Source: an optimization exercise on an open RTL-to-GDS flow (aim: small area). Production flows keep margins and buffers that such runs may drop. RTL that was checked went through simulation tests only; none was proved equivalent to the original. Not every run is shown, and edits may drop behaviour that the tests do not exercise. Only the layout flow was run in run 6; the RTL was not checked for function there.

==> design/flow/design.v <==
module qcpu_spi(
    input [7:0] divisor,
    input [7:0] din,
    output reg [7:0] dout,
    output reg SCLK,
    output reg DO,
    input DI,
    input start,
    output reg busy,
    input clk,
    input rst
);
reg [7:0] data_out_buff;
reg [7:0] data_in_buff;
reg [7:0] div_counter;
reg [4:0] counter;
always @(posedge clk) begin
    if(rst) begin
        counter <= 5'b11111;
        dout <= 0;
        div_counter <= 0;
        data_in_buff <= 0;
        data_out_buff <= 0;
    end else begin
        if(start) begin
            counter <= 5'b10000;
            div_counter <= 0;
            data_out_buff <= din;
            data_in_buff <= 1;
            SCLK <= 0;
        end
        if(counter != 5'b11111) begin
            busy <= 1;
            div_counter <= div_counter + 1;
            if(div_counter == divisor) begin
                div_counter <= 0;
                counter <= counter - 1;
                if(!counter[0]) begin
                    DO <= data_out_buff[7];
                    data_out_buff <= {data_out_buff[6:0], 1'b0};
                    SCLK <= 0;
                end else begin
                    SCLK <= 1;
                    data_in_buff <= {data_in_buff[6:0], DI};
                end
            end
        end else begin
            SCLK <= 0;
            DO <= 0;
            busy <= 0;
            dout <= data_in_buff;
        end
    end
end
endmodule
module qcpu_uart(
    input [15:0] divisor,
    input [7:0] din,
    output reg [7:0] dout,
    output reg TX,
    input RX,
    input start,
    output reg busy,
    output reg has_byte,
    input clr_hb,
    input clk,
    input rst
);
reg [9:0] data_buff;
reg [15:0] div_counter;
reg [3:0] counter;
reg receiving;
reg [7:0] receive_buff;
reg [3:0] receive_counter;
reg [15:0] receive_div_counter;
always @(posedge clk) begin
    if(rst) begin
        TX <= 1;
        busy <= 0;
        counter <= 0;
        div_counter <= 0;
        receive_div_counter <= 0;
        receiving <= 0;
        dout <= 0;
        has_byte <= 0;
        receive_buff <= 0;
        receive_counter <= 0;
        receive_div_counter <= 0;
        data_buff <= 0;
    end else begin
        if(clr_hb) begin
            has_byte <= 0;
        end
        if(start) begin
            counter <= 4'b1010;
            div_counter <= 0;
            data_buff <= {1'b1, din, 1'b0};
        end
        if(counter != 0) begin
            busy <= 1;
            div_counter <= div_counter + 1;
            if(div_counter == divisor) begin
                div_counter <= 0;
                counter <= counter - 1;
                TX <= data_buff[0];
                data_buff <= {1'b0, data_buff[9:1]};
            end
        end else begin
            TX <= 1;
            busy <= 0;
        end
        if(!receiving && !RX) begin
            receiving <= 1;
            receive_counter <= 4'b1000;
            receive_buff <= 0;
            receive_div_counter <= 0;
        end
        if(receiving) begin
            receive_div_counter <= receive_div_counter + 1;
            if(receive_div_counter == divisor) begin
                receive_div_counter <= 0;
                receive_counter <= receive_counter - 1;
                if(receive_counter == 0) begin
                    receiving <= 0;
                    dout <= receive_buff;
                    has_byte <= 1;
                end else begin
                    receive_buff <= {RX, receive_buff[7:1]};
                end
            end
        end
    end
end
endmodule
module mul_step(
    input [31:0] a,
    input sa,
    input [10:0] c,
    input cneg,
    input [33:0] H,
    output [44:0] T
);
localparam [44:0] K = 45'h0 - (45'h7FF << 32) - (45'h1 << 33);
wire [32:0] x10 = {sa, a} ^ {33{cneg}};
wire [44:0] r0  = {12'h0, ~(c[0] & sa), a & {32{c[0]}}};
wire [44:0] r1  = {11'h0, ~(c[1] & sa), a & {32{c[1]}}, 1'h0};
wire [44:0] r2  = {10'h0, ~(c[2] & sa), a & {32{c[2]}}, 2'h0};
wire [44:0] r3  = {9'h0, ~(c[3] & sa), a & {32{c[3]}}, 3'h0};
wire [44:0] r4  = {8'h0, ~(c[4] & sa), a & {32{c[4]}}, 4'h0};
wire [44:0] r5  = {7'h0, ~(c[5] & sa), a & {32{c[5]}}, 5'h0};
wire [44:0] r6  = {6'h0, ~(c[6] & sa), a & {32{c[6]}}, 6'h0};
wire [44:0] r7  = {5'h0, ~(c[7] & sa), a & {32{c[7]}}, 7'h0};
wire [44:0] r8  = {4'h0, ~(c[8] & sa), a & {32{c[8]}}, 8'h0};
wire [44:0] r9  = {3'h0, ~(c[9] & sa), a & {32{c[9]}}, 9'h0};
wire [44:0] r10 = {2'h0, ~(c[10] & x10[32]), x10[31:0] & {32{c[10]}}, 10'h0};
wire [44:0] rh  = {11'h0, ~H[33], H[32:0]};
wire [44:0] rc  = {34'h0, c[10] & cneg, 10'h0};
assign T = r0 + r1 + r2 + r3 + r4 + r5 + r6 + r7 + r8 + r9 + r10 + rh + rc + K;
endmodule
`default_nettype none
module tholin_riscv(
    output [15:0] bus_out,
    input [15:0] bus_in,
    output le_lo,
    output le_hi,
    output OEb,
    output WEb_lo,
    output WEb_hi,
    output bus_dir,
    output SCLK,
    output SDO,
    input SDI,
    output TXD,
    input RXD,
    output reg [5:0] PORT_dir,
    output reg [5:0] PORT_out,
    input [5:0] PORT_in,
    input clk,
    input rst_n
);
reg [2:0] irqs;
reg io_int_enable;
reg uart_int_enable;
reg timer_int_enable;
reg last_io_state;
wire [1:0] highest_irq = irqs[2] ? 3 : (irqs[1] ? 2 : (irqs[0] ? 1 : 0));
reg [1:0] current_irq;
reg [31:0] PC;
reg [31:0] PCE;
reg [31:0] tmr0;
reg [31:0] tmr1;
reg [31:0] tmr0_pre;
reg [31:0] tmr1_pre;
reg [31:0] tmr0_top;
reg [31:0] tmr1_top;
reg [31:0] tmr0_pre_ctr;
reg [31:0] tmr1_pre_ctr;
reg [29:0] intr_vec;
reg [31:0] requested_addr;
reg is_write;
reg [31:0] mem_io;
reg [1:0] io_size;
reg [2:0] ret_cycle;
reg int_enabled;
reg [3:0] cycle;
localparam FETCH = 0;
localparam MEM1 = 1;
localparam MEM2 = 2;
localparam MEM3 = 3;
localparam MEM4 = 4;
localparam MEM5 = 5;
localparam EXEC1 = 6;
localparam LOAD = 7;
localparam MUL = 8;
localparam DIV1 = 9;
localparam DIV2 = 10;
wire le_lo_pre = cycle == MEM1 || cycle == MEM4;
assign le_lo = le_lo_pre;
wire le_hi_pre = cycle == MEM2;
assign le_hi = le_hi_pre;
wire WEb = !((cycle == MEM3 || cycle == MEM5) && is_write);
assign bus_dir = !(le_lo_pre || le_hi_pre || (!WEb));
assign OEb = !((cycle == MEM3 || cycle == MEM5) && !is_write);
assign WEb_lo = !(io_size != 0 || requested_addr[0] == 0) || WEb;
assign WEb_hi = !(io_size != 0 || requested_addr[0] == 1) || WEb;
reg [15:0] bus_out_c;
always @(*) begin
    case(cycle)
        default: bus_out_c = 0;
        MEM1: bus_out_c = requested_addr[16:1];
        MEM2: bus_out_c = {1'b0, requested_addr[31:17]};
        MEM3: begin
            if(io_size == 0) begin
                if(requested_addr[0]) bus_out_c = {mem_io[7:0], 8'h00};
                else bus_out_c = {8'h00, mem_io[7:0]};
            end else begin
                bus_out_c = mem_io[15:0];
            end
        end
        MEM4: bus_out_c = requested_addr[16:1] | 1;
        MEM5: bus_out_c = mem_io[31:16];
    endcase
end
assign bus_out = bus_out_c;
wire [31:0] instr = mem_io;
wire isALUreg = instr[6:0] == 7'b0110011;
wire isALUimm = instr[6:0] == 7'b0010011;
wire isBranch = instr[6:0] == 7'b1100011;
wire isJALR   = instr[6:0] == 7'b1100111;
wire isJAL    = instr[6:0] == 7'b1101111;
wire isAUIPC  = instr[6:0] == 7'b0010111;
wire isLUI    = instr[6:0] == 7'b0110111;
wire isLoad   = instr[6:0] == 7'b0000011;
wire isStore  = instr[6:0] == 7'b0100011;
wire isSYSTEM = instr[6:0] == 7'b1110011;
wire [4:0] rdId   = instr[11:7];
wire [2:0] funct3 = instr[14:12];
wire [6:0] funct7 = instr[31:25];
wire [11:0] func12 = instr[31:20];
wire [31:0] Uimm = {instr[31], instr[30:12], 12'h000};
wire [31:0] Iimm = {{21{instr[31]}}, instr[30:20]};
wire [31:0] Simm = {{21{instr[31]}}, instr[30:25], instr[11:7]};
wire [31:0] Bimm = {{20{instr[31]}}, instr[7], instr[30:25], instr[11:8], 1'b0};
wire [31:0] Jimm = {{12{instr[31]}}, instr[19:12], instr[20], instr[30:21], 1'b0};
reg load_funct;
reg [4:0] load_dest;
wire LOAD_sign = load_funct & (io_size == 0 ? mem_io[7] : mem_io[15]);
wire mmio = requested_addr >= 32'hFFFFFF00;
reg [7:0] spi_div;
wire [7:0] spi_dout;
wire spi_busy;
reg [15:0] uart_div;
wire [7:0] uart_dout;
wire uart_busy;
wire uart_hb;
reg mmio_rd;
reg [31:0] mmio_rdata;
always @(*) begin
    mmio_rd = 1'b1;
    mmio_rdata = 32'h0;
    case(requested_addr[7:2])
        0: mmio_rdata = {24'h0, spi_div};
        1: mmio_rdata = {24'h0, spi_dout};
        2: mmio_rdata = {16'h0, uart_div};
        3: mmio_rdata = {24'h0, uart_dout};
        4: mmio_rdata = {29'h0, uart_hb, uart_busy, spi_busy};
        5: mmio_rdata = {26'h0, PORT_dir};
        6: mmio_rdata = {26'h0, PORT_out};
        7: mmio_rdata = {26'h0, PORT_in};
        8: mmio_rdata = {intr_vec, 2'b00};
        9: mmio_rdata = {30'h0, current_irq};
        10: mmio_rdata = {29'h0, uart_int_enable, timer_int_enable, io_int_enable};
        11: mmio_rdata = tmr0_pre;
        12: mmio_rdata = tmr1_pre;
        13: mmio_rdata = tmr0_top;
        14: mmio_rdata = tmr1_top;
        15: mmio_rdata = tmr0;
        16: mmio_rdata = tmr1;
        18: mmio_rdata = PCE;
        19: mmio_rdata = {8'h52, 8'h49, 8'h48, 8'h43};
        20: mmio_rdata = {8'h00, 8'h00, 8'h21, 8'h50};
        default: mmio_rd = 1'b0;
    endcase
end
wire [31:0] rs2 = requested_addr;
reg [31:0] mem_io_nxt;
always @(*) begin
    mem_io_nxt = mem_io;
    if(cycle == MEM1) begin
        if(mmio && !is_write && mmio_rd) mem_io_nxt = mmio_rdata;
    end else if(cycle == MEM3) begin
        if(io_size == 0) mem_io_nxt[7:0] = requested_addr[0] ? bus_in[15:8] : bus_in[7:0];
        else mem_io_nxt[15:0] = bus_in;
    end else if(cycle == MEM5) begin
        mem_io_nxt[31:16] = bus_in;
    end else if(cycle == EXEC1 && isStore) begin
        mem_io_nxt = rs2;
    end
end
wire [4:0] raddr = (cycle == MEM1 || cycle == MEM5) ? mem_io_nxt[24:20] : instr[19:15];
wire [32*32-1:0] rf_flat;
assign rf_flat[31:0] = 32'h0;
wire [31:0] rdata = rf_flat[raddr*32 +: 32];
wire [31:0] rs1 = rdata;
reg rf_we;
reg [4:0] rf_waddr;
reg [31:0] rf_wdata;
genvar gi;
generate for(gi = 1; gi < 32; gi = gi + 1) begin : rf
    reg [31:0] q;
    always @(posedge clk) begin
        if(gi == 1 && !rst_n) q <= 0;
        else if(rst_n && rf_we && rf_waddr == gi) q <= rf_wdata;
    end
    assign rf_flat[gi*32 +: 32] = q;
end endgenerate
reg should_branch;
always @(*) begin
    case(funct3)
        0: should_branch = EQ;
        1: should_branch = !EQ;
        4: should_branch = LTS;
        5: should_branch = !LTS;
        6: should_branch = LT;
        7: should_branch = !LT;
        default: should_branch = 1'b0;
    endcase
end
wire is_muldiv = funct7 == 1 && isALUreg;
wire is_mul = funct3 < 4;
wire is_div = !is_mul;
wire signed_div = funct3 == 3'b100 || funct3 == 3'b110;
wire res_sign = signed_div & (rs1[31] ^ rs2[31]);
wire [31:0] aluIn1 = rs1;
wire [31:0] aluIn2 = isStore ? Simm : (isALUreg || isBranch ? rs2 : Iimm);
wire [31:0] XOR = aluIn1 ^ aluIn2;
wire EQ = XOR == 0;
reg mul_delay;
reg [63:0] div_shifter;
reg [4:0] div_counter;
reg [31:0] add_a;
reg [31:0] add_b;
reg add_sub;
always @(*) begin
    add_a = aluIn1;
    add_b = aluIn2;
    add_sub = isBranch || ((isALUreg || isALUimm) && ((funct3 == 0 && funct7[5] && instr[5]) || funct3 == 2 || funct3 == 3));
    if(cycle == DIV1) begin
        add_a = div_shifter[62:31];
        add_b = rs2;
        add_sub = !(signed_div && rs2[31]);
    end else if(cycle == DIV2) begin
        add_a = 0;
        add_b = funct3[1] ? div_shifter[63:32] : div_shifter[31:0];
        add_sub = funct3 == 3'b100 ? res_sign : (funct3 == 3'b110 ? rs1[31] : 1'b0);
    end else if(is_muldiv) begin
        add_a = 0;
        add_b = rs1;
        add_sub = signed_div && rs1[31];
    end
end
wire [32:0] add_res = {1'b0, add_a} + {1'b0, add_b ^ {32{add_sub}}} + {32'h0, add_sub};
wire [31:0] addsub = add_res[31:0];
wire LT = !add_res[32];
wire LTS = (aluIn1[31] ^ aluIn2[31]) ? aluIn1[31] : LT;
wire [4:0] shift_amount = isALUreg ? rs2[4:0] : instr[24:20];
wire [31:0] shifter_in = (funct3 == 3'b001) ?
{aluIn1[0], aluIn1[1], aluIn1[2], aluIn1[3], aluIn1[4], aluIn1[5],
aluIn1[6], aluIn1[7], aluIn1[8], aluIn1[9], aluIn1[10], aluIn1[11], aluIn1[12],
aluIn1[13], aluIn1[14], aluIn1[15], aluIn1[16], aluIn1[17], aluIn1[18], aluIn1[19],
aluIn1[20], aluIn1[21], aluIn1[22], aluIn1[23], aluIn1[24], aluIn1[25],
aluIn1[26], aluIn1[27], aluIn1[28], aluIn1[29], aluIn1[30], aluIn1[31]}
 : aluIn1;
wire [31:0] shifter = $signed({funct7[5] & aluIn1[31], shifter_in}) >>> shift_amount;
reg [31:0] ALUout;
always @(*) begin
    case(funct3)
        0: ALUout = addsub;
        1: ALUout = {shifter[0], shifter[1], shifter[2], shifter[3], shifter[4], shifter[5], shifter[6],
        shifter[7], shifter[8], shifter[9], shifter[10], shifter[11], shifter[12], shifter[13], shifter[14], shifter[15],
        shifter[16], shifter[17], shifter[18], shifter[19], shifter[20], shifter[21], shifter[22],
        shifter[23], shifter[24], shifter[25], shifter[26], shifter[27], shifter[28], shifter[29],
        shifter[30], shifter[31]};
        2: ALUout = {31'h0, LTS};
        3: ALUout = {31'h0, LT};
        4: ALUout = XOR;
        5: ALUout = shifter;
        6: ALUout = aluIn1 | aluIn2;
        7: ALUout = aluIn1 & aluIn2;
    endcase
end
wire mul_first = cycle == EXEC1;
wire mul_last = cycle == MUL && mul_delay;
wire m_sa = rs1[31] && (funct3 == 3'b001 || funct3 == 3'b010);
wire m_sb = rs2[31] && funct3 == 3'b001;
wire [10:0] m_c = mul_first ? rs2[10:0] : (mul_last ? {m_sb, rs2[31:22]} : rs2[21:11]);
wire [33:0] m_H = mul_first ? 34'h0 : div_shifter[63:30];
wire [44:0] m_T;
mul_step mstep(
    .a(rs1),
    .sa(m_sa),
    .c(m_c),
    .cneg(mul_last),
    .H(m_H),
    .T(m_T)
);
wire [63:0] mul_next = {m_T[44:11], 8'h0, m_T[10:0], div_shifter[21:11]};
wire [31:0] mul_res = funct3 == 0 ? {m_T[9:0], div_shifter[21:0]} : m_T[41:10];
wire [31:0] PC_next = PC + 4;
wire [31:0] PC_imm = isJAL ? Jimm : (isBranch ? Bimm : Uimm);
wire [31:0] PC_jmp = PC + PC_imm;
always @(*) begin
    rf_we = 1'b0;
    rf_waddr = rdId;
    rf_wdata = ALUout;
    if(cycle == EXEC1) begin
        if(isJAL || isJALR) begin
            rf_we = 1'b1;
            rf_wdata = PC_next;
        end else if(isLUI) begin
            rf_we = 1'b1;
            rf_wdata = Uimm;
        end else if(isAUIPC) begin
            rf_we = 1'b1;
            rf_wdata = PC_jmp;
        end else if((isALUreg || isALUimm) && !is_muldiv) begin
            rf_we = 1'b1;
        end
    end else if(cycle == LOAD) begin
        rf_we = 1'b1;
        rf_waddr = load_dest;
        if(io_size == 0) rf_wdata = {{24{LOAD_sign}}, mem_io[7:0]};
        else if(io_size == 1) rf_wdata = {{16{LOAD_sign}}, mem_io[15:0]};
        else rf_wdata = mem_io;
    end else if(cycle == MUL) begin
        rf_we = mul_delay;
        rf_wdata = mul_res;
    end else if(cycle == DIV2) begin
        rf_we = 1'b1;
        rf_wdata = addsub;
    end
end
always @(posedge clk) begin
    if(!rst_n) begin
        PC <= 0;
        cycle <= FETCH;
        PORT_dir <= 0;
        PORT_out <= 0;
        spi_div <= 8'h80;
        uart_div <= 16'h0101;
        int_enabled <= 0;
        irqs <= 0;
        io_int_enable <= 0;
        last_io_state <= 0;
        current_irq <= 0;
        uart_int_enable <= 0;
        timer_int_enable <= 0;
        tmr0 <= 0;
        tmr1 <= 0;
        tmr0_pre <= 32'h00008000;
        tmr1_pre <= 32'h00001000;
        tmr0_top <= 32'hFFFFFFFF;
        tmr1_top <= 32'hFFFFFFFF;
        tmr0_pre_ctr <= 0;
        tmr1_pre_ctr <= 0;
        intr_vec <= 0;
        mem_io <= 0;
    end else begin
        mem_io <= mem_io_nxt;
        last_io_state <= PORT_in[5];
        if(!last_io_state && PORT_in[5] && io_int_enable) irqs[0] <= 1;
        else irqs[0] <= irqs[0] & io_int_enable;
        irqs[2] <= uart_hb & uart_int_enable;
        tmr0_pre_ctr <= tmr0_pre_ctr + 1;
        tmr1_pre_ctr <= tmr1_pre_ctr + 1;
        if((tmr0_pre_ctr+1) >= tmr0_pre) begin
            tmr0_pre_ctr <= 0;
            tmr0 <= tmr0 + 1;
            if(tmr0 >= tmr0_top) begin
                tmr0 <= 0;
            end
        end
        irqs[1] <= (irqs[1] || tmr1 >= tmr1_top) && timer_int_enable;
        if((tmr1_pre_ctr+1) >= tmr1_pre) begin
            tmr1_pre_ctr <= 0;
            tmr1 <= tmr1 + 1;
            if(tmr1 >= tmr1_top) begin
                tmr1 <= 0;
            end
        end
        if(cycle == MEM1) begin
            if(mmio) begin
                if(is_write) case(requested_addr[7:2])
                    0: spi_div <= mem_io[7:0];
                    2: uart_div <= mem_io[15:0];
                    5: PORT_dir <= mem_io[5:0];
                    6: PORT_out <= mem_io[5:0];
                    7: irqs[0] <= 0;
                    8: intr_vec <= mem_io[31:2];
                    10: begin
                        io_int_enable <= mem_io[0];
                        timer_int_enable <= mem_io[1];
                        uart_int_enable <= mem_io[2];
                    end
                    11: tmr0_pre <= mem_io;
                    12: tmr1_pre <= mem_io;
                    13: tmr0_top <= mem_io;
                    14: tmr1_top <= mem_io;
                    15: tmr0 <= mem_io;
                    16: tmr1 <= mem_io;
                    17: irqs[1] <= 0;
                endcase
                cycle <= {1'b0, ret_cycle};
                if(ret_cycle == EXEC1) requested_addr <= rdata;
            end else cycle <= MEM2;
        end else if(cycle == MEM2) begin
            cycle <= MEM3;
        end else if(cycle == MEM3) begin
            if(io_size == 0) begin
                cycle <= {1'b0, ret_cycle};
            end else begin
                cycle <= io_size == 1 ? {1'b0, ret_cycle} : MEM4;
            end
        end else if(cycle == MEM4) begin
            cycle <= MEM5;
        end else if(cycle == MEM5) begin
            cycle <= {1'b0, ret_cycle};
            if(ret_cycle == EXEC1) requested_addr <= rdata;
        end
        else if(cycle == FETCH && irqs != 0 && int_enabled) begin
            PCE <= PC;
            PC <= {2'b00, intr_vec};
            int_enabled <= 0;
            current_irq <= highest_irq;
        end else if(cycle == FETCH) begin
            requested_addr <= PC;
            ret_cycle <= EXEC1;
            cycle <= MEM1;
            is_write <= 0;
            io_size <= 2;
        end else if(cycle == EXEC1) begin
            PC <= PC_next;
            if(isSYSTEM) begin
                if(func12 == 12'h26D) begin
                    int_enabled <= !int_enabled;
                    PC <= PCE;
                end else if(func12 == 12'h007) begin
                    int_enabled <= 1;
                end else if(func12 == 12'h008) begin
                    int_enabled <= 0;
                end
                cycle <= FETCH;
            end else if(is_muldiv) begin
                mul_delay <= 1'b0;
                cycle <= is_mul ? MUL : DIV1;
                div_counter <= 0;
                div_shifter <= is_div ? {32'h0, addsub} : mul_next;
            end else if(isJAL || isJALR) begin
                PC <= isJALR ? addsub : PC_jmp;
                cycle <= FETCH;
            end else if(isBranch) begin
                if(should_branch) PC <= PC_jmp;
                cycle <= FETCH;
            end else if(isLoad) begin
                load_funct <= !funct3[2];
                load_dest <= rdId;
                io_size <= funct3[1:0];
                requested_addr <= addsub;
                is_write <= 0;
                ret_cycle <= LOAD;
                cycle <= MEM1;
            end else if(isStore) begin
                io_size <= funct3[1:0];
                requested_addr <= addsub;
                is_write <= 1;
                ret_cycle <= FETCH;
                cycle <= MEM1;
            end else if(isLUI || isAUIPC || isALUreg || isALUimm) begin
                cycle <= FETCH;
            end
        end else if(cycle == LOAD) begin
            cycle <= FETCH;
        end else if(cycle == MUL) begin
            mul_delay <= !mul_delay;
            div_shifter <= mul_next;
            if(mul_delay) begin
                cycle <= FETCH;
            end
        end else if(cycle == DIV1) begin
            div_shifter <= add_res[32] ? {addsub, div_shifter[30:0], 1'b1} : {div_shifter[62:0], 1'b0};
            div_counter <= div_counter + 1;
            if(div_counter == 31) begin
                cycle <= DIV2;
            end
        end else if(cycle == DIV2) begin
            cycle <= FETCH;
        end
    end
end
qcpu_spi spi(
    .divisor(spi_div),
    .din(mem_io[7:0]),
    .dout(spi_dout),
    .SCLK(SCLK),
    .DO(SDO),
    .DI(SDI),
    .start(cycle == MEM1 && requested_addr == 32'hFFFFFF04 && is_write),
    .busy(spi_busy),
    .clk(clk),
    .rst(!rst_n)
);
qcpu_uart uart(
    .divisor(uart_div),
    .din(mem_io[7:0]),
    .dout(uart_dout),
    .TX(TXD),
    .RX(RXD),
    .start(cycle == MEM1 && requested_addr == 32'hFFFFFF0C && is_write),
    .busy(uart_busy),
    .has_byte(uart_hb),
    .clr_hb(cycle == MEM1 && requested_addr == 32'hFFFFFF10 && is_write),
    .clk(clk),
    .rst(!rst_n)
);
endmodule
==> design/flow/run.sh <==
#!/bin/bash
# synth_recipe.tcl (not shown) runs the flow's synth.tcl, then flattens the netlist and writes it again
# the make line also repeats each setting of config.mk as NAME=value (left out here)
make -C /OpenROAD-flow-scripts/flow DESIGN_CONFIG=/design/flow/config.mk WORK_HOME=/design/flow/orfs CLKGATE_MAP_FILE= SYNTH_SCRIPT=/design/flow/synth_recipe.tcl finish
==> design/flow/config.mk <==
export PLATFORM = sky130hd
export DESIGN_NAME = tholin_riscv
export DESIGN_NICKNAME = tholin_riscv
export VERILOG_FILES = /design/flow/design.v
export SDC_FILE = /design/flow/constraint.sdc
export NUM_CORES = 4
export LEC_CHECK = 0
export CAP_MARGIN = 20
export CORE_MARGIN = 2
export CORE_UTILIZATION = 30
export PLACE_DENSITY = 0.42
export SLEW_MARGIN = 20
==> design/flow/constraint.sdc <==
create_clock -name core_clock -period 15.0 [get_ports {clk}]
set_input_delay 3.0000 -clock core_clock [delete_from_list [all_inputs] [get_ports {clk}]]
set_output_delay 3.0000 -clock core_clock [all_outputs]
set_load 0.01 [all_outputs]
**Run 1: local utilization**

The bar under the picture is 200 um long. The die is cut into 29 by 29 equal tiles; dark blue is low, red is high, 0 to 100% covered.
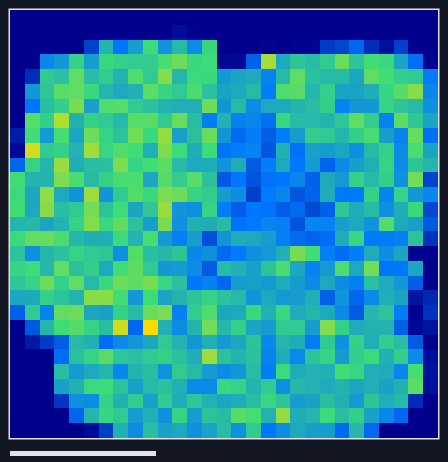
nearly empty tiles: 14%
mean over tiles: 33%
densest ninth of the die: west
fullest tile: 74%
core area: 337000 um2
Starting Density: 30.1%
utilization after layout: 35.6%

**Run 1: I/O nets highlighted**

The bar under the picture is 200 um long.
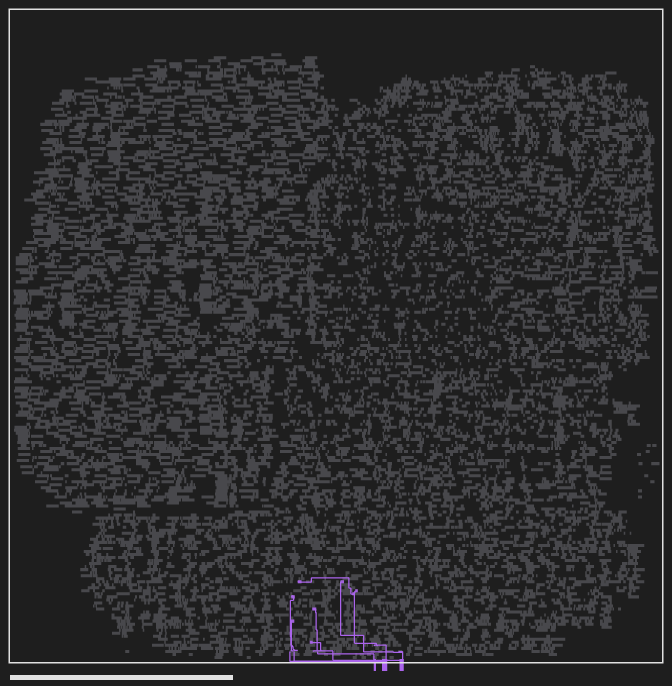
legend:
  purple:
    port: PORT_in
    bits: 6
    direction: input
    edge: south
    end_cells: 8
    buffers: 6
    wire: 775 um
Ports: 63
Port Buffers: 62

==> summary.txt, run 1 <==
Synth area leaders: edfxtp_1 (33%), dfxtp_1 (11%), nand2_1 (7.0%), fa_1 (5.6%), ha_1 (5.1%)
top cell type's share of synthesized area: 32.8%
vias after detailed routing: 93300
clk buf depth: 4
global-route usage over all layers: 29.4%
number of synthesized flops with an enable pin: 1108
Chip Width: 586 um
reg2reg start: requested_addr[6]
Skew-Pair Late Insertion Delay: 0.92 ns
CP Class: in -> reg
dpl cells: 15700
clk root buf: clkbuf_16
largest net degree at the start of global routing: 134
CP Buf/Inv Count: 17
Yosys warnings: 3
synthesis-stage register bit count: 1647
Synth Cell Area: 101000 um2
worst-case reg-to-reg path depth: 65
WL met1: 227000 um
maximum clock rate: 68.4 MHz
first-pass GRT wire length: 715000 um
number of global-route vias before repair: 88300
initial drt markers: 11600
Vias/cell: 5.79
sequential fraction of the synthesis area: 43.4%
final wirelength: 520000 um
1st-pass router iterations: 11
HP Start: spi.data_out_buff[0]
CP max stage cell: fa_1
crit-path max FO: 15
area of the die: 343000 um2
routed wl met3: 49500 um
Worst setup SP type: primary input
synthesized instance count: 11100
fin. max-slew vios: 0
crit path from: bus_in[6]
Tcrit/Tclk final: 97.5%
WP data required: 15.74 ns
Largest regs: rf.q x992, div_shifter x64
CTS tree: done
cell mode on critical path: buf_4
Worst R2R Setup Slack: 0.73 ns
DP Wirelength: 366000 um
Levels on crit path: 63
min Tclk post-route: 14.63 ns
CP endpoint: rf[27].q[28]
Worst path top cell family by delay: compound AO/OA/AOI/OAI gates
GP Congestion: 1.04
R2R Path End: rf[27].q[28]
Final WS setup: 0.375 ns
initial antenna violation count: 43
Reg clk slew, reported paths: 0.06 ns
TritonCTS Buffers: 195
hold_buf cts: 0
Biggest register: rf.q
slowest cell delay on critical path: 0.51 ns
highest metal used: met5
Sink Count: 1647
Async SR Flop Fraction: 0%
commonest cells after routing, fill and taps aside: nand2_1 (1902), edfxtp_1 (1108), buf_4 (784)
post-layout instance area: 120000 um2
met2 WL: 218000 um
fin nets: 12100
DRT antenna net count: 0
Post-synth top flop: edfxtp_1
final hold vios: 0
final setup skew: 0.0792 ns
H-tree levels: 4
Congestion Overflow GR: 0
outcome: timing/DRC/antenna clean
WP data arrival: 15.36 ns
max FFs per register: 992
Area Growth Syn to Fin: 18.3%
CP endpoint kind: register
Die Y: 586 um
Yosys cell types: 101
worst slew pin tran: 1.35 ns
placed inst area: 113000 um2
FP Rows: 213
max_cap viols: 0
layout cells sized above 1: 12.6%
Residual DRC: 0
commonest non-fill, non-tap cell in the layout: nand2_1
Avg Inst Size Synth: 9.17 um2
**Run 1: routing congestion map**

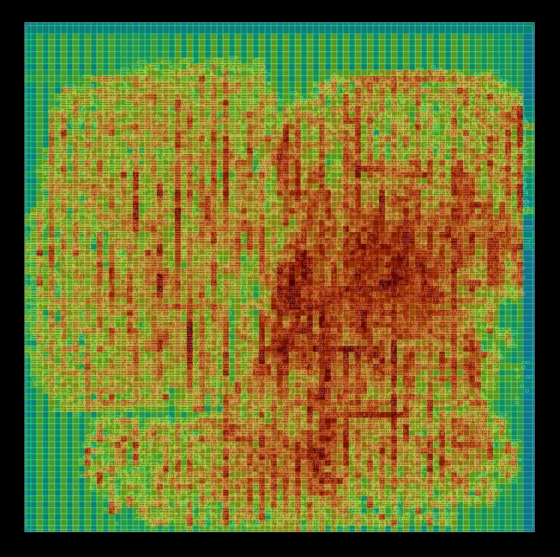
drt wl/cell: 32.3 um
Most Used Layer, Global Route: met2
grt met2 use: 43.2%
global-route track usage on met1: 41.7%
M3 GR Usage: 6.42%

run 1: metal layers:
metal | up-vias | track usage [%]
met2 | 4917 | 43.2
met3 | 1036 | 6.42
met1 | 47000 | 41.7
met5 | - | 0
met4 | 32 | 11.7
li1 | 40300 | -
run 1: how the worst min path moves through the flow:
stage                            to  slack [ns]  cells after the start
6_report       spi.data_out_buff[0]        0.47                      2
5_1_grt           uart.data_buff[0]        0.48                      2
4_1_cts        spi.data_out_buff[0]        0.47                      2
3_5_place_dp           tmr0_pre[23]        0.45                      2
3_3_place_gp           tmr0_pre[23]        0.45                      2
2_1_floorplan          load_dest[0]        0.41                      0
run 1: cell type report:
cell class              instances  share of cell area [%]
inverters                     617                    1.94
multi-input cells            8021                    44.5
clock buffers                 260                    4.46
clock inverters                99                   0.994
repair buffers                922                    6.60
well taps                    4515                    4.71
flip-flops and latches       1647                    36.7
diodes                         20                  0.0417
run 1: worst register-to-register path: cells and delay by family, from the launching register on:
family	cells	cell delay, ns
adders and majority gates	7	2.87
AOI/OAI and AO/OA	28	5.35
buffers and inverters	19	3.12
and+or+nand+nor	10	2.11
DFF	1	0.62
xor gates and xnor gates	1	0.07
run 1: timing repair:
action / 4_1_cts / 5_1_grt
setup buffers: 3 / 14
pin swaps: 4 / 24
endpoints found under the setup margin: 310 / 338
gates cloned: 1 / 4
endpoints found under the hold margin: 0 / 0
gates resized for setup: 26 / 80
run 1: cell families (layout without fill, tap and decap cells):
family                   count (synthesis)  count (layout)  synth area share, %
XOR/XNOR                               346             346                 2.99
AND/OR/NAND/NOR                       4097            4097                 17.7
multiplexers                           266             266                 2.73
adder cells (fa/ha/maj)                700             700                 10.7
other                                    0              20                    0
flip-flops                            1647            1647                 43.4
AO/OA/AOI/OAI                         2612            2612                 17.0
buffers and inverters                 1398            1898                 5.38
run 1: Yosys cell counts (19+ instances only):
library cell and number:
mux2i_1 238, o21a_1 25, a21o_1 104, a221oi_1 71, a31oi_1 90, nor3b_1 24
nor4_1 27, nand2_1 1904, a222oi_1 37, xor2_1 104, a22o_1 39, o31ai_1 24
o2bb2ai_1 27, nand3_1 640, ha_1 414, o21bai_1 30, o221ai_1 39, and3_1 146
clkbuf_1 604, xnor2_1 242, nor3_1 141, edfxtp_1 1108, nand4_1 84, and2_1 68
o211ai_1 181, buf_2 82, nor2_1 832, a211oi_1 144, buf_1 75, a311oi_1 187
a21oi_1 690, mux2_2 19, or3_1 31, o21ai_0 543, a221o_1 26, inv_1 608
nand2b_1 63, a22oi_1 125, dfxtp_1 539, fa_1 286, nor2b_1 57, o22ai_1 54
run 1: stage by stage:
stage               TNS (ns)  hold slack [ns]  utilization [%]
floorplan                  0            0.406                -
global placement     -585.11            0.445             33.4
detailed placement   -491.68            0.451             33.5
CTS                        0            0.466             35.4
global route          -0.585            0.481             35.6
finish                     0            0.466             35.6
**Run 1: signal wires on met1**

The bar under the picture is 200 um long.
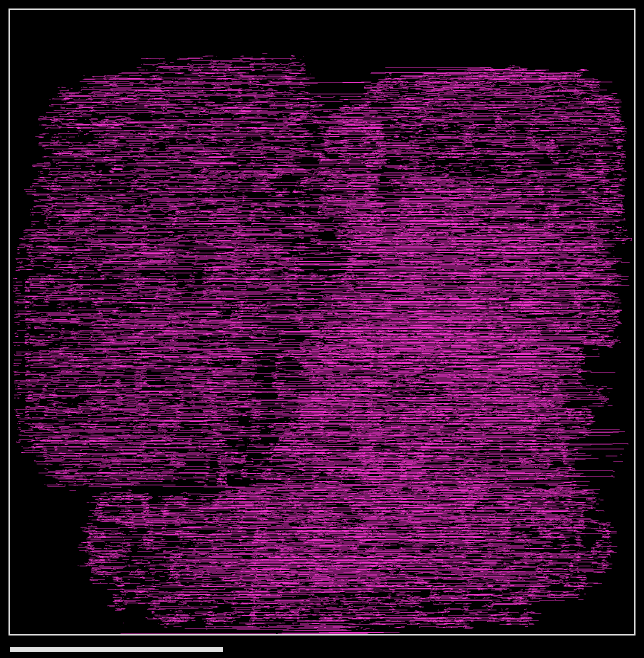

--- run 2 (changed files replaced; the others as in run 1) ---
==> design/flow/design.v <==
module qcpu_spi(
    input [7:0] divisor,
    input [7:0] din,
    output reg [7:0] dout,
    output reg SCLK,
    output reg DO,
    input DI,
    input start,
    output reg busy,
    input clk,
    input rst
);
reg [7:0] data_out_buff;
reg [7:0] data_in_buff;
reg [7:0] div_counter;
reg [4:0] counter;
wire [7:0] div_counter_inc;
inc_rc #(8) dinc(.a(div_counter), .s(div_counter_inc));
always @(posedge clk) begin
    if(rst) begin
        counter <= 5'b11111;
        dout <= 0;
        div_counter <= 0;
        data_in_buff <= 0;
        data_out_buff <= 0;
    end else begin
        if(start) begin
            counter <= 5'b10000;
            div_counter <= 0;
            data_out_buff <= din;
            data_in_buff <= 1;
            SCLK <= 0;
        end
        if(counter != 5'b11111) begin
            busy <= 1;
            div_counter <= div_counter_inc;
            if(div_counter == divisor) begin
                div_counter <= 0;
                counter <= counter - 1;
                if(!counter[0]) begin
                    DO <= data_out_buff[7];
                    data_out_buff <= {data_out_buff[6:0], 1'b0};
                    SCLK <= 0;
                end else begin
                    SCLK <= 1;
                    data_in_buff <= {data_in_buff[6:0], DI};
                end
            end
        end else begin
            SCLK <= 0;
            DO <= 0;
            busy <= 0;
            dout <= data_in_buff;
        end
    end
end
endmodule
module qcpu_uart(
    input [15:0] divisor,
    input [7:0] din,
    output reg [7:0] dout,
    output reg TX,
    input RX,
    input start,
    output reg busy,
    output reg has_byte,
    input clr_hb,
    input clk,
    input rst
);
reg [9:0] data_buff;
reg [15:0] div_counter;
reg [3:0] counter;
reg receiving;
reg [7:0] receive_buff;
reg [3:0] receive_counter;
reg [15:0] receive_div_counter;
wire [15:0] div_counter_inc, receive_div_counter_inc;
inc_rc #(16) tinc(.a(div_counter), .s(div_counter_inc));
inc_rc #(16) rinc(.a(receive_div_counter), .s(receive_div_counter_inc));
always @(posedge clk) begin
    if(rst) begin
        TX <= 1;
        busy <= 0;
        counter <= 0;
        div_counter <= 0;
        receive_div_counter <= 0;
        receiving <= 0;
        dout <= 0;
        has_byte <= 0;
        receive_buff <= 0;
        receive_counter <= 0;
        receive_div_counter <= 0;
        data_buff <= 0;
    end else begin
        if(clr_hb) begin
            has_byte <= 0;
        end
        if(start) begin
            counter <= 4'b1010;
            div_counter <= 0;
            data_buff <= {1'b1, din, 1'b0};
        end
        if(counter != 0) begin
            busy <= 1;
            div_counter <= div_counter_inc;
            if(div_counter == divisor) begin
                div_counter <= 0;
                counter <= counter - 1;
                TX <= data_buff[0];
                data_buff <= {1'b0, data_buff[9:1]};
            end
        end else begin
            TX <= 1;
            busy <= 0;
        end
        if(!receiving && !RX) begin
            receiving <= 1;
            receive_counter <= 4'b1000;
            receive_buff <= 0;
            receive_div_counter <= 0;
        end
        if(receiving) begin
            receive_div_counter <= receive_div_counter_inc;
            if(receive_div_counter == divisor) begin
                receive_div_counter <= 0;
                receive_counter <= receive_counter - 1;
                if(receive_counter == 0) begin
                    receiving <= 0;
                    dout <= receive_buff;
                    has_byte <= 1;
                end else begin
                    receive_buff <= {RX, receive_buff[7:1]};
                end
            end
        end
    end
end
endmodule
module mul_step(
    input [31:0] a,
    input sa,
    input [12:0] w,
    input [33:0] H,
    output [45:0] T
);
wire [34:0] A = {sa, sa, a, 1'b0};
wire [5:0] neg;
genvar k, i;
generate for(k = 0; k < 6; k = k + 1) begin : dig
    wire w0 = w[2*k];
    wire w1 = w[2*k+1];
    wire w2 = w[2*k+2];
    wire one = w1 ^ w0;
    wire two = (w2 & !w1 & !w0) | (!w2 & w1 & w0);
    assign neg[k] = w2 & !(w1 & w0);
    wire [33:0] p;
    for(i = 0; i < 34; i = i + 1) begin : pb
        assign p[i] = ((one & A[i+1]) | (two & A[i])) ^ neg[k];
    end
end endgenerate
wire [33:0] p0 = dig[0].p;
wire [33:0] p1 = dig[1].p;
wire [33:0] p2 = dig[2].p;
wire [33:0] p3 = dig[3].p;
wire [33:0] p4 = dig[4].p;
wire [33:0] p5 = dig[5].p;
wire t1 = p0[8] ^ p1[6];
wire t2 = p0[8] & p1[6];
wire t3 = p0[9] ^ p1[7];
wire t4 = p0[9] & p1[7];
wire t5 = p0[10] ^ p1[8] ^ p2[6];
wire t6 = (p0[10] & p1[8]) | (p2[6] & (p0[10] ^ p1[8]));
wire t7 = p3[4] ^ p4[2];
wire t8 = p3[4] & p4[2];
wire t9 = p0[11] ^ p1[9] ^ p2[7];
wire t10 = (p0[11] & p1[9]) | (p2[7] & (p0[11] ^ p1[9]));
wire t11 = p3[5] ^ p4[3];
wire t12 = p3[5] & p4[3];
wire t13 = p0[12] ^ p1[10] ^ p2[8];
wire t14 = (p0[12] & p1[10]) | (p2[8] & (p0[12] ^ p1[10]));
wire t15 = p3[6] ^ p4[4];
wire t16 = p3[6] & p4[4];
wire t17 = p0[13] ^ p1[11] ^ p2[9];
wire t18 = (p0[13] & p1[11]) | (p2[9] & (p0[13] ^ p1[11]));
wire t19 = p3[7] ^ p4[5];
wire t20 = p3[7] & p4[5];
wire t21 = p0[14] ^ p1[12] ^ p2[10];
wire t22 = (p0[14] & p1[12]) | (p2[10] & (p0[14] ^ p1[12]));
wire t23 = p3[8] ^ p4[6];
wire t24 = p3[8] & p4[6];
wire t25 = p0[15] ^ p1[13] ^ p2[11];
wire t26 = (p0[15] & p1[13]) | (p2[11] & (p0[15] ^ p1[13]));
wire t27 = p3[9] ^ p4[7];
wire t28 = p3[9] & p4[7];
wire t29 = p0[16] ^ p1[14] ^ p2[12];
wire t30 = (p0[16] & p1[14]) | (p2[12] & (p0[16] ^ p1[14]));
wire t31 = p3[10] ^ p4[8];
wire t32 = p3[10] & p4[8];
wire t33 = p0[17] ^ p1[15] ^ p2[13];
wire t34 = (p0[17] & p1[15]) | (p2[13] & (p0[17] ^ p1[15]));
wire t35 = p3[11] ^ p4[9];
wire t36 = p3[11] & p4[9];
wire t37 = p0[18] ^ p1[16] ^ p2[14];
wire t38 = (p0[18] & p1[16]) | (p2[14] & (p0[18] ^ p1[16]));
wire t39 = p3[12] ^ p4[10];
wire t40 = p3[12] & p4[10];
wire t41 = p0[19] ^ p1[17] ^ p2[15];
wire t42 = (p0[19] & p1[17]) | (p2[15] & (p0[19] ^ p1[17]));
wire t43 = p3[13] ^ p4[11];
wire t44 = p3[13] & p4[11];
wire t45 = p0[20] ^ p1[18] ^ p2[16];
wire t46 = (p0[20] & p1[18]) | (p2[16] & (p0[20] ^ p1[18]));
wire t47 = p3[14] ^ p4[12];
wire t48 = p3[14] & p4[12];
wire t49 = p0[21] ^ p1[19] ^ p2[17];
wire t50 = (p0[21] & p1[19]) | (p2[17] & (p0[21] ^ p1[19]));
wire t51 = p3[15] ^ p4[13];
wire t52 = p3[15] & p4[13];
wire t53 = p0[22] ^ p1[20] ^ p2[18];
wire t54 = (p0[22] & p1[20]) | (p2[18] & (p0[22] ^ p1[20]));
wire t55 = p3[16] ^ p4[14];
wire t56 = p3[16] & p4[14];
wire t57 = p0[23] ^ p1[21] ^ p2[19];
wire t58 = (p0[23] & p1[21]) | (p2[19] & (p0[23] ^ p1[21]));
wire t59 = p3[17] ^ p4[15];
wire t60 = p3[17] & p4[15];
wire t61 = p0[24] ^ p1[22] ^ p2[20];
wire t62 = (p0[24] & p1[22]) | (p2[20] & (p0[24] ^ p1[22]));
wire t63 = p3[18] ^ p4[16];
wire t64 = p3[18] & p4[16];
wire t65 = p0[25] ^ p1[23] ^ p2[21];
wire t66 = (p0[25] & p1[23]) | (p2[21] & (p0[25] ^ p1[23]));
wire t67 = p3[19] ^ p4[17];
wire t68 = p3[19] & p4[17];
wire t69 = p0[26] ^ p1[24] ^ p2[22];
wire t70 = (p0[26] & p1[24]) | (p2[22] & (p0[26] ^ p1[24]));
wire t71 = p3[20] ^ p4[18];
wire t72 = p3[20] & p4[18];
wire t73 = p0[27] ^ p1[25] ^ p2[23];
wire t74 = (p0[27] & p1[25]) | (p2[23] & (p0[27] ^ p1[25]));
wire t75 = p3[21] ^ p4[19];
wire t76 = p3[21] & p4[19];
wire t77 = p0[28] ^ p1[26] ^ p2[24];
wire t78 = (p0[28] & p1[26]) | (p2[24] & (p0[28] ^ p1[26]));
wire t79 = p3[22] ^ p4[20];
wire t80 = p3[22] & p4[20];
wire t81 = p0[29] ^ p1[27] ^ p2[25];
wire t82 = (p0[29] & p1[27]) | (p2[25] & (p0[29] ^ p1[27]));
wire t83 = p3[23] ^ p4[21];
wire t84 = p3[23] & p4[21];
wire t85 = p0[30] ^ p1[28] ^ p2[26];
wire t86 = (p0[30] & p1[28]) | (p2[26] & (p0[30] ^ p1[28]));
wire t87 = p3[24] ^ p4[22];
wire t88 = p3[24] & p4[22];
wire t89 = p0[31] ^ p1[29] ^ p2[27];
wire t90 = (p0[31] & p1[29]) | (p2[27] & (p0[31] ^ p1[29]));
wire t91 = p3[25] ^ p4[23];
wire t92 = p3[25] & p4[23];
wire t93 = p0[32] ^ p1[30] ^ p2[28];
wire t94 = (p0[32] & p1[30]) | (p2[28] & (p0[32] ^ p1[30]));
wire t95 = p3[26] ^ p4[24];
wire t96 = p3[26] & p4[24];
wire t97 = ~p0[33] ^ p1[31] ^ p2[29];
wire t98 = (~p0[33] & p1[31]) | (p2[29] & (~p0[33] ^ p1[31]));
wire t99 = p3[27] ^ p4[25];
wire t100 = p3[27] & p4[25];
wire t101 = p1[32] ^ p2[30] ^ p3[28];
wire t102 = (p1[32] & p2[30]) | (p3[28] & (p1[32] ^ p2[30]));
wire t103 = p0[4] ^ p1[2];
wire t104 = p0[4] & p1[2];
wire t105 = p0[5] ^ p1[3];
wire t106 = p0[5] & p1[3];
wire t107 = p0[6] ^ p1[4] ^ p2[2];
wire t108 = (p0[6] & p1[4]) | (p2[2] & (p0[6] ^ p1[4]));
wire t109 = p3[0] ^ neg[3];
wire t110 = p3[0] & neg[3];
wire t111 = p0[7] ^ p1[5] ^ p2[3];
wire t112 = (p0[7] & p1[5]) | (p2[3] & (p0[7] ^ p1[5]));
wire t113 = p3[1] ^ H[7];
wire t114 = p3[1] & H[7];
wire t115 = t1 ^ p2[4] ^ p3[2];
wire t116 = (t1 & p2[4]) | (p3[2] & (t1 ^ p2[4]));
wire t117 = p4[0] ^ neg[4] ^ H[8];
wire t118 = (p4[0] & neg[4]) | (H[8] & (p4[0] ^ neg[4]));
wire t119 = t3 ^ p2[5] ^ p3[3];
wire t120 = (t3 & p2[5]) | (p3[3] & (t3 ^ p2[5]));
wire t121 = p4[1] ^ H[9] ^ t2;
wire t122 = (p4[1] & H[9]) | (t2 & (p4[1] ^ H[9]));
wire t123 = t5 ^ t7 ^ p5[0];
wire t124 = (t5 & t7) | (p5[0] & (t5 ^ t7));
wire t125 = neg[5] ^ H[10] ^ t4;
wire t126 = (neg[5] & H[10]) | (t4 & (neg[5] ^ H[10]));
wire t127 = t9 ^ t11 ^ p5[1];
wire t128 = (t9 & t11) | (p5[1] & (t9 ^ t11));
wire t129 = H[11] ^ t6 ^ t8;
wire t130 = (H[11] & t6) | (t8 & (H[11] ^ t6));
wire t131 = t13 ^ t15 ^ p5[2];
wire t132 = (t13 & t15) | (p5[2] & (t13 ^ t15));
wire t133 = H[12] ^ t10 ^ t12;
wire t134 = (H[12] & t10) | (t12 & (H[12] ^ t10));
wire t135 = t17 ^ t19 ^ p5[3];
wire t136 = (t17 & t19) | (p5[3] & (t17 ^ t19));
wire t137 = H[13] ^ t14 ^ t16;
wire t138 = (H[13] & t14) | (t16 & (H[13] ^ t14));
wire t139 = t21 ^ t23 ^ p5[4];
wire t140 = (t21 & t23) | (p5[4] & (t21 ^ t23));
wire t141 = H[14] ^ t18 ^ t20;
wire t142 = (H[14] & t18) | (t20 & (H[14] ^ t18));
wire t143 = t25 ^ t27 ^ p5[5];
wire t144 = (t25 & t27) | (p5[5] & (t25 ^ t27));
wire t145 = H[15] ^ t22 ^ t24;
wire t146 = (H[15] & t22) | (t24 & (H[15] ^ t22));
wire t147 = t29 ^ t31 ^ p5[6];
wire t148 = (t29 & t31) | (p5[6] & (t29 ^ t31));
wire t149 = H[16] ^ t26 ^ t28;
wire t150 = (H[16] & t26) | (t28 & (H[16] ^ t26));
wire t151 = t33 ^ t35 ^ p5[7];
wire t152 = (t33 & t35) | (p5[7] & (t33 ^ t35));
wire t153 = H[17] ^ t30 ^ t32;
wire t154 = (H[17] & t30) | (t32 & (H[17] ^ t30));
wire t155 = t37 ^ t39 ^ p5[8];
wire t156 = (t37 & t39) | (p5[8] & (t37 ^ t39));
wire t157 = H[18] ^ t34 ^ t36;
wire t158 = (H[18] & t34) | (t36 & (H[18] ^ t34));
wire t159 = t41 ^ t43 ^ p5[9];
wire t160 = (t41 & t43) | (p5[9] & (t41 ^ t43));
wire t161 = H[19] ^ t38 ^ t40;
wire t162 = (H[19] & t38) | (t40 & (H[19] ^ t38));
wire t163 = t45 ^ t47 ^ p5[10];
wire t164 = (t45 & t47) | (p5[10] & (t45 ^ t47));
wire t165 = H[20] ^ t42 ^ t44;
wire t166 = (H[20] & t42) | (t44 & (H[20] ^ t42));
wire t167 = t49 ^ t51 ^ p5[11];
wire t168 = (t49 & t51) | (p5[11] & (t49 ^ t51));
wire t169 = H[21] ^ t46 ^ t48;
wire t170 = (H[21] & t46) | (t48 & (H[21] ^ t46));
wire t171 = t53 ^ t55 ^ p5[12];
wire t172 = (t53 & t55) | (p5[12] & (t53 ^ t55));
wire t173 = H[22] ^ t50 ^ t52;
wire t174 = (H[22] & t50) | (t52 & (H[22] ^ t50));
wire t175 = t57 ^ t59 ^ p5[13];
wire t176 = (t57 & t59) | (p5[13] & (t57 ^ t59));
wire t177 = H[23] ^ t54 ^ t56;
wire t178 = (H[23] & t54) | (t56 & (H[23] ^ t54));
wire t179 = t61 ^ t63 ^ p5[14];
wire t180 = (t61 & t63) | (p5[14] & (t61 ^ t63));
wire t181 = H[24] ^ t58 ^ t60;
wire t182 = (H[24] & t58) | (t60 & (H[24] ^ t58));
wire t183 = t65 ^ t67 ^ p5[15];
wire t184 = (t65 & t67) | (p5[15] & (t65 ^ t67));
wire t185 = H[25] ^ t62 ^ t64;
wire t186 = (H[25] & t62) | (t64 & (H[25] ^ t62));
wire t187 = t69 ^ t71 ^ p5[16];
wire t188 = (t69 & t71) | (p5[16] & (t69 ^ t71));
wire t189 = H[26] ^ t66 ^ t68;
wire t190 = (H[26] & t66) | (t68 & (H[26] ^ t66));
wire t191 = t73 ^ t75 ^ p5[17];
wire t192 = (t73 & t75) | (p5[17] & (t73 ^ t75));
wire t193 = H[27] ^ t70 ^ t72;
wire t194 = (H[27] & t70) | (t72 & (H[27] ^ t70));
wire t195 = t77 ^ t79 ^ p5[18];
wire t196 = (t77 & t79) | (p5[18] & (t77 ^ t79));
wire t197 = H[28] ^ t74 ^ t76;
wire t198 = (H[28] & t74) | (t76 & (H[28] ^ t74));
wire t199 = t81 ^ t83 ^ p5[19];
wire t200 = (t81 & t83) | (p5[19] & (t81 ^ t83));
wire t201 = H[29] ^ t78 ^ t80;
wire t202 = (H[29] & t78) | (t80 & (H[29] ^ t78));
wire t203 = t85 ^ t87 ^ p5[20];
wire t204 = (t85 & t87) | (p5[20] & (t85 ^ t87));
wire t205 = H[30] ^ t82 ^ t84;
wire t206 = (H[30] & t82) | (t84 & (H[30] ^ t82));
wire t207 = t89 ^ t91 ^ p5[21];
wire t208 = (t89 & t91) | (p5[21] & (t89 ^ t91));
wire t209 = H[31] ^ t86 ^ t88;
wire t210 = (H[31] & t86) | (t88 & (H[31] ^ t86));
wire t211 = t93 ^ t95 ^ p5[22];
wire t212 = (t93 & t95) | (p5[22] & (t93 ^ t95));
wire t213 = H[32] ^ t90 ^ t92;
wire t214 = (H[32] & t90) | (t92 & (H[32] ^ t90));
wire t215 = t97 ^ t99 ^ p5[23];
wire t216 = (t97 & t99) | (p5[23] & (t97 ^ t99));
wire t217 = ~H[33] ^ t94 ^ t96;
wire t218 = (~H[33] & t94) | (t96 & (~H[33] ^ t94));
wire t219 = t101 ^ p4[26] ^ p5[24];
wire t220 = (t101 & p4[26]) | (p5[24] & (t101 ^ p4[26]));
wire t221 = 1'b1 ^ t98 ^ t100;
wire t222 = (1'b1 & t98) | (t100 & (1'b1 ^ t98));
wire t223 = ~p1[33] ^ p2[31] ^ p3[29];
wire t224 = (~p1[33] & p2[31]) | (p3[29] & (~p1[33] ^ p2[31]));
wire t225 = p4[27] ^ p5[25] ^ t102;
wire t226 = (p4[27] & p5[25]) | (t102 & (p4[27] ^ p5[25]));
wire t227 = p2[32] ^ p3[30] ^ p4[28];
wire t228 = (p2[32] & p3[30]) | (p4[28] & (p2[32] ^ p3[30]));
wire t229 = p5[26] ^ 1'b1;
wire t230 = p5[26] & 1'b1;
wire t231 = ~p2[33] ^ p3[31] ^ p4[29];
wire t232 = (~p2[33] & p3[31]) | (p4[29] & (~p2[33] ^ p3[31]));
wire t233 = p3[32] ^ p4[30];
wire t234 = p3[32] & p4[30];
wire t235 = p0[2] ^ p1[0];
wire t236 = p0[2] & p1[0];
wire t237 = p0[3] ^ p1[1];
wire t238 = p0[3] & p1[1];
wire t239 = t103 ^ p2[0] ^ neg[2];
wire t240 = (t103 & p2[0]) | (neg[2] & (t103 ^ p2[0]));
wire t241 = t105 ^ p2[1] ^ H[5];
wire t242 = (t105 & p2[1]) | (H[5] & (t105 ^ p2[1]));
wire t243 = t107 ^ t109 ^ H[6];
wire t244 = (t107 & t109) | (H[6] & (t107 ^ t109));
wire t245 = t111 ^ t113 ^ t108;
wire t246 = (t111 & t113) | (t108 & (t111 ^ t113));
wire t247 = t115 ^ t117 ^ t112;
wire t248 = (t115 & t117) | (t112 & (t115 ^ t117));
wire t249 = t119 ^ t121 ^ t116;
wire t250 = (t119 & t121) | (t116 & (t119 ^ t121));
wire t251 = t123 ^ t125 ^ t120;
wire t252 = (t123 & t125) | (t120 & (t123 ^ t125));
wire t253 = t127 ^ t129 ^ t124;
wire t254 = (t127 & t129) | (t124 & (t127 ^ t129));
wire t255 = t131 ^ t133 ^ t128;
wire t256 = (t131 & t133) | (t128 & (t131 ^ t133));
wire t257 = t135 ^ t137 ^ t132;
wire t258 = (t135 & t137) | (t132 & (t135 ^ t137));
wire t259 = t139 ^ t141 ^ t136;
wire t260 = (t139 & t141) | (t136 & (t139 ^ t141));
wire t261 = t143 ^ t145 ^ t140;
wire t262 = (t143 & t145) | (t140 & (t143 ^ t145));
wire t263 = t147 ^ t149 ^ t144;
wire t264 = (t147 & t149) | (t144 & (t147 ^ t149));
wire t265 = t151 ^ t153 ^ t148;
wire t266 = (t151 & t153) | (t148 & (t151 ^ t153));
wire t267 = t155 ^ t157 ^ t152;
wire t268 = (t155 & t157) | (t152 & (t155 ^ t157));
wire t269 = t159 ^ t161 ^ t156;
wire t270 = (t159 & t161) | (t156 & (t159 ^ t161));
wire t271 = t163 ^ t165 ^ t160;
wire t272 = (t163 & t165) | (t160 & (t163 ^ t165));
wire t273 = t167 ^ t169 ^ t164;
wire t274 = (t167 & t169) | (t164 & (t167 ^ t169));
wire t275 = t171 ^ t173 ^ t168;
wire t276 = (t171 & t173) | (t168 & (t171 ^ t173));
wire t277 = t175 ^ t177 ^ t172;
wire t278 = (t175 & t177) | (t172 & (t175 ^ t177));
wire t279 = t179 ^ t181 ^ t176;
wire t280 = (t179 & t181) | (t176 & (t179 ^ t181));
wire t281 = t183 ^ t185 ^ t180;
wire t282 = (t183 & t185) | (t180 & (t183 ^ t185));
wire t283 = t187 ^ t189 ^ t184;
wire t284 = (t187 & t189) | (t184 & (t187 ^ t189));
wire t285 = t191 ^ t193 ^ t188;
wire t286 = (t191 & t193) | (t188 & (t191 ^ t193));
wire t287 = t195 ^ t197 ^ t192;
wire t288 = (t195 & t197) | (t192 & (t195 ^ t197));
wire t289 = t199 ^ t201 ^ t196;
wire t290 = (t199 & t201) | (t196 & (t199 ^ t201));
wire t291 = t203 ^ t205 ^ t200;
wire t292 = (t203 & t205) | (t200 & (t203 ^ t205));
wire t293 = t207 ^ t209 ^ t204;
wire t294 = (t207 & t209) | (t204 & (t207 ^ t209));
wire t295 = t211 ^ t213 ^ t208;
wire t296 = (t211 & t213) | (t208 & (t211 ^ t213));
wire t297 = t215 ^ t217 ^ t212;
wire t298 = (t215 & t217) | (t212 & (t215 ^ t217));
wire t299 = t219 ^ t221 ^ t216;
wire t300 = (t219 & t221) | (t216 & (t219 ^ t221));
wire t301 = t223 ^ t225 ^ t220;
wire t302 = (t223 & t225) | (t220 & (t223 ^ t225));
wire t303 = t227 ^ t229 ^ t224;
wire t304 = (t227 & t229) | (t224 & (t227 ^ t229));
wire t305 = t231 ^ p5[27] ^ t228;
wire t306 = (t231 & p5[27]) | (t228 & (t231 ^ p5[27]));
wire t307 = t233 ^ p5[28] ^ 1'b1;
wire t308 = (t233 & p5[28]) | (1'b1 & (t233 ^ p5[28]));
wire t309 = ~p3[33] ^ p4[31] ^ p5[29];
wire t310 = (~p3[33] & p4[31]) | (p5[29] & (~p3[33] ^ p4[31]));
wire t311 = p4[32] ^ p5[30];
wire t312 = p4[32] & p5[30];
wire t313 = p0[0] ^ neg[0];
wire t314 = p0[0] & neg[0];
wire t315 = p0[1] ^ H[1];
wire t316 = p0[1] & H[1];
wire t317 = t235 ^ neg[1] ^ H[2];
wire t318 = (t235 & neg[1]) | (H[2] & (t235 ^ neg[1]));
wire t319 = t237 ^ H[3] ^ t236;
wire t320 = (t237 & H[3]) | (t236 & (t237 ^ H[3]));
wire t321 = t239 ^ H[4] ^ t238;
wire t322 = (t239 & H[4]) | (t238 & (t239 ^ H[4]));
wire t323 = t241 ^ t104 ^ t240;
wire t324 = (t241 & t104) | (t240 & (t241 ^ t104));
wire t325 = t243 ^ t106 ^ t242;
wire t326 = (t243 & t106) | (t242 & (t243 ^ t106));
wire t327 = t245 ^ t110 ^ t244;
wire t328 = (t245 & t110) | (t244 & (t245 ^ t110));
wire t329 = t247 ^ t114 ^ t246;
wire t330 = (t247 & t114) | (t246 & (t247 ^ t114));
wire t331 = t249 ^ t118 ^ t248;
wire t332 = (t249 & t118) | (t248 & (t249 ^ t118));
wire t333 = t251 ^ t122 ^ t250;
wire t334 = (t251 & t122) | (t250 & (t251 ^ t122));
wire t335 = t253 ^ t126 ^ t252;
wire t336 = (t253 & t126) | (t252 & (t253 ^ t126));
wire t337 = t255 ^ t130 ^ t254;
wire t338 = (t255 & t130) | (t254 & (t255 ^ t130));
wire t339 = t257 ^ t134 ^ t256;
wire t340 = (t257 & t134) | (t256 & (t257 ^ t134));
wire t341 = t259 ^ t138 ^ t258;
wire t342 = (t259 & t138) | (t258 & (t259 ^ t138));
wire t343 = t261 ^ t142 ^ t260;
wire t344 = (t261 & t142) | (t260 & (t261 ^ t142));
wire t345 = t263 ^ t146 ^ t262;
wire t346 = (t263 & t146) | (t262 & (t263 ^ t146));
wire t347 = t265 ^ t150 ^ t264;
wire t348 = (t265 & t150) | (t264 & (t265 ^ t150));
wire t349 = t267 ^ t154 ^ t266;
wire t350 = (t267 & t154) | (t266 & (t267 ^ t154));
wire t351 = t269 ^ t158 ^ t268;
wire t352 = (t269 & t158) | (t268 & (t269 ^ t158));
wire t353 = t271 ^ t162 ^ t270;
wire t354 = (t271 & t162) | (t270 & (t271 ^ t162));
wire t355 = t273 ^ t166 ^ t272;
wire t356 = (t273 & t166) | (t272 & (t273 ^ t166));
wire t357 = t275 ^ t170 ^ t274;
wire t358 = (t275 & t170) | (t274 & (t275 ^ t170));
wire t359 = t277 ^ t174 ^ t276;
wire t360 = (t277 & t174) | (t276 & (t277 ^ t174));
wire t361 = t279 ^ t178 ^ t278;
wire t362 = (t279 & t178) | (t278 & (t279 ^ t178));
wire t363 = t281 ^ t182 ^ t280;
wire t364 = (t281 & t182) | (t280 & (t281 ^ t182));
wire t365 = t283 ^ t186 ^ t282;
wire t366 = (t283 & t186) | (t282 & (t283 ^ t186));
wire t367 = t285 ^ t190 ^ t284;
wire t368 = (t285 & t190) | (t284 & (t285 ^ t190));
wire t369 = t287 ^ t194 ^ t286;
wire t370 = (t287 & t194) | (t286 & (t287 ^ t194));
wire t371 = t289 ^ t198 ^ t288;
wire t372 = (t289 & t198) | (t288 & (t289 ^ t198));
wire t373 = t291 ^ t202 ^ t290;
wire t374 = (t291 & t202) | (t290 & (t291 ^ t202));
wire t375 = t293 ^ t206 ^ t292;
wire t376 = (t293 & t206) | (t292 & (t293 ^ t206));
wire t377 = t295 ^ t210 ^ t294;
wire t378 = (t295 & t210) | (t294 & (t295 ^ t210));
wire t379 = t297 ^ t214 ^ t296;
wire t380 = (t297 & t214) | (t296 & (t297 ^ t214));
wire t381 = t299 ^ t218 ^ t298;
wire t382 = (t299 & t218) | (t298 & (t299 ^ t218));
wire t383 = t301 ^ t222 ^ t300;
wire t384 = (t301 & t222) | (t300 & (t301 ^ t222));
wire t385 = t303 ^ t226 ^ t302;
wire t386 = (t303 & t226) | (t302 & (t303 ^ t226));
wire t387 = t305 ^ t230 ^ t304;
wire t388 = (t305 & t230) | (t304 & (t305 ^ t230));
wire t389 = t307 ^ t232 ^ t306;
wire t390 = (t307 & t232) | (t306 & (t307 ^ t232));
wire t391 = t309 ^ t234 ^ t308;
wire t392 = (t309 & t234) | (t308 & (t309 ^ t234));
wire t393 = t311 ^ 1'b1 ^ t310;
wire t394 = (t311 & 1'b1) | (t310 & (t311 ^ 1'b1));
wire t395 = ~p4[33] ^ p5[31] ^ t312;
wire t396 = (~p4[33] & p5[31]) | (t312 & (~p4[33] ^ p5[31]));
wire t397 = p5[32] ^ 1'b1;
wire t398 = p5[32] & 1'b1;
wire [45:0] ra = {1'b1, 1'b1, ~p5[33], t397, t395, t393, t391, t389, t387, t385, t383, t381, t379, t377, t375, t373, t371, t369, t367, t365, t363, t361, t359, t357, t355, t353, t351, t349, t347, t345, t343, t341, t339, t337, t335, t333, t331, t329, t327, t325, t323, t321, t319, t317, t315, t313};
wire [45:0] rb = {1'b0, 1'b0, t398, t396, t394, t392, t390, t388, t386, t384, t382, t380, t378, t376, t374, t372, t370, t368, t366, t364, t362, t360, t358, t356, t354, t352, t350, t348, t346, t344, t342, t340, t338, t336, t334, t332, t330, t328, t326, t324, t322, t320, t318, t316, t314, H[0]};
assign T = ra + rb;
endmodule
`default_nettype none
module tholin_riscv(
    output [15:0] bus_out,
    input [15:0] bus_in,
    output le_lo,
    output le_hi,
    output OEb,
    output WEb_lo,
    output WEb_hi,
    output bus_dir,
    output SCLK,
    output SDO,
    input SDI,
    output TXD,
    input RXD,
    output reg [5:0] PORT_dir,
    output reg [5:0] PORT_out,
    input [5:0] PORT_in,
    input clk,
    input rst_n
);
reg [2:0] irqs;
reg io_int_enable;
reg uart_int_enable;
reg timer_int_enable;
reg last_io_state;
wire [1:0] highest_irq = irqs[2] ? 3 : (irqs[1] ? 2 : (irqs[0] ? 1 : 0));
reg [1:0] current_irq;
reg [31:0] PC;
reg [31:0] PCE;
reg [31:0] tmr0;
reg [31:0] tmr1;
reg [31:0] tmr0_pre;
reg [31:0] tmr1_pre;
reg [31:0] tmr0_top;
reg [31:0] tmr1_top;
reg [31:0] tmr0_pre_ctr;
reg [31:0] tmr1_pre_ctr;
reg [29:0] intr_vec;
reg [31:0] requested_addr;
reg is_write;
reg [31:0] mem_io;
reg [1:0] io_size;
reg [1:0] ret_state;
wire [2:0] ret_cycle = {ret_state[1], ret_state};
reg int_enabled;
reg [3:0] cycle;
localparam FETCH = 0;
localparam MEM1 = 1;
localparam MEM2 = 2;
localparam MEM3 = 3;
localparam MEM4 = 4;
localparam MEM5 = 5;
localparam EXEC1 = 6;
localparam LOAD = 7;
localparam MUL = 8;
localparam DIV1 = 9;
localparam DIV2 = 10;
wire le_lo_pre = cycle == MEM1 || cycle == MEM4;
assign le_lo = le_lo_pre;
wire le_hi_pre = cycle == MEM2;
assign le_hi = le_hi_pre;
wire WEb = !((cycle == MEM3 || cycle == MEM5) && is_write);
assign bus_dir = !(le_lo_pre || le_hi_pre || (!WEb));
assign OEb = !((cycle == MEM3 || cycle == MEM5) && !is_write);
assign WEb_lo = !(io_size != 0 || requested_addr[0] == 0) || WEb;
assign WEb_hi = !(io_size != 0 || requested_addr[0] == 1) || WEb;
reg [15:0] bus_out_c;
always @(*) begin
    case(cycle)
        default: bus_out_c = 0;
        MEM1: bus_out_c = requested_addr[16:1];
        MEM2: bus_out_c = {1'b0, requested_addr[31:17]};
        MEM3: begin
            if(io_size == 0) begin
                if(requested_addr[0]) bus_out_c = {mem_io[7:0], 8'h00};
                else bus_out_c = {8'h00, mem_io[7:0]};
            end else begin
                bus_out_c = mem_io[15:0];
            end
        end
        MEM4: bus_out_c = requested_addr[16:1] | 1;
        MEM5: bus_out_c = mem_io[31:16];
    endcase
end
assign bus_out = bus_out_c;
wire [31:0] instr = mem_io;
wire isALUreg = instr[6:0] == 7'b0110011;
wire isALUimm = instr[6:0] == 7'b0010011;
wire isBranch = instr[6:0] == 7'b1100011;
wire isJALR   = instr[6:0] == 7'b1100111;
wire isJAL    = instr[6:0] == 7'b1101111;
wire isAUIPC  = instr[6:0] == 7'b0010111;
wire isLUI    = instr[6:0] == 7'b0110111;
wire isLoad   = instr[6:0] == 7'b0000011;
wire isStore  = instr[6:0] == 7'b0100011;
wire isSYSTEM = instr[6:0] == 7'b1110011;
wire [4:0] rdId   = instr[11:7];
wire [2:0] funct3 = instr[14:12];
wire [6:0] funct7 = instr[31:25];
wire [11:0] func12 = instr[31:20];
wire [31:0] Uimm = {instr[31], instr[30:12], 12'h000};
wire [31:0] Iimm = {{21{instr[31]}}, instr[30:20]};
wire [31:0] Simm = {{21{instr[31]}}, instr[30:25], instr[11:7]};
wire [31:0] Bimm = {{20{instr[31]}}, instr[7], instr[30:25], instr[11:8], 1'b0};
wire [31:0] Jimm = {{12{instr[31]}}, instr[19:12], instr[20], instr[30:21], 1'b0};
reg load_funct;
reg [4:0] load_dest;
wire LOAD_sign = load_funct & (io_size == 0 ? mem_io[7] : mem_io[15]);
wire mmio = requested_addr >= 32'hFFFFFF00;
reg [7:0] spi_div;
wire [7:0] spi_dout;
wire spi_busy;
reg [15:0] uart_div;
wire [7:0] uart_dout;
wire uart_busy;
wire uart_hb;
reg mmio_rd;
reg [31:0] mmio_rdata;
always @(*) begin
    mmio_rd = 1'b1;
    mmio_rdata = 32'h0;
    case(requested_addr[7:2])
        0: mmio_rdata = {24'h0, spi_div};
        1: mmio_rdata = {24'h0, spi_dout};
        2: mmio_rdata = {16'h0, uart_div};
        3: mmio_rdata = {24'h0, uart_dout};
        4: mmio_rdata = {29'h0, uart_hb, uart_busy, spi_busy};
        5: mmio_rdata = {26'h0, PORT_dir};
        6: mmio_rdata = {26'h0, PORT_out};
        7: mmio_rdata = {26'h0, PORT_in};
        8: mmio_rdata = {intr_vec, 2'b00};
        9: mmio_rdata = {30'h0, current_irq};
        10: mmio_rdata = {29'h0, uart_int_enable, timer_int_enable, io_int_enable};
        11: mmio_rdata = tmr0_pre;
        12: mmio_rdata = tmr1_pre;
        13: mmio_rdata = tmr0_top;
        14: mmio_rdata = tmr1_top;
        15: mmio_rdata = tmr0;
        16: mmio_rdata = tmr1;
        18: mmio_rdata = PCE;
        19: mmio_rdata = {8'h52, 8'h49, 8'h48, 8'h43};
        20: mmio_rdata = {8'h00, 8'h00, 8'h21, 8'h50};
        default: mmio_rd = 1'b0;
    endcase
end
wire [31:0] rs2 = requested_addr;
reg [31:0] mem_io_nxt;
always @(*) begin
    mem_io_nxt = mem_io;
    if(cycle == MEM1) begin
        if(mmio && !is_write && mmio_rd) mem_io_nxt = mmio_rdata;
    end else if(cycle == MEM3) begin
        if(io_size == 0) mem_io_nxt[7:0] = requested_addr[0] ? bus_in[15:8] : bus_in[7:0];
        else mem_io_nxt[15:0] = bus_in;
    end else if(cycle == MEM5) begin
        mem_io_nxt[31:16] = bus_in;
    end else if(cycle == EXEC1 && isStore) begin
        mem_io_nxt = rs2;
    end
end
wire rf_we = cycle == FETCH;
wire [4:0] raddr = (cycle == MEM1 || cycle == MEM5) ? mem_io_nxt[24:20] : (rf_we ? load_dest : instr[19:15]);
wire [31:1] rsel;
genvar gi;
generate for(gi = 1; gi < 32; gi = gi + 1) begin : rf
    assign rsel[gi] = raddr == gi;
    reg [31:0] q;
    always @(posedge clk) begin
        if(gi == 1 && !rst_n) q <= 0;
        else if(rst_n && rf_we && rsel[gi]) q <= requested_addr;
    end
end endgenerate
wire [31:0] rdata;
rf_read rport(
    .q({rf[31].q, rf[30].q, rf[29].q, rf[28].q, rf[27].q, rf[26].q, rf[25].q, rf[24].q,
        rf[23].q, rf[22].q, rf[21].q, rf[20].q, rf[19].q, rf[18].q, rf[17].q, rf[16].q,
        rf[15].q, rf[14].q, rf[13].q, rf[12].q, rf[11].q, rf[10].q, rf[9].q, rf[8].q,
        rf[7].q, rf[6].q, rf[5].q, rf[4].q, rf[3].q, rf[2].q, rf[1].q}),
    .sel(rsel),
    .d(rdata)
);
wire [31:0] rs1 = rdata;
reg should_branch;
always @(*) begin
    case(funct3)
        0: should_branch = EQ;
        1: should_branch = !EQ;
        4: should_branch = LTS;
        5: should_branch = !LTS;
        6: should_branch = LT;
        7: should_branch = !LT;
        default: should_branch = 1'b0;
    endcase
end
wire is_muldiv = funct7 == 1 && isALUreg;
wire is_mul = funct3 < 4;
wire is_div = !is_mul;
wire signed_div = funct3 == 3'b100 || funct3 == 3'b110;
wire res_sign = signed_div & (rs1[31] ^ rs2[31]);
wire [31:0] aluIn1 = rs1;
wire [31:0] aluIn2 = isStore ? Simm : (isALUreg || isBranch ? rs2 : Iimm);
wire [31:0] XOR = aluIn1 ^ aluIn2;
wire EQ = XOR == 0;
wire mul_delay = div_counter[0];
reg [63:0] div_shifter;
reg [4:0] div_counter;
reg [31:0] add_a;
reg [31:0] add_b;
reg add_sub;
always @(*) begin
    add_a = aluIn1;
    add_b = aluIn2;
    add_sub = isBranch || ((isALUreg || isALUimm) && ((funct3 == 0 && funct7[5] && instr[5]) || funct3 == 2 || funct3 == 3));
    if(cycle == DIV1) begin
        add_a = div_shifter[62:31];
        add_b = rs2;
        add_sub = !(signed_div && rs2[31]);
    end else if(cycle == DIV2) begin
        add_a = 0;
        add_b = funct3[1] ? div_shifter[63:32] : div_shifter[31:0];
        add_sub = funct3 == 3'b100 ? res_sign : (funct3 == 3'b110 ? rs1[31] : 1'b0);
    end else if(is_muldiv) begin
        add_a = 0;
        add_b = rs1;
        add_sub = signed_div && rs1[31];
    end
end
wire [32:0] add_res = {1'b0, add_a} + {1'b0, add_b ^ {32{add_sub}}} + {32'h0, add_sub};
wire [31:0] addsub = add_res[31:0];
wire LT = !add_res[32];
wire LTS = (aluIn1[31] ^ aluIn2[31]) ? aluIn1[31] : LT;
wire [4:0] shift_amount = isALUreg ? rs2[4:0] : instr[24:20];
wire [31:0] shifter_in = (funct3 == 3'b001) ?
{aluIn1[0], aluIn1[1], aluIn1[2], aluIn1[3], aluIn1[4], aluIn1[5],
aluIn1[6], aluIn1[7], aluIn1[8], aluIn1[9], aluIn1[10], aluIn1[11], aluIn1[12],
aluIn1[13], aluIn1[14], aluIn1[15], aluIn1[16], aluIn1[17], aluIn1[18], aluIn1[19],
aluIn1[20], aluIn1[21], aluIn1[22], aluIn1[23], aluIn1[24], aluIn1[25],
aluIn1[26], aluIn1[27], aluIn1[28], aluIn1[29], aluIn1[30], aluIn1[31]}
 : aluIn1;
wire [31:0] shifter = $signed({funct7[5] & aluIn1[31], shifter_in}) >>> shift_amount;
reg [31:0] ALUout;
wire [31:0] sll_res = {shifter[0], shifter[1], shifter[2], shifter[3], shifter[4], shifter[5], shifter[6],
        shifter[7], shifter[8], shifter[9], shifter[10], shifter[11], shifter[12], shifter[13], shifter[14], shifter[15],
        shifter[16], shifter[17], shifter[18], shifter[19], shifter[20], shifter[21], shifter[22],
        shifter[23], shifter[24], shifter[25], shifter[26], shifter[27], shifter[28], shifter[29],
        shifter[30], shifter[31]};
always @(*) begin
    case(funct3)
        0: ALUout = addsub;
        1: ALUout = sll_res;
        2: ALUout = {31'h0, LTS};
        3: ALUout = {31'h0, LT};
        4: ALUout = XOR;
        5: ALUout = shifter;
        6: ALUout = aluIn1 | aluIn2;
        7: ALUout = aluIn1 & aluIn2;
    endcase
end
wire mul_first = cycle == EXEC1;
wire mul_last = cycle == MUL && mul_delay;
wire m_sa = rs1[31] && (funct3 == 3'b001 || funct3 == 3'b010);
wire m_sb = rs2[31] && funct3 == 3'b001;
wire [12:0] m_w = mul_first ? {rs2[11:0], 1'b0} : (mul_last ? {{4{m_sb}}, rs2[31:23]} : rs2[23:11]);
wire [33:0] m_H = mul_first ? 34'h0 : div_shifter[63:30];
wire [45:0] m_T;
mul_step mstep(
    .a(rs1),
    .sa(m_sa),
    .w(m_w),
    .H(m_H),
    .T(m_T)
);
wire [63:0] mul_next = {m_T[45:12], 6'h0, m_T[11:0], div_shifter[23:12]};
wire [31:0] mul_res = funct3 == 0 ? {m_T[7:0], div_shifter[23:0]} : m_T[39:8];
wire [31:0] PC_next;
assign PC_next[1:0] = PC[1:0];
inc_rc #(30) pcinc(.a(PC[31:2]), .s(PC_next[31:2]));
wire [31:0] t0_ctr_inc, t1_ctr_inc, t0_inc, t1_inc;
wire t0_fire, t1_fire, t0_hit, t1_hit;
inc_rc #(32) t0ci(.a(tmr0_pre_ctr), .s(t0_ctr_inc));
inc_rc #(32) t1ci(.a(tmr1_pre_ctr), .s(t1_ctr_inc));
inc_rc #(32) t0i(.a(tmr0), .s(t0_inc));
inc_rc #(32) t1i(.a(tmr1), .s(t1_inc));
ge_rc #(32) t0f(.a(t0_ctr_inc), .b(tmr0_pre), .ge(t0_fire));
ge_rc #(32) t1f(.a(t1_ctr_inc), .b(tmr1_pre), .ge(t1_fire));
ge_rc #(32) t0h(.a(tmr0), .b(tmr0_top), .ge(t0_hit));
ge_rc #(32) t1h(.a(tmr1), .b(tmr1_top), .ge(t1_hit));
wire [31:0] PC_imm = isJAL ? Jimm : (isBranch ? Bimm : Uimm);
wire [31:0] PC_jmp;
add_cs32 pcadd(.a(PC), .b(PC_imm), .s(PC_jmp));
wire writes_rd = isJAL || isJALR || isLUI || isAUIPC || isLoad || isALUreg || isALUimm;
reg [31:0] exec_res;
always @(*) begin
    if(isJAL || isJALR) exec_res = PC_next;
    else if(isLUI) exec_res = Uimm;
    else if(isAUIPC) exec_res = PC_jmp;
    else if(isLoad || isStore) exec_res = addsub;
    else exec_res = ALUout;
end
wire [31:0] load_res = io_size == 0 ? {{24{LOAD_sign}}, mem_io[7:0]} :
                       (io_size == 1 ? {{16{LOAD_sign}}, mem_io[15:0]} : mem_io);
wire ex = cycle == EXEC1 && !is_muldiv;
wire aluop = isALUreg || isALUimm;
wire [16:0] ra_sel = {
    cycle == FETCH && !(irqs != 0 && int_enabled),
    (cycle == MEM5 || (cycle == MEM1 && mmio)) && ret_cycle == EXEC1,
    ex && (isJAL || isJALR),
    ex && isLUI,
    ex && isAUIPC,
    (ex && (isLoad || isStore || (aluop && funct3 == 0))) || cycle == DIV2,
    ex && aluop && funct3 == 1,
    ex && aluop && (funct3 == 2 || funct3 == 3),
    ex && aluop && funct3 == 4,
    ex && aluop && funct3 == 5,
    ex && aluop && funct3 == 6,
    ex && aluop && funct3 == 7,
    cycle == LOAD && io_size == 0,
    cycle == LOAD && io_size == 1,
    cycle == LOAD && io_size[1],
    cycle == MUL && mul_delay && funct3 == 0,
    cycle == MUL && mul_delay && funct3 != 0};
wire [31:0] ra_next;
aomux #(17) ramux(.sel(ra_sel), .d({PC, rdata, PC_next, Uimm, PC_jmp, addsub, sll_res, {31'h0, funct3[0] ? LT : LTS},
    XOR, shifter, aluIn1 | aluIn2, aluIn1 & aluIn2,
    {{24{LOAD_sign}}, mem_io[7:0]}, {{16{LOAD_sign}}, mem_io[15:0]}, mem_io,
    {m_T[7:0], div_shifter[23:0]}, m_T[39:8]}), .y(ra_next));
always @(posedge clk) if(rst_n && ra_sel != 0) requested_addr <= ra_next;
always @(posedge clk) begin
    if(!rst_n) begin
        PC <= 0;
        cycle <= FETCH;
        PORT_dir <= 0;
        PORT_out <= 0;
        spi_div <= 8'h80;
        uart_div <= 16'h0101;
        int_enabled <= 0;
        irqs <= 0;
        io_int_enable <= 0;
        last_io_state <= 0;
        current_irq <= 0;
        uart_int_enable <= 0;
        timer_int_enable <= 0;
        tmr0 <= 0;
        tmr1 <= 0;
        tmr0_pre <= 32'h00008000;
        tmr1_pre <= 32'h00001000;
        tmr0_top <= 32'hFFFFFFFF;
        tmr1_top <= 32'hFFFFFFFF;
        tmr0_pre_ctr <= 0;
        tmr1_pre_ctr <= 0;
        intr_vec <= 0;
        mem_io <= 0;
        load_dest <= 0;
    end else begin
        mem_io <= mem_io_nxt;
        last_io_state <= PORT_in[5];
        if(!last_io_state && PORT_in[5] && io_int_enable) irqs[0] <= 1;
        else irqs[0] <= irqs[0] & io_int_enable;
        irqs[2] <= uart_hb & uart_int_enable;
        tmr0_pre_ctr <= t0_fire ? 32'h0 : t0_ctr_inc;
        tmr1_pre_ctr <= t1_fire ? 32'h0 : t1_ctr_inc;
        if(t0_fire) tmr0 <= t0_hit ? 32'h0 : t0_inc;
        irqs[1] <= (irqs[1] || t1_hit) && timer_int_enable;
        if(t1_fire) tmr1 <= t1_hit ? 32'h0 : t1_inc;
        if(cycle == MEM1) begin
            if(mmio) begin
                if(is_write) case(requested_addr[7:2])
                    0: spi_div <= mem_io[7:0];
                    2: uart_div <= mem_io[15:0];
                    5: PORT_dir <= mem_io[5:0];
                    6: PORT_out <= mem_io[5:0];
                    7: irqs[0] <= 0;
                    8: intr_vec <= mem_io[31:2];
                    10: begin
                        io_int_enable <= mem_io[0];
                        timer_int_enable <= mem_io[1];
                        uart_int_enable <= mem_io[2];
                    end
                    11: tmr0_pre <= mem_io;
                    12: tmr1_pre <= mem_io;
                    13: tmr0_top <= mem_io;
                    14: tmr1_top <= mem_io;
                    15: tmr0 <= mem_io;
                    16: tmr1 <= mem_io;
                    17: irqs[1] <= 0;
                endcase
                cycle <= {1'b0, ret_cycle};
            end else cycle <= MEM2;
        end else if(cycle == MEM2) begin
            cycle <= MEM3;
        end else if(cycle == MEM3) begin
            if(io_size == 0) begin
                cycle <= {1'b0, ret_cycle};
            end else begin
                cycle <= io_size == 1 ? {1'b0, ret_cycle} : MEM4;
            end
        end else if(cycle == MEM4) begin
            cycle <= MEM5;
        end else if(cycle == MEM5) begin
            cycle <= {1'b0, ret_cycle};
        end
        else if(cycle == FETCH && irqs != 0 && int_enabled) begin
            PCE <= PC;
            PC <= {2'b00, intr_vec};
            int_enabled <= 0;
            current_irq <= highest_irq;
        end else if(cycle == FETCH) begin
            ret_state <= 2'b10;
            cycle <= MEM1;
            is_write <= 0;
            io_size <= 2;
        end else if(cycle == EXEC1) begin
            PC <= PC_next;
            load_dest <= writes_rd ? rdId : 5'd0;
            if(isSYSTEM) begin
                if(func12 == 12'h26D) begin
                    int_enabled <= !int_enabled;
                    PC <= PCE;
                end else if(func12 == 12'h007) begin
                    int_enabled <= 1;
                end else if(func12 == 12'h008) begin
                    int_enabled <= 0;
                end
                cycle <= FETCH;
            end else if(is_muldiv) begin
                cycle <= is_mul ? MUL : DIV1;
                div_counter <= 0;
                div_shifter <= is_div ? {32'h0, addsub} : mul_next;
            end else if(isJAL || isJALR) begin
                PC <= isJALR ? addsub : PC_jmp;
                cycle <= FETCH;
            end else if(isBranch) begin
                if(should_branch) PC <= PC_jmp;
                cycle <= FETCH;
            end else if(isLoad) begin
                load_funct <= !funct3[2];
                io_size <= funct3[1:0];
                is_write <= 0;
                ret_state <= 2'b11;
                cycle <= MEM1;
            end else if(isStore) begin
                io_size <= funct3[1:0];
                is_write <= 1;
                ret_state <= 2'b00;
                cycle <= MEM1;
            end else if(isLUI || isAUIPC || isALUreg || isALUimm) begin
                cycle <= FETCH;
            end
        end else if(cycle == LOAD) begin
            cycle <= FETCH;
        end else if(cycle == MUL) begin
            div_counter[0] <= !mul_delay;
            div_shifter <= mul_next;
            if(mul_delay) begin
                cycle <= FETCH;
            end
        end else if(cycle == DIV1) begin
            div_shifter <= add_res[32] ? {addsub, div_shifter[30:0], 1'b1} : {div_shifter[62:0], 1'b0};
            div_counter <= div_counter + 1;
            if(div_counter == 31) begin
                cycle <= DIV2;
            end
        end else if(cycle == DIV2) begin
            cycle <= FETCH;
        end
    end
end
qcpu_spi spi(
    .divisor(spi_div),
    .din(mem_io[7:0]),
    .dout(spi_dout),
    .SCLK(SCLK),
    .DO(SDO),
    .DI(SDI),
    .start(cycle == MEM1 && requested_addr == 32'hFFFFFF04 && is_write),
    .busy(spi_busy),
    .clk(clk),
    .rst(!rst_n)
);
qcpu_uart uart(
    .divisor(uart_div),
    .din(mem_io[7:0]),
    .dout(uart_dout),
    .TX(TXD),
    .RX(RXD),
    .start(cycle == MEM1 && requested_addr == 32'hFFFFFF0C && is_write),
    .busy(uart_busy),
    .has_byte(uart_hb),
    .clr_hb(cycle == MEM1 && requested_addr == 32'hFFFFFF10 && is_write),
    .clk(clk),
    .rst(!rst_n)
);
endmodule
module rf_read(
    input [991:0] q,
    input [30:0] sel,
    output reg [31:0] d
);
integer i;
always @(*) begin
    d = 32'h0;
    for(i = 0; i < 31; i = i + 1) d = d | (q[i*32 +: 32] & {32{sel[i]}});
end
endmodule
module inc_rc #(parameter W = 32) (
    input [W-1:0] a,
    output [W-1:0] s
);
wire [W:0] c;
assign c[0] = 1'b1;
genvar i;
generate for(i = 0; i < W; i = i + 1) begin : g
    assign s[i] = a[i] ^ c[i];
    assign c[i+1] = a[i] & c[i];
end endgenerate
endmodule
module ge_rc #(parameter W = 32) (
    input [W-1:0] a,
    input [W-1:0] b,
    output ge
);
wire [W:0] c;
assign c[0] = 1'b1;
genvar i;
generate for(i = 0; i < W; i = i + 1) begin : g
    assign c[i+1] = (a[i] & ~b[i]) | (c[i] & (a[i] | ~b[i]));
end endgenerate
assign ge = c[W];
endmodule
module add_rc #(parameter W = 16) (
    input [W-1:0] a,
    input [W-1:0] b,
    input ci,
    output [W-1:0] s,
    output co
);
wire [W:0] c;
assign c[0] = ci;
genvar i;
generate for(i = 0; i < W; i = i + 1) begin : g
    assign s[i] = a[i] ^ b[i] ^ c[i];
    assign c[i+1] = (a[i] & b[i]) | (c[i] & (a[i] ^ b[i]));
end endgenerate
assign co = c[W];
endmodule
module add_cs32(
    input [31:0] a,
    input [31:0] b,
    output [31:0] s
);
wire c16, co0, co1;
wire [15:0] h0, h1;
add_rc #(16) lo(.a(a[15:0]), .b(b[15:0]), .ci(1'b0), .s(s[15:0]), .co(c16));
add_rc #(16) hi0(.a(a[31:16]), .b(b[31:16]), .ci(1'b0), .s(h0), .co(co0));
add_rc #(16) hi1(.a(a[31:16]), .b(b[31:16]), .ci(1'b1), .s(h1), .co(co1));
assign s[31:16] = c16 ? h1 : h0;
endmodule
module aomux #(parameter N = 2, parameter W = 32) (
    input [N-1:0] sel,
    input [N*W-1:0] d,
    output reg [W-1:0] y
);
integer i;
always @(*) begin
    y = {W{1'b0}};
    for(i = 0; i < N; i = i + 1) y = y | (d[i*W +: W] & {W{sel[i]}});
end
endmodule
==> design/flow/config.mk <==
export PLATFORM = sky130hd
export DESIGN_NAME = tholin_riscv
export DESIGN_NICKNAME = tholin_riscv
export VERILOG_FILES = /design/flow/design.v
export SDC_FILE = /design/flow/constraint.sdc
export NUM_CORES = 4
export LEC_CHECK = 0
export CAP_MARGIN = 20
export CORE_MARGIN = 2
export CORE_UTILIZATION = 50
export CTS_BUF_LIST = sky130_fd_sc_hd__clkbuf_16
export CTS_CLUSTER_DIAMETER = 50
export CTS_CLUSTER_SIZE = 20
export PLACE_DENSITY = 0.6
export SLEW_MARGIN = 20
export SYNTH_HIERARCHICAL = 1
**Run 2: signal wires on met1**

The bar under the picture is 100 um long.
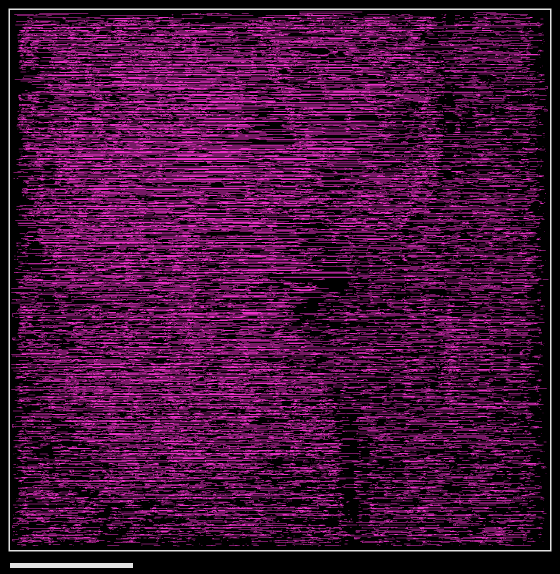
nets with wire on the layer: 9045
main direction: horizontal
wire length on this layer: 155 mm

**Run 2: routing congestion map**

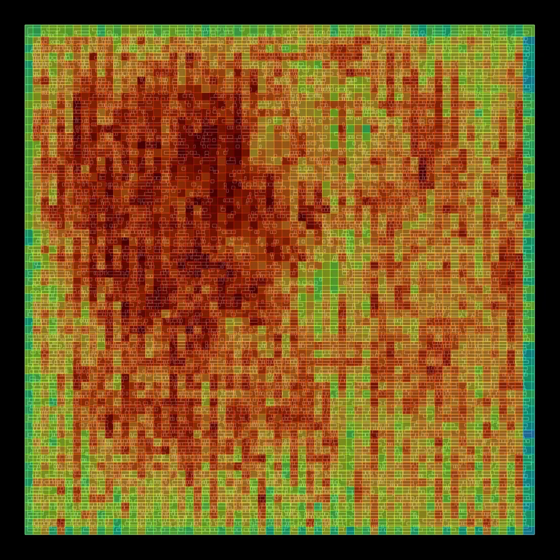
global-route track usage on met1: 53.9%
grt met2 use: 63.1%
M3 GR Usage: 13.4%
utilization after layout: 56.1%
drt wl/cell: 36.3 um

==> run 2 against run 1 <==
Utilization is 20 points higher. Critical path depth down 30. Worst setup slack gained 0.78 ns. First-iteration DRC count up 13%. Clock skew down 0.0036 ns. Global-route usage rose by 14 points. Non-clock buffer count decreased by 482. Wire length is 19% lower. Cell count down 28%. Clock-buffer cell count fell by 96. Via count shrank 13%. Largest cell class unchanged.
==> summary.txt, run 2 <==
Min Hold Slack: 0.457 ns (-0.00932 ns)
max_cap viols: 0 (unchanged)
HP Start: rf[1].q[3]
Chip Width: 438 um (-25%)
Vias/cell: 6.97 (+20%)
max FFs per register: 992 (unchanged)
clk root buf: clkbuf_16
vias after detailed routing: 80800 (-13%)
Avg Inst Size Synth: 10.5 um2 (+14%)
Congestion Overflow GR: 0 (unchanged)
Setup Buffers After CTS: 0 (-3)
crit-path max FO: 13 (-2)
initial drt markers: 13100 (+13%)
fin. max-slew vios: 0 (unchanged)
outcome: timing/DRC/antenna clean
placed inst area: 98800 um2 (-12%)
area of the die: 191000 um2 (-44%)
GP Congestion: 1.10 (+6.2%)
H-tree levels: 4 (unchanged)
min Tclk post-route: 13.85 ns (-0.779 ns)
WP data required: 15.52 ns (-0.22 ns)
Final WS setup: 1.15 ns (+0.779 ns)
hold depth: 2 (unchanged)
reg2reg start: requested_addr[3]
Residual DRC: 0 (unchanged)
worst-case reg-to-reg path depth: 35 (-46%)
Yosys warnings: 11 (+8)
fin nets: 9499 (-22%)
CP Class: in -> reg
final setup skew: 0.0756 ns (-0.00358 ns)
hold_buf cts: 0 (unchanged)
commonest cells after routing, fill and taps aside: edfxtp_1 (1102), nand2_1 (896), a22oi_1 (774)
post-layout instance area: 105000 um2 (-12%)
Tcrit/Tclk final: 92.3% (-5.2 points)
CTS tree: done
DP Wirelength: 295000 um (-19%)
Die Y: 438 um (-25%)
CP endpoint kind: register
Worst R2R Setup Slack: 1.67 ns (+0.94 ns)
Reg clk slew, reported paths: 0.08 ns (+0.02 ns)
layout cells sized above 1: 11.5% (-1.1 points)
Synth Cell Area: 94000 um2 (-7.4%)
synthesized instance count: 8956 (-19%)
global-route usage over all layers: 43.0% (+14 points)
R2R Path End: requested_addr[23]
first-pass GRT wire length: 586000 um (-18%)
TritonCTS Buffers: 161 (-17%)
Port Buffers: 62 (unchanged)
Ports: 63 (unchanged)
number of global-route vias before repair: 75900 (-14%)
**Run 2: local utilization**

The bar under the picture is 100 um long. The die is cut into 22 by 22 equal tiles; dark blue is low, red is high, 0 to 100% covered.
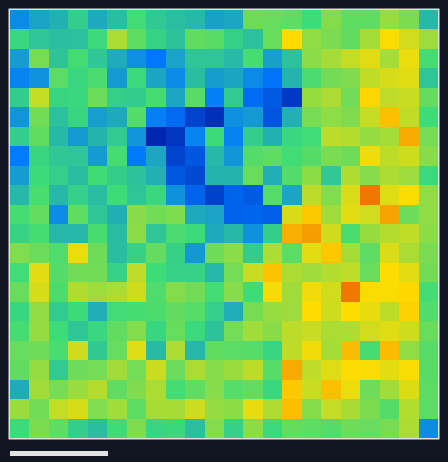
emptiest ninth of the die: north
tiles over 75% full: 4.1%
fullest tile: 87%
mean over tiles: 53%
core area: 187000 um2
Starting Density: 50.2%

**Run 2: I/O nets highlighted**

The bar under the picture is 100 um long.
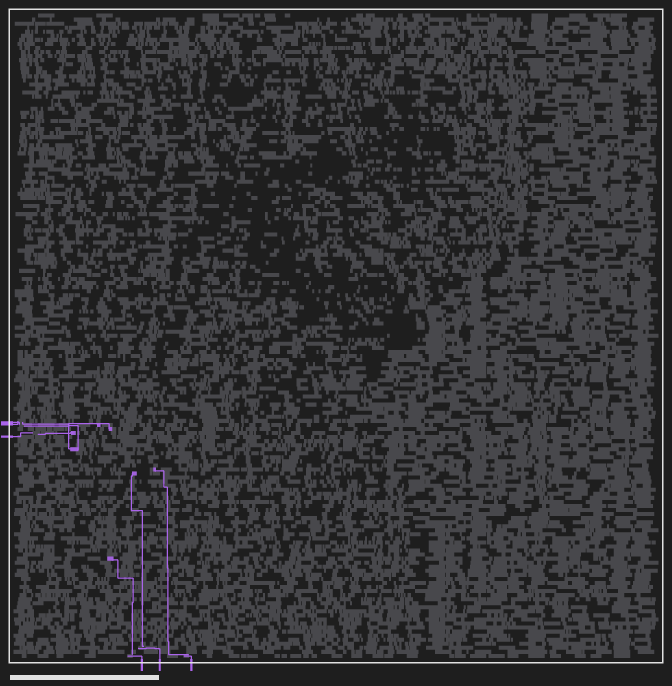
legend:
  purple:
    port: PORT_in
    bits: 6
    direction: input
    edge: 3 south, 3 west
    end_cells: 8
    buffers: 6
    wire: 589 um

## run 2: how the worst max path moves through the flow
stage                     startpoint                  to  slack [ns]
after floorplan            bus_in[8]  requested_addr[29]        3.61
after global placement     bus_in[5]  requested_addr[13]        0.90
after detailed placement   bus_in[5]  requested_addr[23]        0.84
after CTS                  bus_in[5]  requested_addr[23]        1.69
after global routing       bus_in[5]  requested_addr[23]        0.91
final                      bus_in[5]  requested_addr[23]        1.15
## run 2: routing by layer
metal	up-vias	share of wire, %	global-route usage (%)
li1	33700	-	-
met1	39900	37	53.9
met2	5636	43	63.1
met3	1442	12	13.4
met4	48	8.5	30.1
met5	-	0.10	0.504
## run 2: worst max-delay path, delay by kind of cell
family | cells | cell delay, ns
adder cells (fa/ha/maj) | 5 | 2.36
AO/OA/AOI/OAI | 12 | 3.67
AND/OR/NAND/NOR | 9 | 3.82
XOR/XNOR | 2 | 0.44
buffers and inverters | 5 | 1.03
## run 2: stage by stage
stage / util (%) / std cells
floorplan: - / 9000
detailed placement: 52.8 / 11200
global route: 56.1 / 11600
CTS: 55.9 / 11500
global placement: 52.6 / 11200
finish: 56.1 / 11600
## run 2: cell type report
cell class                      count  area share (%)
Tap cell                         2495            2.97
Antenna cell                       55           0.131
Timing Repair Buffer              440            3.58
Clock inverter                    136            1.69
Sequential cell                  1646            41.9
Clock buffer                      164            3.91
Multi-Input combinational cell   6101            43.9
Inverter                          546            1.96
--- run 3 (diff from run 2) ---
==> design/flow/config.mk (replaced) <==
export PLATFORM = sky130hd
export DESIGN_NAME = tholin_riscv
export DESIGN_NICKNAME = tholin_riscv
export VERILOG_FILES = /design/flow/design.v
export SDC_FILE = /design/flow/constraint.sdc
export NUM_CORES = 4
export LEC_CHECK = 0
export CAP_MARGIN = 20
export CORE_MARGIN = 2
export CORE_UTILIZATION = 45
export CTS_BUF_LIST = sky130_fd_sc_hd__clkbuf_8
export PLACE_DENSITY = 0.55
export SLEW_MARGIN = 20
export SYNTH_HIERARCHICAL = 1
**Run 3: routing congestion map**

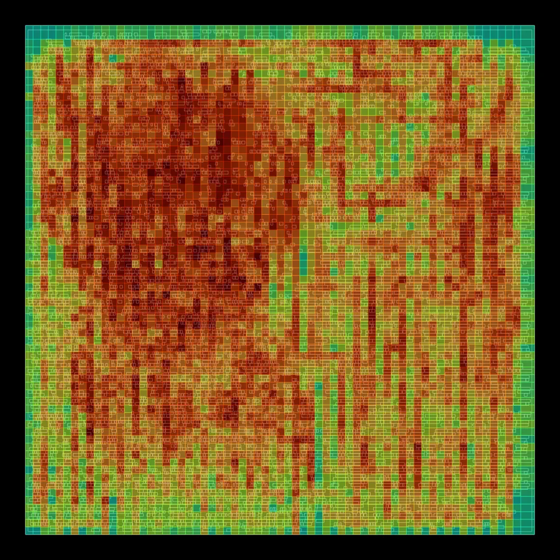
utilization after layout: 50.7%
global-route usage over all layers: 40.0%

**Run 3: signal wires on met1**

The bar under the picture is 100 um long.
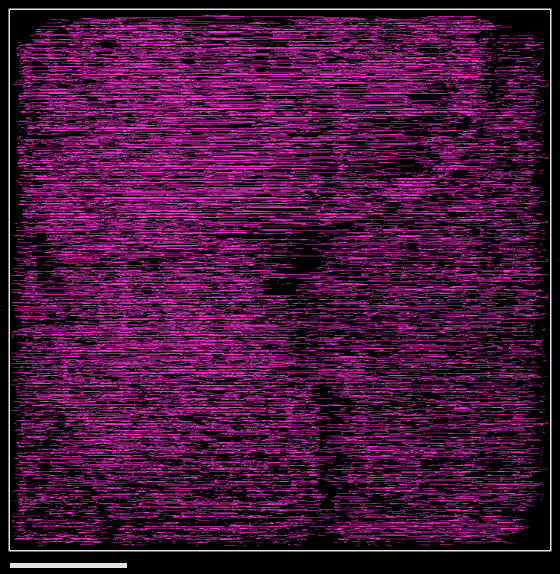
wire length on this layer: 164 mm
main direction: horizontal
share of all routed wire: 38%
nets with wire on the layer: 9207
longest straight run: 111 um

**Run 3: local utilization**

The bar under the picture is 100 um long. The die is cut into 23 by 23 equal tiles; dark blue is low, red is high, 0 to 100% covered.
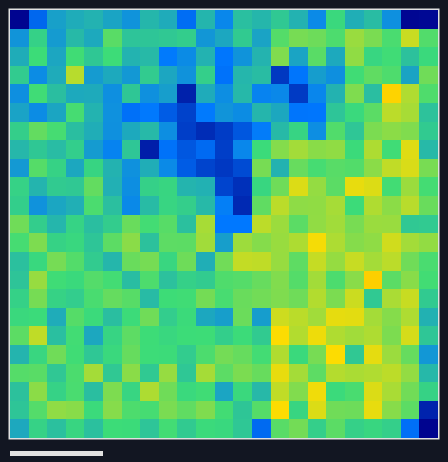
mean over tiles: 48%
tiles over 75% full: 0.40%
fullest tile: 76%
emptiest ninth of the die: north
nearly empty tiles: 0.80%
Starting Density: 45.3%
core area: 207000 um2

**Run 3: I/O nets highlighted**

The bar under the picture is 100 um long.
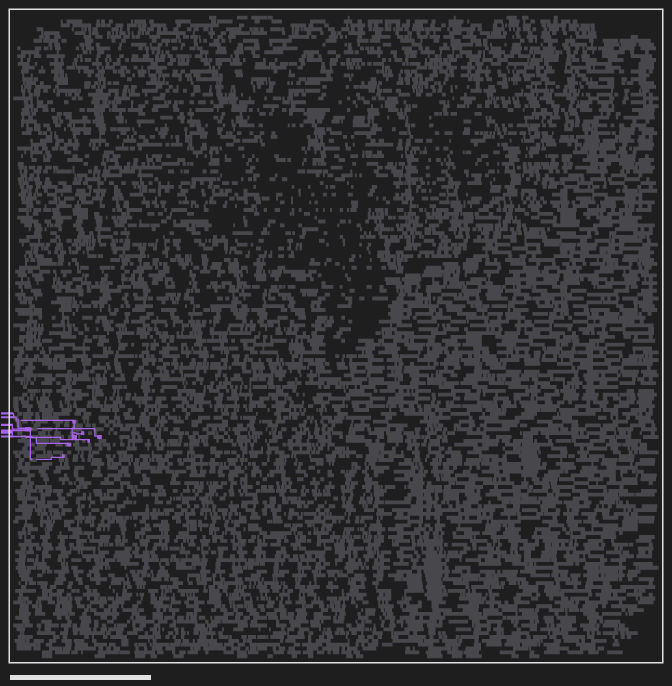

==> run 3 against run 2 <==
Clock skew grew 0.042 ns. Register-to-register slack worse by 0.14 ns. First-iteration DRC count increased by 0.11%. Critical path depth did not move. Hold slack worse by 0.0093 ns.
==> summary.txt, run 3 <==
outcome: timing/DRC/antenna clean
largest net degree at the start of global routing: 103
maximum clock rate: 73.7 MHz
Synth Cell Area: 94000 um2 (unchanged)
max_cap viols: 0 (unchanged)
post-layout instance area: 105000 um2 (about the same)
area of the die: 213000 um2 (+11%)
fin. max-slew vios: 0 (unchanged)
Yosys warnings: 11 (unchanged)
layout cells sized above 1: 12.3% (+0.87 points)
Area Growth Syn to Fin: 11.7%
WP data required: 15.71 ns (+0.19 ns)
Vias/cell: 6.68 (-4.1%)
WP data arrival: 14.29 ns
commonest cells after routing, fill and taps aside: edfxtp_1 (1102), nand2_1 (895), a22oi_1 (774)
Ports: 63 (unchanged)
TNS Setup: 0 ns
Die Y: 461 um (+5.4%)
Sink Count: 1646
Setup Buffers After CTS: 0 (unchanged)
Chip Width: 461 um (+5.4%)
Residual DRC: 0 (unchanged)
synthesized instance count: 8956 (unchanged)
Congestion Overflow GR: 0 (unchanged)
number of global-route vias before repair: 76400 (+0.64%)
min Tclk post-route: 13.58 ns (-0.269 ns)
initial drt markers: 13100 (+0.11%)
CP Class: in -> reg
placed inst area: 99100 um2 (+0.26%)
final wirelength: 434000 um
worst slew pin tran: 1.36 ns
first-pass GRT wire length: 602000 um (+2.6%)
max FFs per register: 992 (unchanged)
worst hold path type: reg -> reg
Tcrit/Tclk final: 90.5% (-1.8 points)
vias after detailed routing: 81100 (+0.37%)
hold_buf cts: 0 (unchanged)
DRT antenna net count: 0
initial antenna violation count: 63
Skew-Pair Late Insertion Delay: 1.09 ns
setup violators final: 0
TritonCTS Buffers: 311 (+93%)
CTS tree: done
Avg Inst Size Synth: 10.5 um2 (unchanged)
GP Congestion: 1.09 (-1.1%)
final setup skew: 0.118 ns (+0.0424 ns)
clk buf depth: 4
CP max stage cell: or4_1
DP Wirelength: 303000 um (+2.7%)
crit-path max FO: 17 (+4)
Reg clk slew, reported paths: 0.05 ns (-0.03 ns)
CP endpoint kind: register
fin nets: 9641 (+1.5%)
drt wl/cell: 35.8 um (-1.4%)
clk root buf: clkbuf_8
H-tree levels: 5 (+1)
Port Buffers: 62 (unchanged)
[run 3: path summary, 6_finish.rpt]
kind                          endpoint            startpoint  cells after the start  slack (ns)
setup / recovery    requested_addr[20]             bus_in[6]                     33        1.42
hold / removal    spi.data_out_buff[1]  spi.data_out_buff[0]                      2        0.45
setup reg to reg    requested_addr[20]     requested_addr[3]                     33        1.53
hold reg to reg   spi.data_out_buff[1]  spi.data_out_buff[0]                      2        0.45
[run 3: layout make-up]
cell class | count | area (um2)
multi-input cells | 6101 | 46100
diodes | 86 | 215
well taps | 2788 | 3490
clock buffers | 343 | 4720
clock inverters | 187 | 862
flip-flops and latches | 1646 | 44000
repair buffers | 432 | 3580
fillers | 19000 | 102000
inverters | 546 | 2060
[run 3: metrics by stage]
step	setup slack, ns	hold slack, ns	cells	utilization [%]
2_1_floorplan	3.61	0.427	9000	-
3_3_place_gp	1.20	0.438	11500	47.7
3_5_place_dp	0.981	0.449	11500	47.8
4_1_cts	2.04	0.454	12000	50.5
5_1_grt	1.33	0.474	12100	50.6
6_report	1.42	0.448	12100	50.7
[run 3: per-layer routing]
layer  up-vias  global-route usage, %  share of wire [%]
met1     40200                   50.6                 38
met2      5489                   58.3                 43
met5         -                      0              0.039
met3      1252                   13.0                 12
li1      34100                      -                  -
met4        28                   26.8                7.5
[run 3: critical path, delay by kind of cell]
kind | cells | cell delay (ns)
and+or+nand+nor | 10 | 3.68
AOI/OAI and AO/OA | 10 | 3.45
adders and majority gates | 5 | 2.52
buffers and inverters | 6 | 1.07
xor gates and xnor gates | 2 | 0.51
## Run 4: large edit since run 3, in outline
design/flow/design.v: 1138 -> 1149 lines; modules unchanged: 8
  mul_step: edited, 430 -> 430 lines
  fa_cell: new, 4 lines
  ha_cell: new, 4 lines
  ge_rc: edited, 13 -> 13 lines
  ge_cell: new, 3 lines
==> module ge_cell as of run 4 <==
module ge_cell(input a, input b, input c, output co);
assign co = (a & ~b) | (c & (a | ~b));
endmodule
==> module fa_cell as of run 4 <==
module fa_cell(input a, input b, input c, output s, output co);
assign s = a ^ b ^ c;
assign co = (a & b) | (c & (a ^ b));
endmodule
==> module ha_cell as of run 4 <==
module ha_cell(input a, input b, output s, output co);
assign s = a ^ b;
assign co = a & b;
endmodule
==> module ge_rc as of run 4 <==
module ge_rc #(parameter W = 32) (
    input [W-1:0] a,
    input [W-1:0] b,
    output ge
);
wire [W:0] c;
assign c[0] = 1'b1;
genvar i;
generate for(i = 0; i < W; i = i + 1) begin : g
    ge_cell u(.a(a[i]), .b(b[i]), .c(c[i]), .co(c[i+1]));
end endgenerate
assign ge = c[W];
endmodule
**Run 4: signal wires on met1**

The bar under the picture is 100 um long.
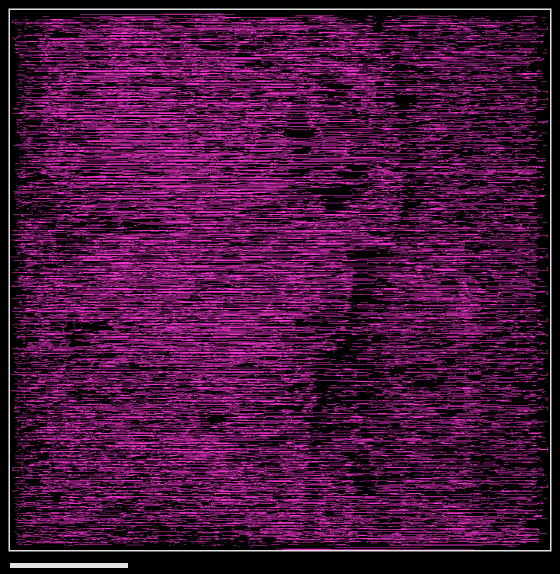
share of all routed wire: 37%
wire length on this layer: 172 mm
main direction: horizontal
nets with wire on the layer: 8928
longest straight run: 163 um
vias after detailed routing: 80400
final wirelength: 462000 um

**Run 4: local utilization**

The bar under the picture is 100 um long. The die is cut into 23 by 23 equal tiles; dark blue is low, red is high, 0 to 100% covered.
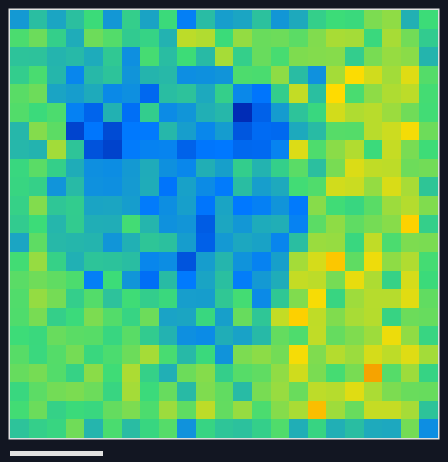
mean over tiles: 48%
tiles over 75% full: 1.1%
emptiest ninth of the die: centre
utilization after layout: 50.9%
core area: 205000 um2
Starting Density: 45.4%

==> run 4 against run 3 <==
Hold slack better by 0.0075 ns. Global-route usage up 2.9 points. Die area shrank 1.1%. Register-to-register slack improved by 0.05 ns. Via count decreased by 0.87%. Critical endpoint unchanged. Critical path type unchanged. Fmax hardly changed. Synthesized cell count shrank 3.9%. Clock-buffer cell count decreased by 3.
==> summary.txt, run 4 <==
Residual DRC: 0 (unchanged)
DP Wirelength: 329000 um (+8.4%)
Vias/cell: 6.84 (+2.3%)
Sink Count: 1646 (unchanged)
clk root buf: clkbuf_8
# fillers: 18600 (-2.4%)
DRT antenna net count: 0 (unchanged)
Chip Width: 459 um (-0.54%)
worst hold path type: reg -> reg
max FFs per register: 992 (unchanged)
Reg clk slew, reported paths: 0.06 ns (about the same)
crit-path max FO: 21 (+4)
Synth Cell Area: 93000 um2 (-1.1%)
H-tree levels: 5 (unchanged)
final setup skew: 0.111 ns (-0.00736 ns)
CP max stage cell: or4_1
Yosys warnings: 11 (unchanged)
Setup Buffers After CTS: 0 (unchanged)
reg2reg start: requested_addr[3]
Port Buffers: 62 (unchanged)
CP endpoint kind: register
Levels on crit path: 27 (-18%)
dpl cells: 11100 (-3.1%)
worst slew pin tran: 1.29 ns (-0.0759 ns)
Area Growth Syn to Fin: 12.3%
clk buf depth: 4 (unchanged)
Most Used Layer, Global Route: met2
min Tclk post-route: 13.59 ns (+0.0122 ns)
fin. max-slew vios: 0 (unchanged)
CP endpoint: requested_addr[20]
area of the die: 210000 um2 (-1.1%)
Avg Inst Size Synth: 10.8 um2 (+2.9%)
GP Congestion: 1.06 (-2.8%)
Skew-Pair Late Insertion Delay: 1.10 ns (about the same)
fin nets: 9382 (-2.7%)
commonest cells after routing, fill and taps aside: edfxtp_1 (1102), nand2_1 (809), a22oi_1 (777)
outcome: timing/DRC/antenna clean
M3 GR Usage: 12.5% (-0.51 points)
max_cap viols: 0 (unchanged)
total area of sequential cells: 44000 um2 (about the same)
TNS Setup: 0 ns (unchanged)
worst-case reg-to-reg path depth: 30 (-9.1%)
largest net degree at the start of global routing: 94 (-8.7%)
Cell Count, Final, Fillers Out: 11800 (-3.1%)
Biggest register: rf.q
initial antenna violation count: 59 (-6.3%)
TritonCTS Buffers: 305 (-1.9%)
CP Class: in -> reg
CTS tree: done
layout cells sized above 1: 14.2% (+1.9 points)
Worst R2R Setup Slack: 1.58 ns (+0.05 ns)
hold_buf cts: 0 (unchanged)
Tcrit/Tclk final: 90.6% (about the same)
Congestion Overflow GR: 0 (unchanged)
setup violators final: 0 (unchanged)
crit path from: bus_in[8]
Die Y: 459 um (-0.54%)
slowest cell delay on critical path: 1.11 ns
number of global-route vias before repair: 76300 (-0.14%)
CP Buf/Inv Count: 2 (-4)
initial drt markers: 12300 (-6.3%)
R2R Path End: requested_addr[20]
first-pass GRT wire length: 631000 um (+4.9%)
WP data required: 15.71 ns (about the same)
Worst path top cell family by delay: compound AO/OA/AOI/OAI gates
WP data arrival: 14.30 ns (about the same)
maximum clock rate: 73.6 MHz (about the same)
Ports: 63 (unchanged)
**Run 4: I/O nets highlighted**

The bar under the picture is 100 um long.
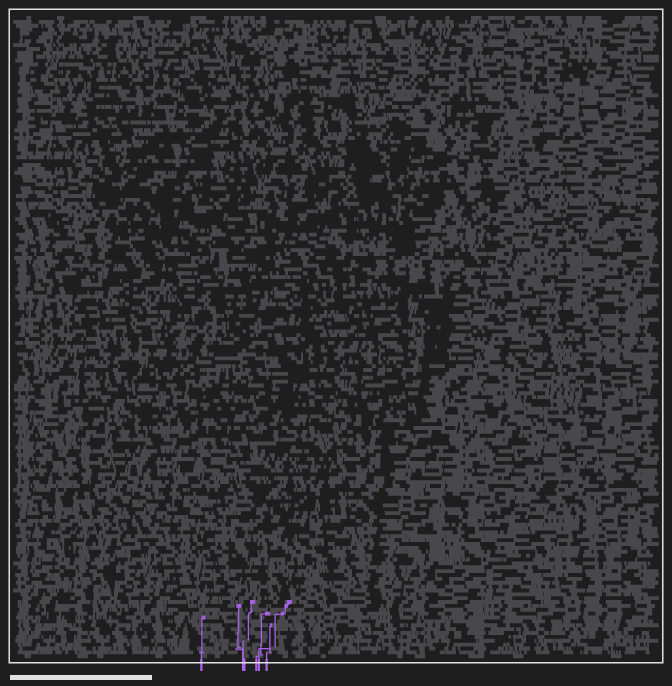
legend:
  purple:
    port: PORT_in
    bits: 6
    direction: input
    edge: south
    end_cells: 8
    buffers: 6
    wire: 250 um

**Run 4: routing congestion map**

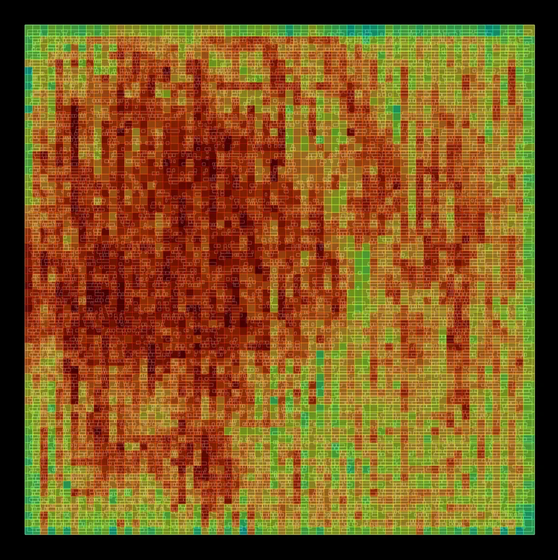
global-route usage over all layers: 42.9%
drt wl/cell: 39.3 um
global-route track usage on met1: 52.9%
grt met2 use: 63.3%

==> run 4: area by class of cell <==
type	instances	share of cell area [%]
antenna	82	0.197
clock buffer	340	4.48
clock inverter	177	0.827
inverter	385	1.39
multi-input combinational	5934	43.7
sequential	1646	42.1
tap	2688	3.22
timing repair buffer	502	3.99
==> run 4: worst min path at each step <==
| stage | start | endpoint | slack [ns] | cells past startpoint |
|---|---|---|---|---|
| 4_1_cts | spi.data_in_buff[7] | spi.dout[7] | 0.46 | 2 |
| 3_3_place_gp | rf[1].q[5] | rf[1].q[5] | 0.44 | 2 |
| 5_1_grt | rf[1].q[19] | rf[1].q[19] | 0.48 | 2 |
| 2_1_floorplan | spi.data_in_buff[7] | spi.dout[7] | 0.43 | 2 |
| 6_report | spi.data_in_buff[7] | spi.dout[7] | 0.46 | 2 |
| 3_5_place_dp | spi.data_in_buff[7] | spi.dout[7] | 0.44 | 2 |
==> run 4: worst register-to-register path: cells and delay by family, from the launching register on <==
family	cells	cell delay [ns]
simple gates	9	3.88
compound gates	11	4.58
fa+ha+maj	5	2.53
flops	1	0.68
xor+xnor	2	0.43
buf+inv	3	1.00
==> run 4: layer usage <==
metal  vias to the layer above  share of wire, %
li1                      33100                 -
met1                     40300                37
met2                      5439                43
met3                      1462                11
met4                        24               9.3
met5                         -             0.032
==> run 4: per-stage QoR <==
step	instance area [um2]	util (%)	worst slack (ns)	hold slack (ns)
2_1_floorplan	93200	-	3.93	0.427
3_3_place_gp	98300	48.0	0.777	0.445
3_5_place_dp	98500	48.1	0.752	0.444
4_1_cts	104000	50.8	1.79	0.457
5_1_grt	104000	50.9	1.31	0.483
6_report	104000	50.9	1.41	0.455
--- run 5 (diff from run 4) ---
--- a/design/flow/config.mk
+++ b/design/flow/config.mk
@@ -8,7 +8,7 @@
 export CAP_MARGIN = 20
 export CORE_MARGIN = 2
 export CORE_UTILIZATION = 45
-export CTS_BUF_LIST = sky130_fd_sc_hd__clkbuf_8
+export CTS_BUF_LIST = sky130_fd_sc_hd__clkbuf_4 sky130_fd_sc_hd__clkbuf_8
 export PLACE_DENSITY = 0.55
 export SLEW_MARGIN = 20
 export SYNTH_HIERARCHICAL = 1
**Run 5: routing congestion map**

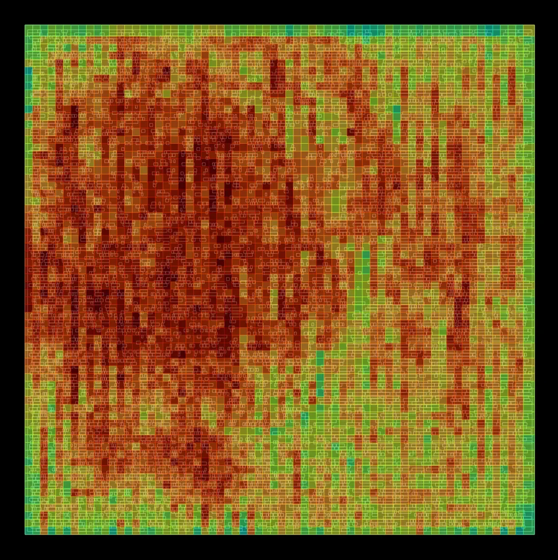
grt met2 use: 63.7%
global-route track usage on met1: 53.1%

**Run 5: signal wires on met1**

The bar under the picture is 100 um long.
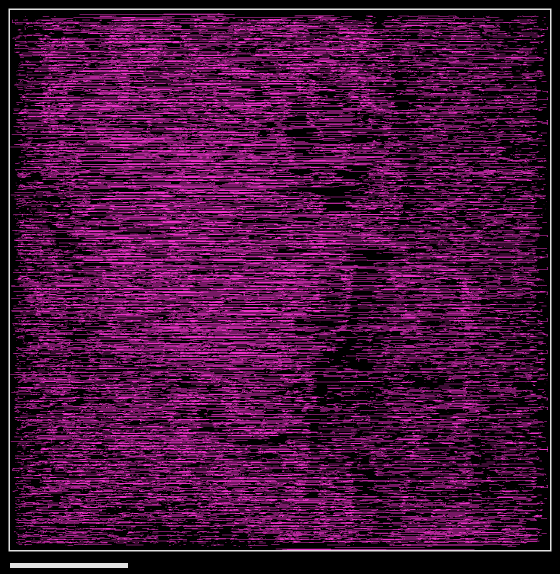
longest straight run: 163 um
main direction: horizontal

==> run 5 against run 4 <==
Highest routed layer unchanged. Wire length about the same. Critical endpoint unchanged. Critical path type unchanged. Synthesized cell count did not move. Largest cell class unchanged. Hold slack is essentially flat.
==> summary.txt, run 5 <==
Chip Width: 459 um (unchanged)
Area Growth Syn to Fin: 12.7%
core area: 205000 um2 (unchanged)
placed inst area: 98500 um2 (unchanged)
first-pass GRT wire length: 632000 um (about the same)
Avg Inst Size Synth: 10.8 um2 (unchanged)
number of gates resized after cts: 0
outcome: timing/DRC/antenna clean
CP Class: in -> reg
Die Y: 459 um (unchanged)
Skew-Pair Late Insertion Delay: 1.09 ns (about the same)
Starting Density: 45.4% (unchanged)
Port Buffers: 62 (unchanged)
1st-pass router iterations: 13
CTS tree: done
clk root buf: clkbuf_8
vias after detailed routing: 80300 (-0.13%)
Biggest register: rf.q
number of global-route vias before repair: 76300 (+0.013%)
RSZ-0062 raised after global routing: false
Vias/cell: 6.83 (about the same)
DRT antenna net count: 0 (unchanged)
synthesized instance count: 8606
Setup Buffers After CTS: 0 (unchanged)
maximum clock rate: 73.8 MHz (+0.22%)
Ports: 63 (unchanged)
FP Rows: 166
final hold vios: 0
final setup skew: 0.105 ns (-0.00539 ns)
largest net degree at the start of global routing: 94 (unchanged)
worst hold path type: reg -> reg
Sink Count: 1646 (unchanged)
max FFs per register: 992 (unchanged)
worst slew pin tran: 1.27 ns (-0.0134 ns)
Max-slew headroom: 15.2%
layout cells sized above 1: 15.4% (+1.2 points)
Most Used Layer, Global Route: met2
Worst setup SP type: primary input
final wirelength: 461000 um (about the same)
M3 GR Usage: 12.1% (-0.36 points)
post-layout instance area: 105000 um2 (+0.36%)
Largest regs: rf.q x992, div_shifter x64
H-tree levels: 5 (unchanged)
Reg clk slew, reported paths: 0.06 ns (about the same)
GP Congestion: 1.06 (unchanged)
DP Wirelength: 329000 um (unchanged)
CP endpoint kind: register
# fillers: 18500 (-0.22%)
cell mode on critical path: fa_1
clk buf depth: 4 (unchanged)
TritonCTS Buffers: 305 (unchanged)
crit-path max FO: 21 (unchanged)
Residual DRC: 0 (unchanged)
fin. max-slew vios: 0 (unchanged)
Tcrit/Tclk final: 90.4% (-0.20 points)
commonest non-fill, non-tap cell in the layout: edfxtp_1
fin nets: 9383 (+0.011%)
initial drt markers: 12600 (+2.7%)
hold_buf cts: 0 (unchanged)
max_cap viols: 0 (unchanged)
WP data required: 15.70 ns (about the same)
global-route usage over all layers: 43.0% (about the same)
CP max stage cell: or4_1
WP data arrival: 14.26 ns (-0.04 ns)
slowest cell delay on critical path: 0.99 ns (-0.12 ns)
drt wl/cell: 39.3 um (about the same)
setup violators final: 0 (unchanged)
Synth Cell Area: 93000 um2 (unchanged)
Congestion Overflow GR: 0 (unchanged)
TNS Setup: 0 ns (unchanged)
area of the die: 210000 um2 (unchanged)
commonest cells after routing, fill and taps aside: edfxtp_1 (1102), nand2_1 (809), a22oi_1 (777)
initial antenna violation count: 62 (+5.1%)
min Tclk post-route: 13.56 ns (-0.0302 ns)
Yosys warnings: 11 (unchanged)
**Run 5: local utilization**

The bar under the picture is 100 um long. The die is cut into 23 by 23 equal tiles; dark blue is low, red is high, 0 to 100% covered.
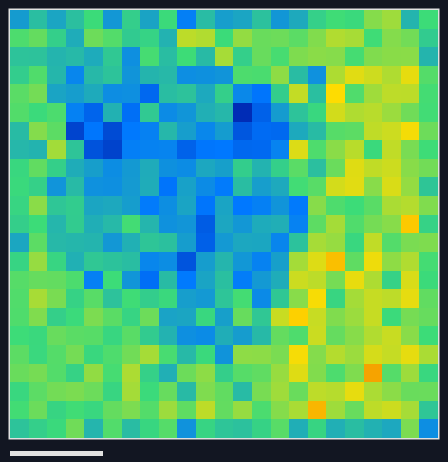
utilization after layout: 51.1%

**Run 5: I/O nets highlighted**

The bar under the picture is 100 um long.
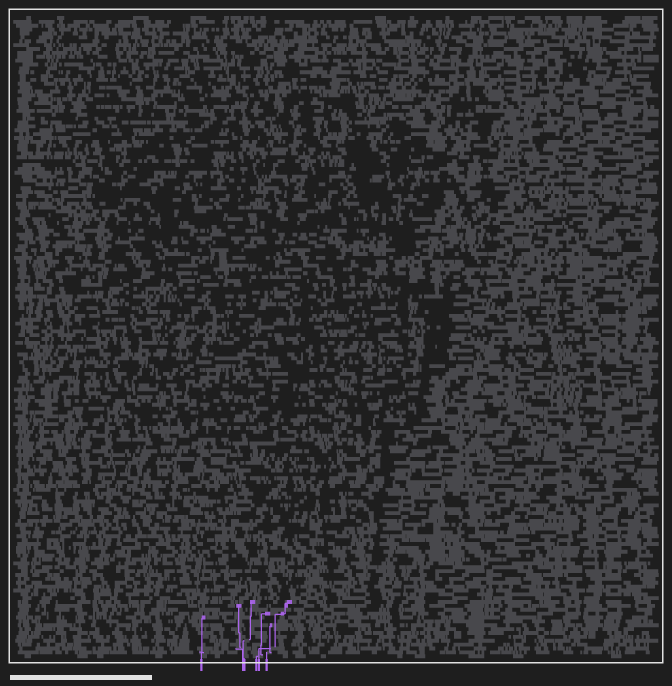
legend:
  purple:
    port: PORT_in
    bits: 6
    direction: input
    edge: south
    end_cells: 8
    buffers: 6
    wire: 247 um

run 5: cell type report:
class / instances / area [um2] / share of cell area, %
flip-flops and latches: 1646 / 44000 / 42.0
diodes: 71 / 178 / 0.170
repair buffers: 503 / 4170 / 3.98
clock buffers: 446 / 5480 / 5.23
inverters: 385 / 1450 / 1.39
clock inverters: 71 / 465 / 0.444
well taps: 2688 / 3360 / 3.21
multi-input cells: 5934 / 45700 / 43.6
run 5: critical path, delay by kind of cell:
family          cells  cell delay, ns
xor+xnor            2            0.37
buf+inv             3            1.39
fa+ha+maj           5            2.50
compound gates     11            4.19
simple gates        8            2.74
run 5: per-stage QoR:
stage	instances	setup WS, ns	hold slack (ns)
2_1_floorplan	8654	3.93	0.427
3_3_place_gp	11100	0.777	0.445
3_5_place_dp	11100	0.752	0.444
4_1_cts	11700	1.79	0.457
5_1_grt	11700	1.32	0.483
6_report	11700	1.44	0.455
run 5: worst paths after layout:
check                 startpoint                  to  slack, ns  cells past startpoint
max                    bus_in[8]  requested_addr[20]       1.44                     29
min          spi.data_in_buff[7]         spi.dout[7]       0.45                      2
max reg2reg    requested_addr[3]  requested_addr[20]       1.58                     32
min reg2reg  spi.data_in_buff[7]         spi.dout[7]       0.45                      2
run 5: metal layers:
metal,routed length (um),vias up
li1,-,33100
met1,171000,40300
met2,198000,5393
met3,49600,1430
met4,42100,26
met5,169,-
--- run 6: outline of the changes from run 5 ---
design/flow/design.v: 1149 -> 18336 lines; modules unchanged: 0
  qcpu_spi: edited, 57 -> 55 lines
  qcpu_uart: edited, 82 -> 79 lines
  final_adder: new, 1628 lines
  multiplier: new, 16095 lines
  tholin_riscv: edited, 493 -> 478 lines
  removed: mul_step, fa_cell, ha_cell, rf_read, inc_rc, ge_rc, add_rc, add_cs32, aomux, ge_cell
==> module qcpu_spi as of run 6 <==
module qcpu_spi(
    input [7:0] divisor,
    input [7:0] din,
    output reg [7:0] dout,
    output reg SCLK,
    output reg DO,
    input DI,
    input start,
    output reg busy,
    input clk,
    input rst
);
reg [7:0] data_out_buff;
reg [7:0] data_in_buff;
reg [7:0] div_counter;
reg [4:0] counter;
always @(posedge clk) begin
    if(rst) begin
        counter <= 5'b11111;
        dout <= 0;
        div_counter <= 0;
        data_in_buff <= 0;
        data_out_buff <= 0;
    end else begin
        if(start) begin
            counter <= 5'b10000;
            div_counter <= 0;
            data_out_buff <= din;
            data_in_buff <= 1;
            SCLK <= 0;
        end
        if(counter != 5'b11111) begin
            busy <= 1;
            div_counter <= div_counter + 1;
            if(div_counter == divisor) begin
                div_counter <= 0;
                counter <= counter - 1;
                if(!counter[0]) begin
                    DO <= data_out_buff[7];
                    data_out_buff <= {data_out_buff[6:0], 1'b0};
                    SCLK <= 0;
                end else begin
                    SCLK <= 1;
                    data_in_buff <= {data_in_buff[6:0], DI};
                end
            end
        end else begin
            SCLK <= 0;
            DO <= 0;
            busy <= 0;
            dout <= data_in_buff;
        end
    end
end
endmodule
==> design/flow/config.mk (replaced) <==
export PLATFORM = sky130hd
export DESIGN_NAME = tholin_riscv
export DESIGN_NICKNAME = tholin_riscv
export VERILOG_FILES = /design/flow/design.v
export SDC_FILE = /design/flow/constraint.sdc
export NUM_CORES = 4
export LEC_CHECK = 0
export CAP_MARGIN = 20
export CORE_MARGIN = 2
export CORE_UTILIZATION = 30
export PLACE_DENSITY = 0.42
export SLEW_MARGIN = 20
**Run 6: local utilization**

The bar under the picture is 200 um long. The die is cut into 36 by 36 equal tiles; dark blue is low, red is high, 0 to 100% covered.
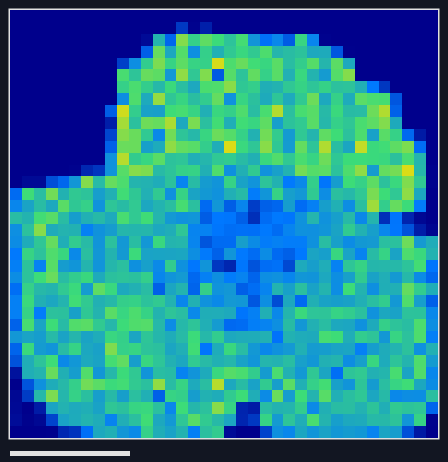
Starting Density: 30.2%
core area: 498000 um2
utilization after layout: 34.1%

**Run 6: signal wires on met1**

The bar under the picture is 200 um long.
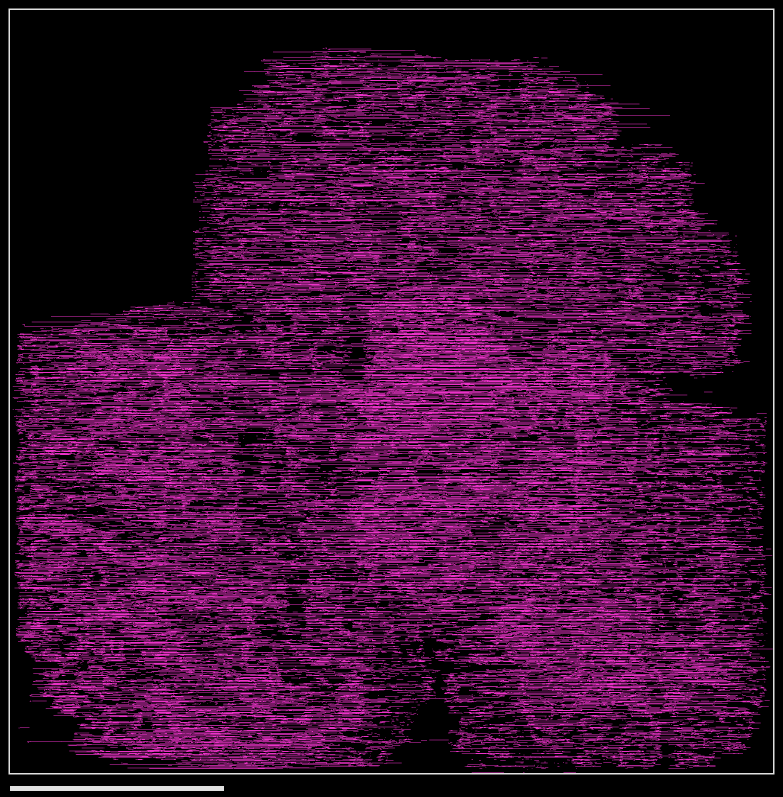
share of all routed wire: 42%
longest straight run: 128 um
wire length on this layer: 316 mm
nets with wire on the layer: 15120
main direction: horizontal

==> run 6 against run 5 <==
Utilization is 17 points lower. Non-clock buffer count is 112 higher. Via count is 62% higher. Cell count is 86% higher. Die area is 140% higher. First-iteration DRC count is 27% higher. Hold slack worse by 0.12 ns.
==> summary.txt, run 6 <==
reg2reg start: mem_io[16]
DP Wirelength: 512000 um (+56%)
CP endpoint kind: register
Port Buffers: 62 (unchanged)
GP Congestion: 1.01 (-4.9%)
WP data arrival: 10.74 ns (-3.52 ns)
DRT antenna net count: 0 (unchanged)
largest net degree at the start of global routing: 110 (+17%)
Congestion Overflow GR: 0 (unchanged)
fin nets: 15900 (+69%)
Residual DRC: 0 (unchanged)
hold_buf cts: 0 (unchanged)
Yosys warnings: 4 (-7)
1st-pass router iterations: 9 (-4)
maximum clock rate: 99.0 MHz (+34%)
outcome: timing/DRC/antenna clean
Ports: 63 (unchanged)
Die Y: 712 um (+55%)
Vias/cell: 5.96 (-13%)
CP max stage cell: mux2i_1
post-place setup slack: 5.21 ns (+4.46 ns)
Sink Count: 2435 (+48%)
Avg Inst Size Synth: 9.81 um2 (-9.2%)
Final WS setup: 4.90 ns (+3.46 ns)
WP data required: 15.64 ns (-0.06 ns)
HP Start: multiplier.pp_row2_2
RSZ-0062 raised after global routing: false
worst hold path type: reg -> reg
clk root buf: clkbuf_16
min Tclk post-route: 10.10 ns (-3.46 ns)
layout cells sized above 1: 11.8% (-3.6 points)
crit-path max FO: 54 (+160%)
commonest cells after routing, fill and taps aside: dfxtp_1 (1383), nand2_1 (1258), a21oi_1 (1105)
synthesized instance count: 15300 (+78%)
final wirelength: 747000 um (+62%)
initial antenna violation count: 53 (-15%)
Reg clk slew, reported paths: 0.06 ns (about the same)
worst slew pin tran: 1.35 ns (+0.0756 ns)
**Run 6: I/O nets highlighted**

The bar under the picture is 200 um long.
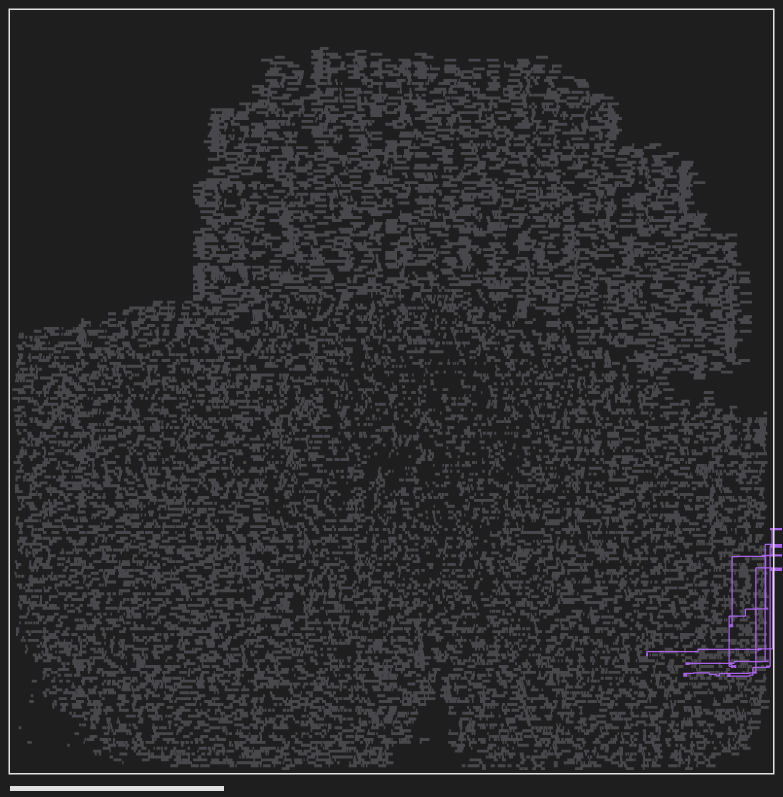
legend:
  purple:
    port: PORT_in
    bits: 6
    direction: input
    edge: east
    end_cells: 8
    buffers: 6
    wire: 1040 um

**Run 6: routing congestion map**

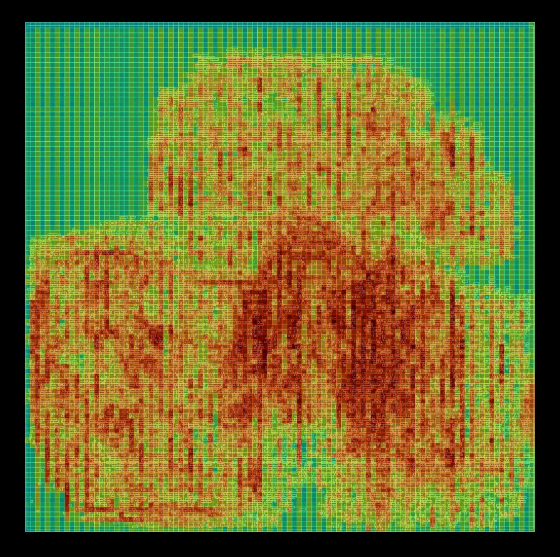
global-route track usage on met1: 38.3%
global-route usage over all layers: 28.4%
grt met2 use: 43.1%
drt wl/cell: 34.2 um

## run 6: worst max-delay path by stage
stage / depth (start not counted) / end / start
5_1_grt: 20 / regs[3][27] / mem_io[16]
3_5_place_dp: 20 / regs[27][27] / mem_io[16]
3_3_place_gp: 20 / regs[16][27] / mem_io[16]
6_report: 20 / regs[3][27] / mem_io[16]
4_1_cts: 20 / regs[3][27] / mem_io[16]
2_1_floorplan: 10 / regs[10][0] / rst_n
## run 6: critical path, delay by kind of cell, from the launching register on
family	cells	cell delay (ns)
buffers and inverters	3	2.31
adder cells (fa/ha/maj)	1	0.51
AO/OA/AOI/OAI	7	2.68
multiplexers	2	1.25
XOR/XNOR	1	0.09
AND/OR/NAND/NOR	6	2.11
flip-flops	1	0.62
## run 6: final cells by class
cell class | instances | area, um2
multi-input combinational | 10600 | 84000
fill | 50900 | 328000
timing repair buffer | 615 | 4840
antenna | 26 | 65.1
clock inverter | 123 | 1570
clock buffer | 433 | 8680
inverter | 941 | 3550
sequential | 2435 | 59100
tap | 6655 | 8330
## run 6: per-layer routing
| layer | wire (um) | GRT usage (%) |
|---|---|---|
| met1 | 316000 | 38.3 |
| met5 | 268 | 0 |
| met3 | 61300 | 5.45 |
| met2 | 324000 | 43.1 |
| met4 | 45400 | 14.7 |
## run 6: through the flow
stage | utilization [%] | hold WS [ns] | area [um2] | instances
final | 34.1 | 0.337 | 170000 | 21800
after detailed placement | 32.1 | 0.326 | 160000 | 21300
after floorplan | - | 0.310 | 150000 | 15300
after global routing | 34.1 | 0.347 | 170000 | 21800
after global placement | 32.1 | 0.316 | 160000 | 21300
after CTS | 34.1 | 0.342 | 170000 | 21800
## run 6: kinds of logic after synthesis
kind of cell | Yosys count | synth area share (%)
flip-flops | 2435 | 39.3
AND/OR/NAND/NOR | 3355 | 10.3
AO/OA/AOI/OAI | 4505 | 19.5
multiplexers | 1096 | 10.2
adder cells (fa/ha/maj) | 980 | 10.6
XOR/XNOR | 674 | 4.02
buffers and inverters | 2272 | 6.12

==> what the ideal ports hide <==
In the flow no input, the clock included, has a driving cell. The finished layouts below were timed again as built, in two steps. Step 1 assumes that a clkbuf_16 drives the clock port and a buf_2 every other input. Step 2 adds t to the input delays and takes it off the output delays; t is the mean of the earliest and latest rising clock arrival at the registers after step 1. Input paths then give back, and output paths get back, about the clock's delay inside the block. a / b / c = ideal ports / drivers / drivers and shift; a / b = the first two.
run	t, ns	setup slack, ns	worst setup path at the end	worst register clock-pin slew, ns	worst slew at a driven data input, ns
run 1	0.976	0.375 / 0.451 / -0.525	input to register	0.07 / 0.07	0.10
run 2	0.940	1.154 / 1.230 / 0.290	input to register	0.08 / 0.08	0.35
run 3	1.123	1.423 / 1.462 / 0.339	input to register	0.07 / 0.07	0.36
run 4	1.145	1.411 / 1.486 / 0.341	input to register	0.08 / 0.08	0.06
run 5	1.135	1.441 / 1.518 / 0.382	input to register	0.08 / 0.08	0.06
run 6	1.086	4.904 / 4.904 / 4.904	register to register	0.08 / 0.08	0.10
With both steps, setup timing fails in run 1, where it was met with ideal ports. The setup slack of run 3, which loses most, moves by +0.039 ns with the drivers and by -1.084 ns with both steps.
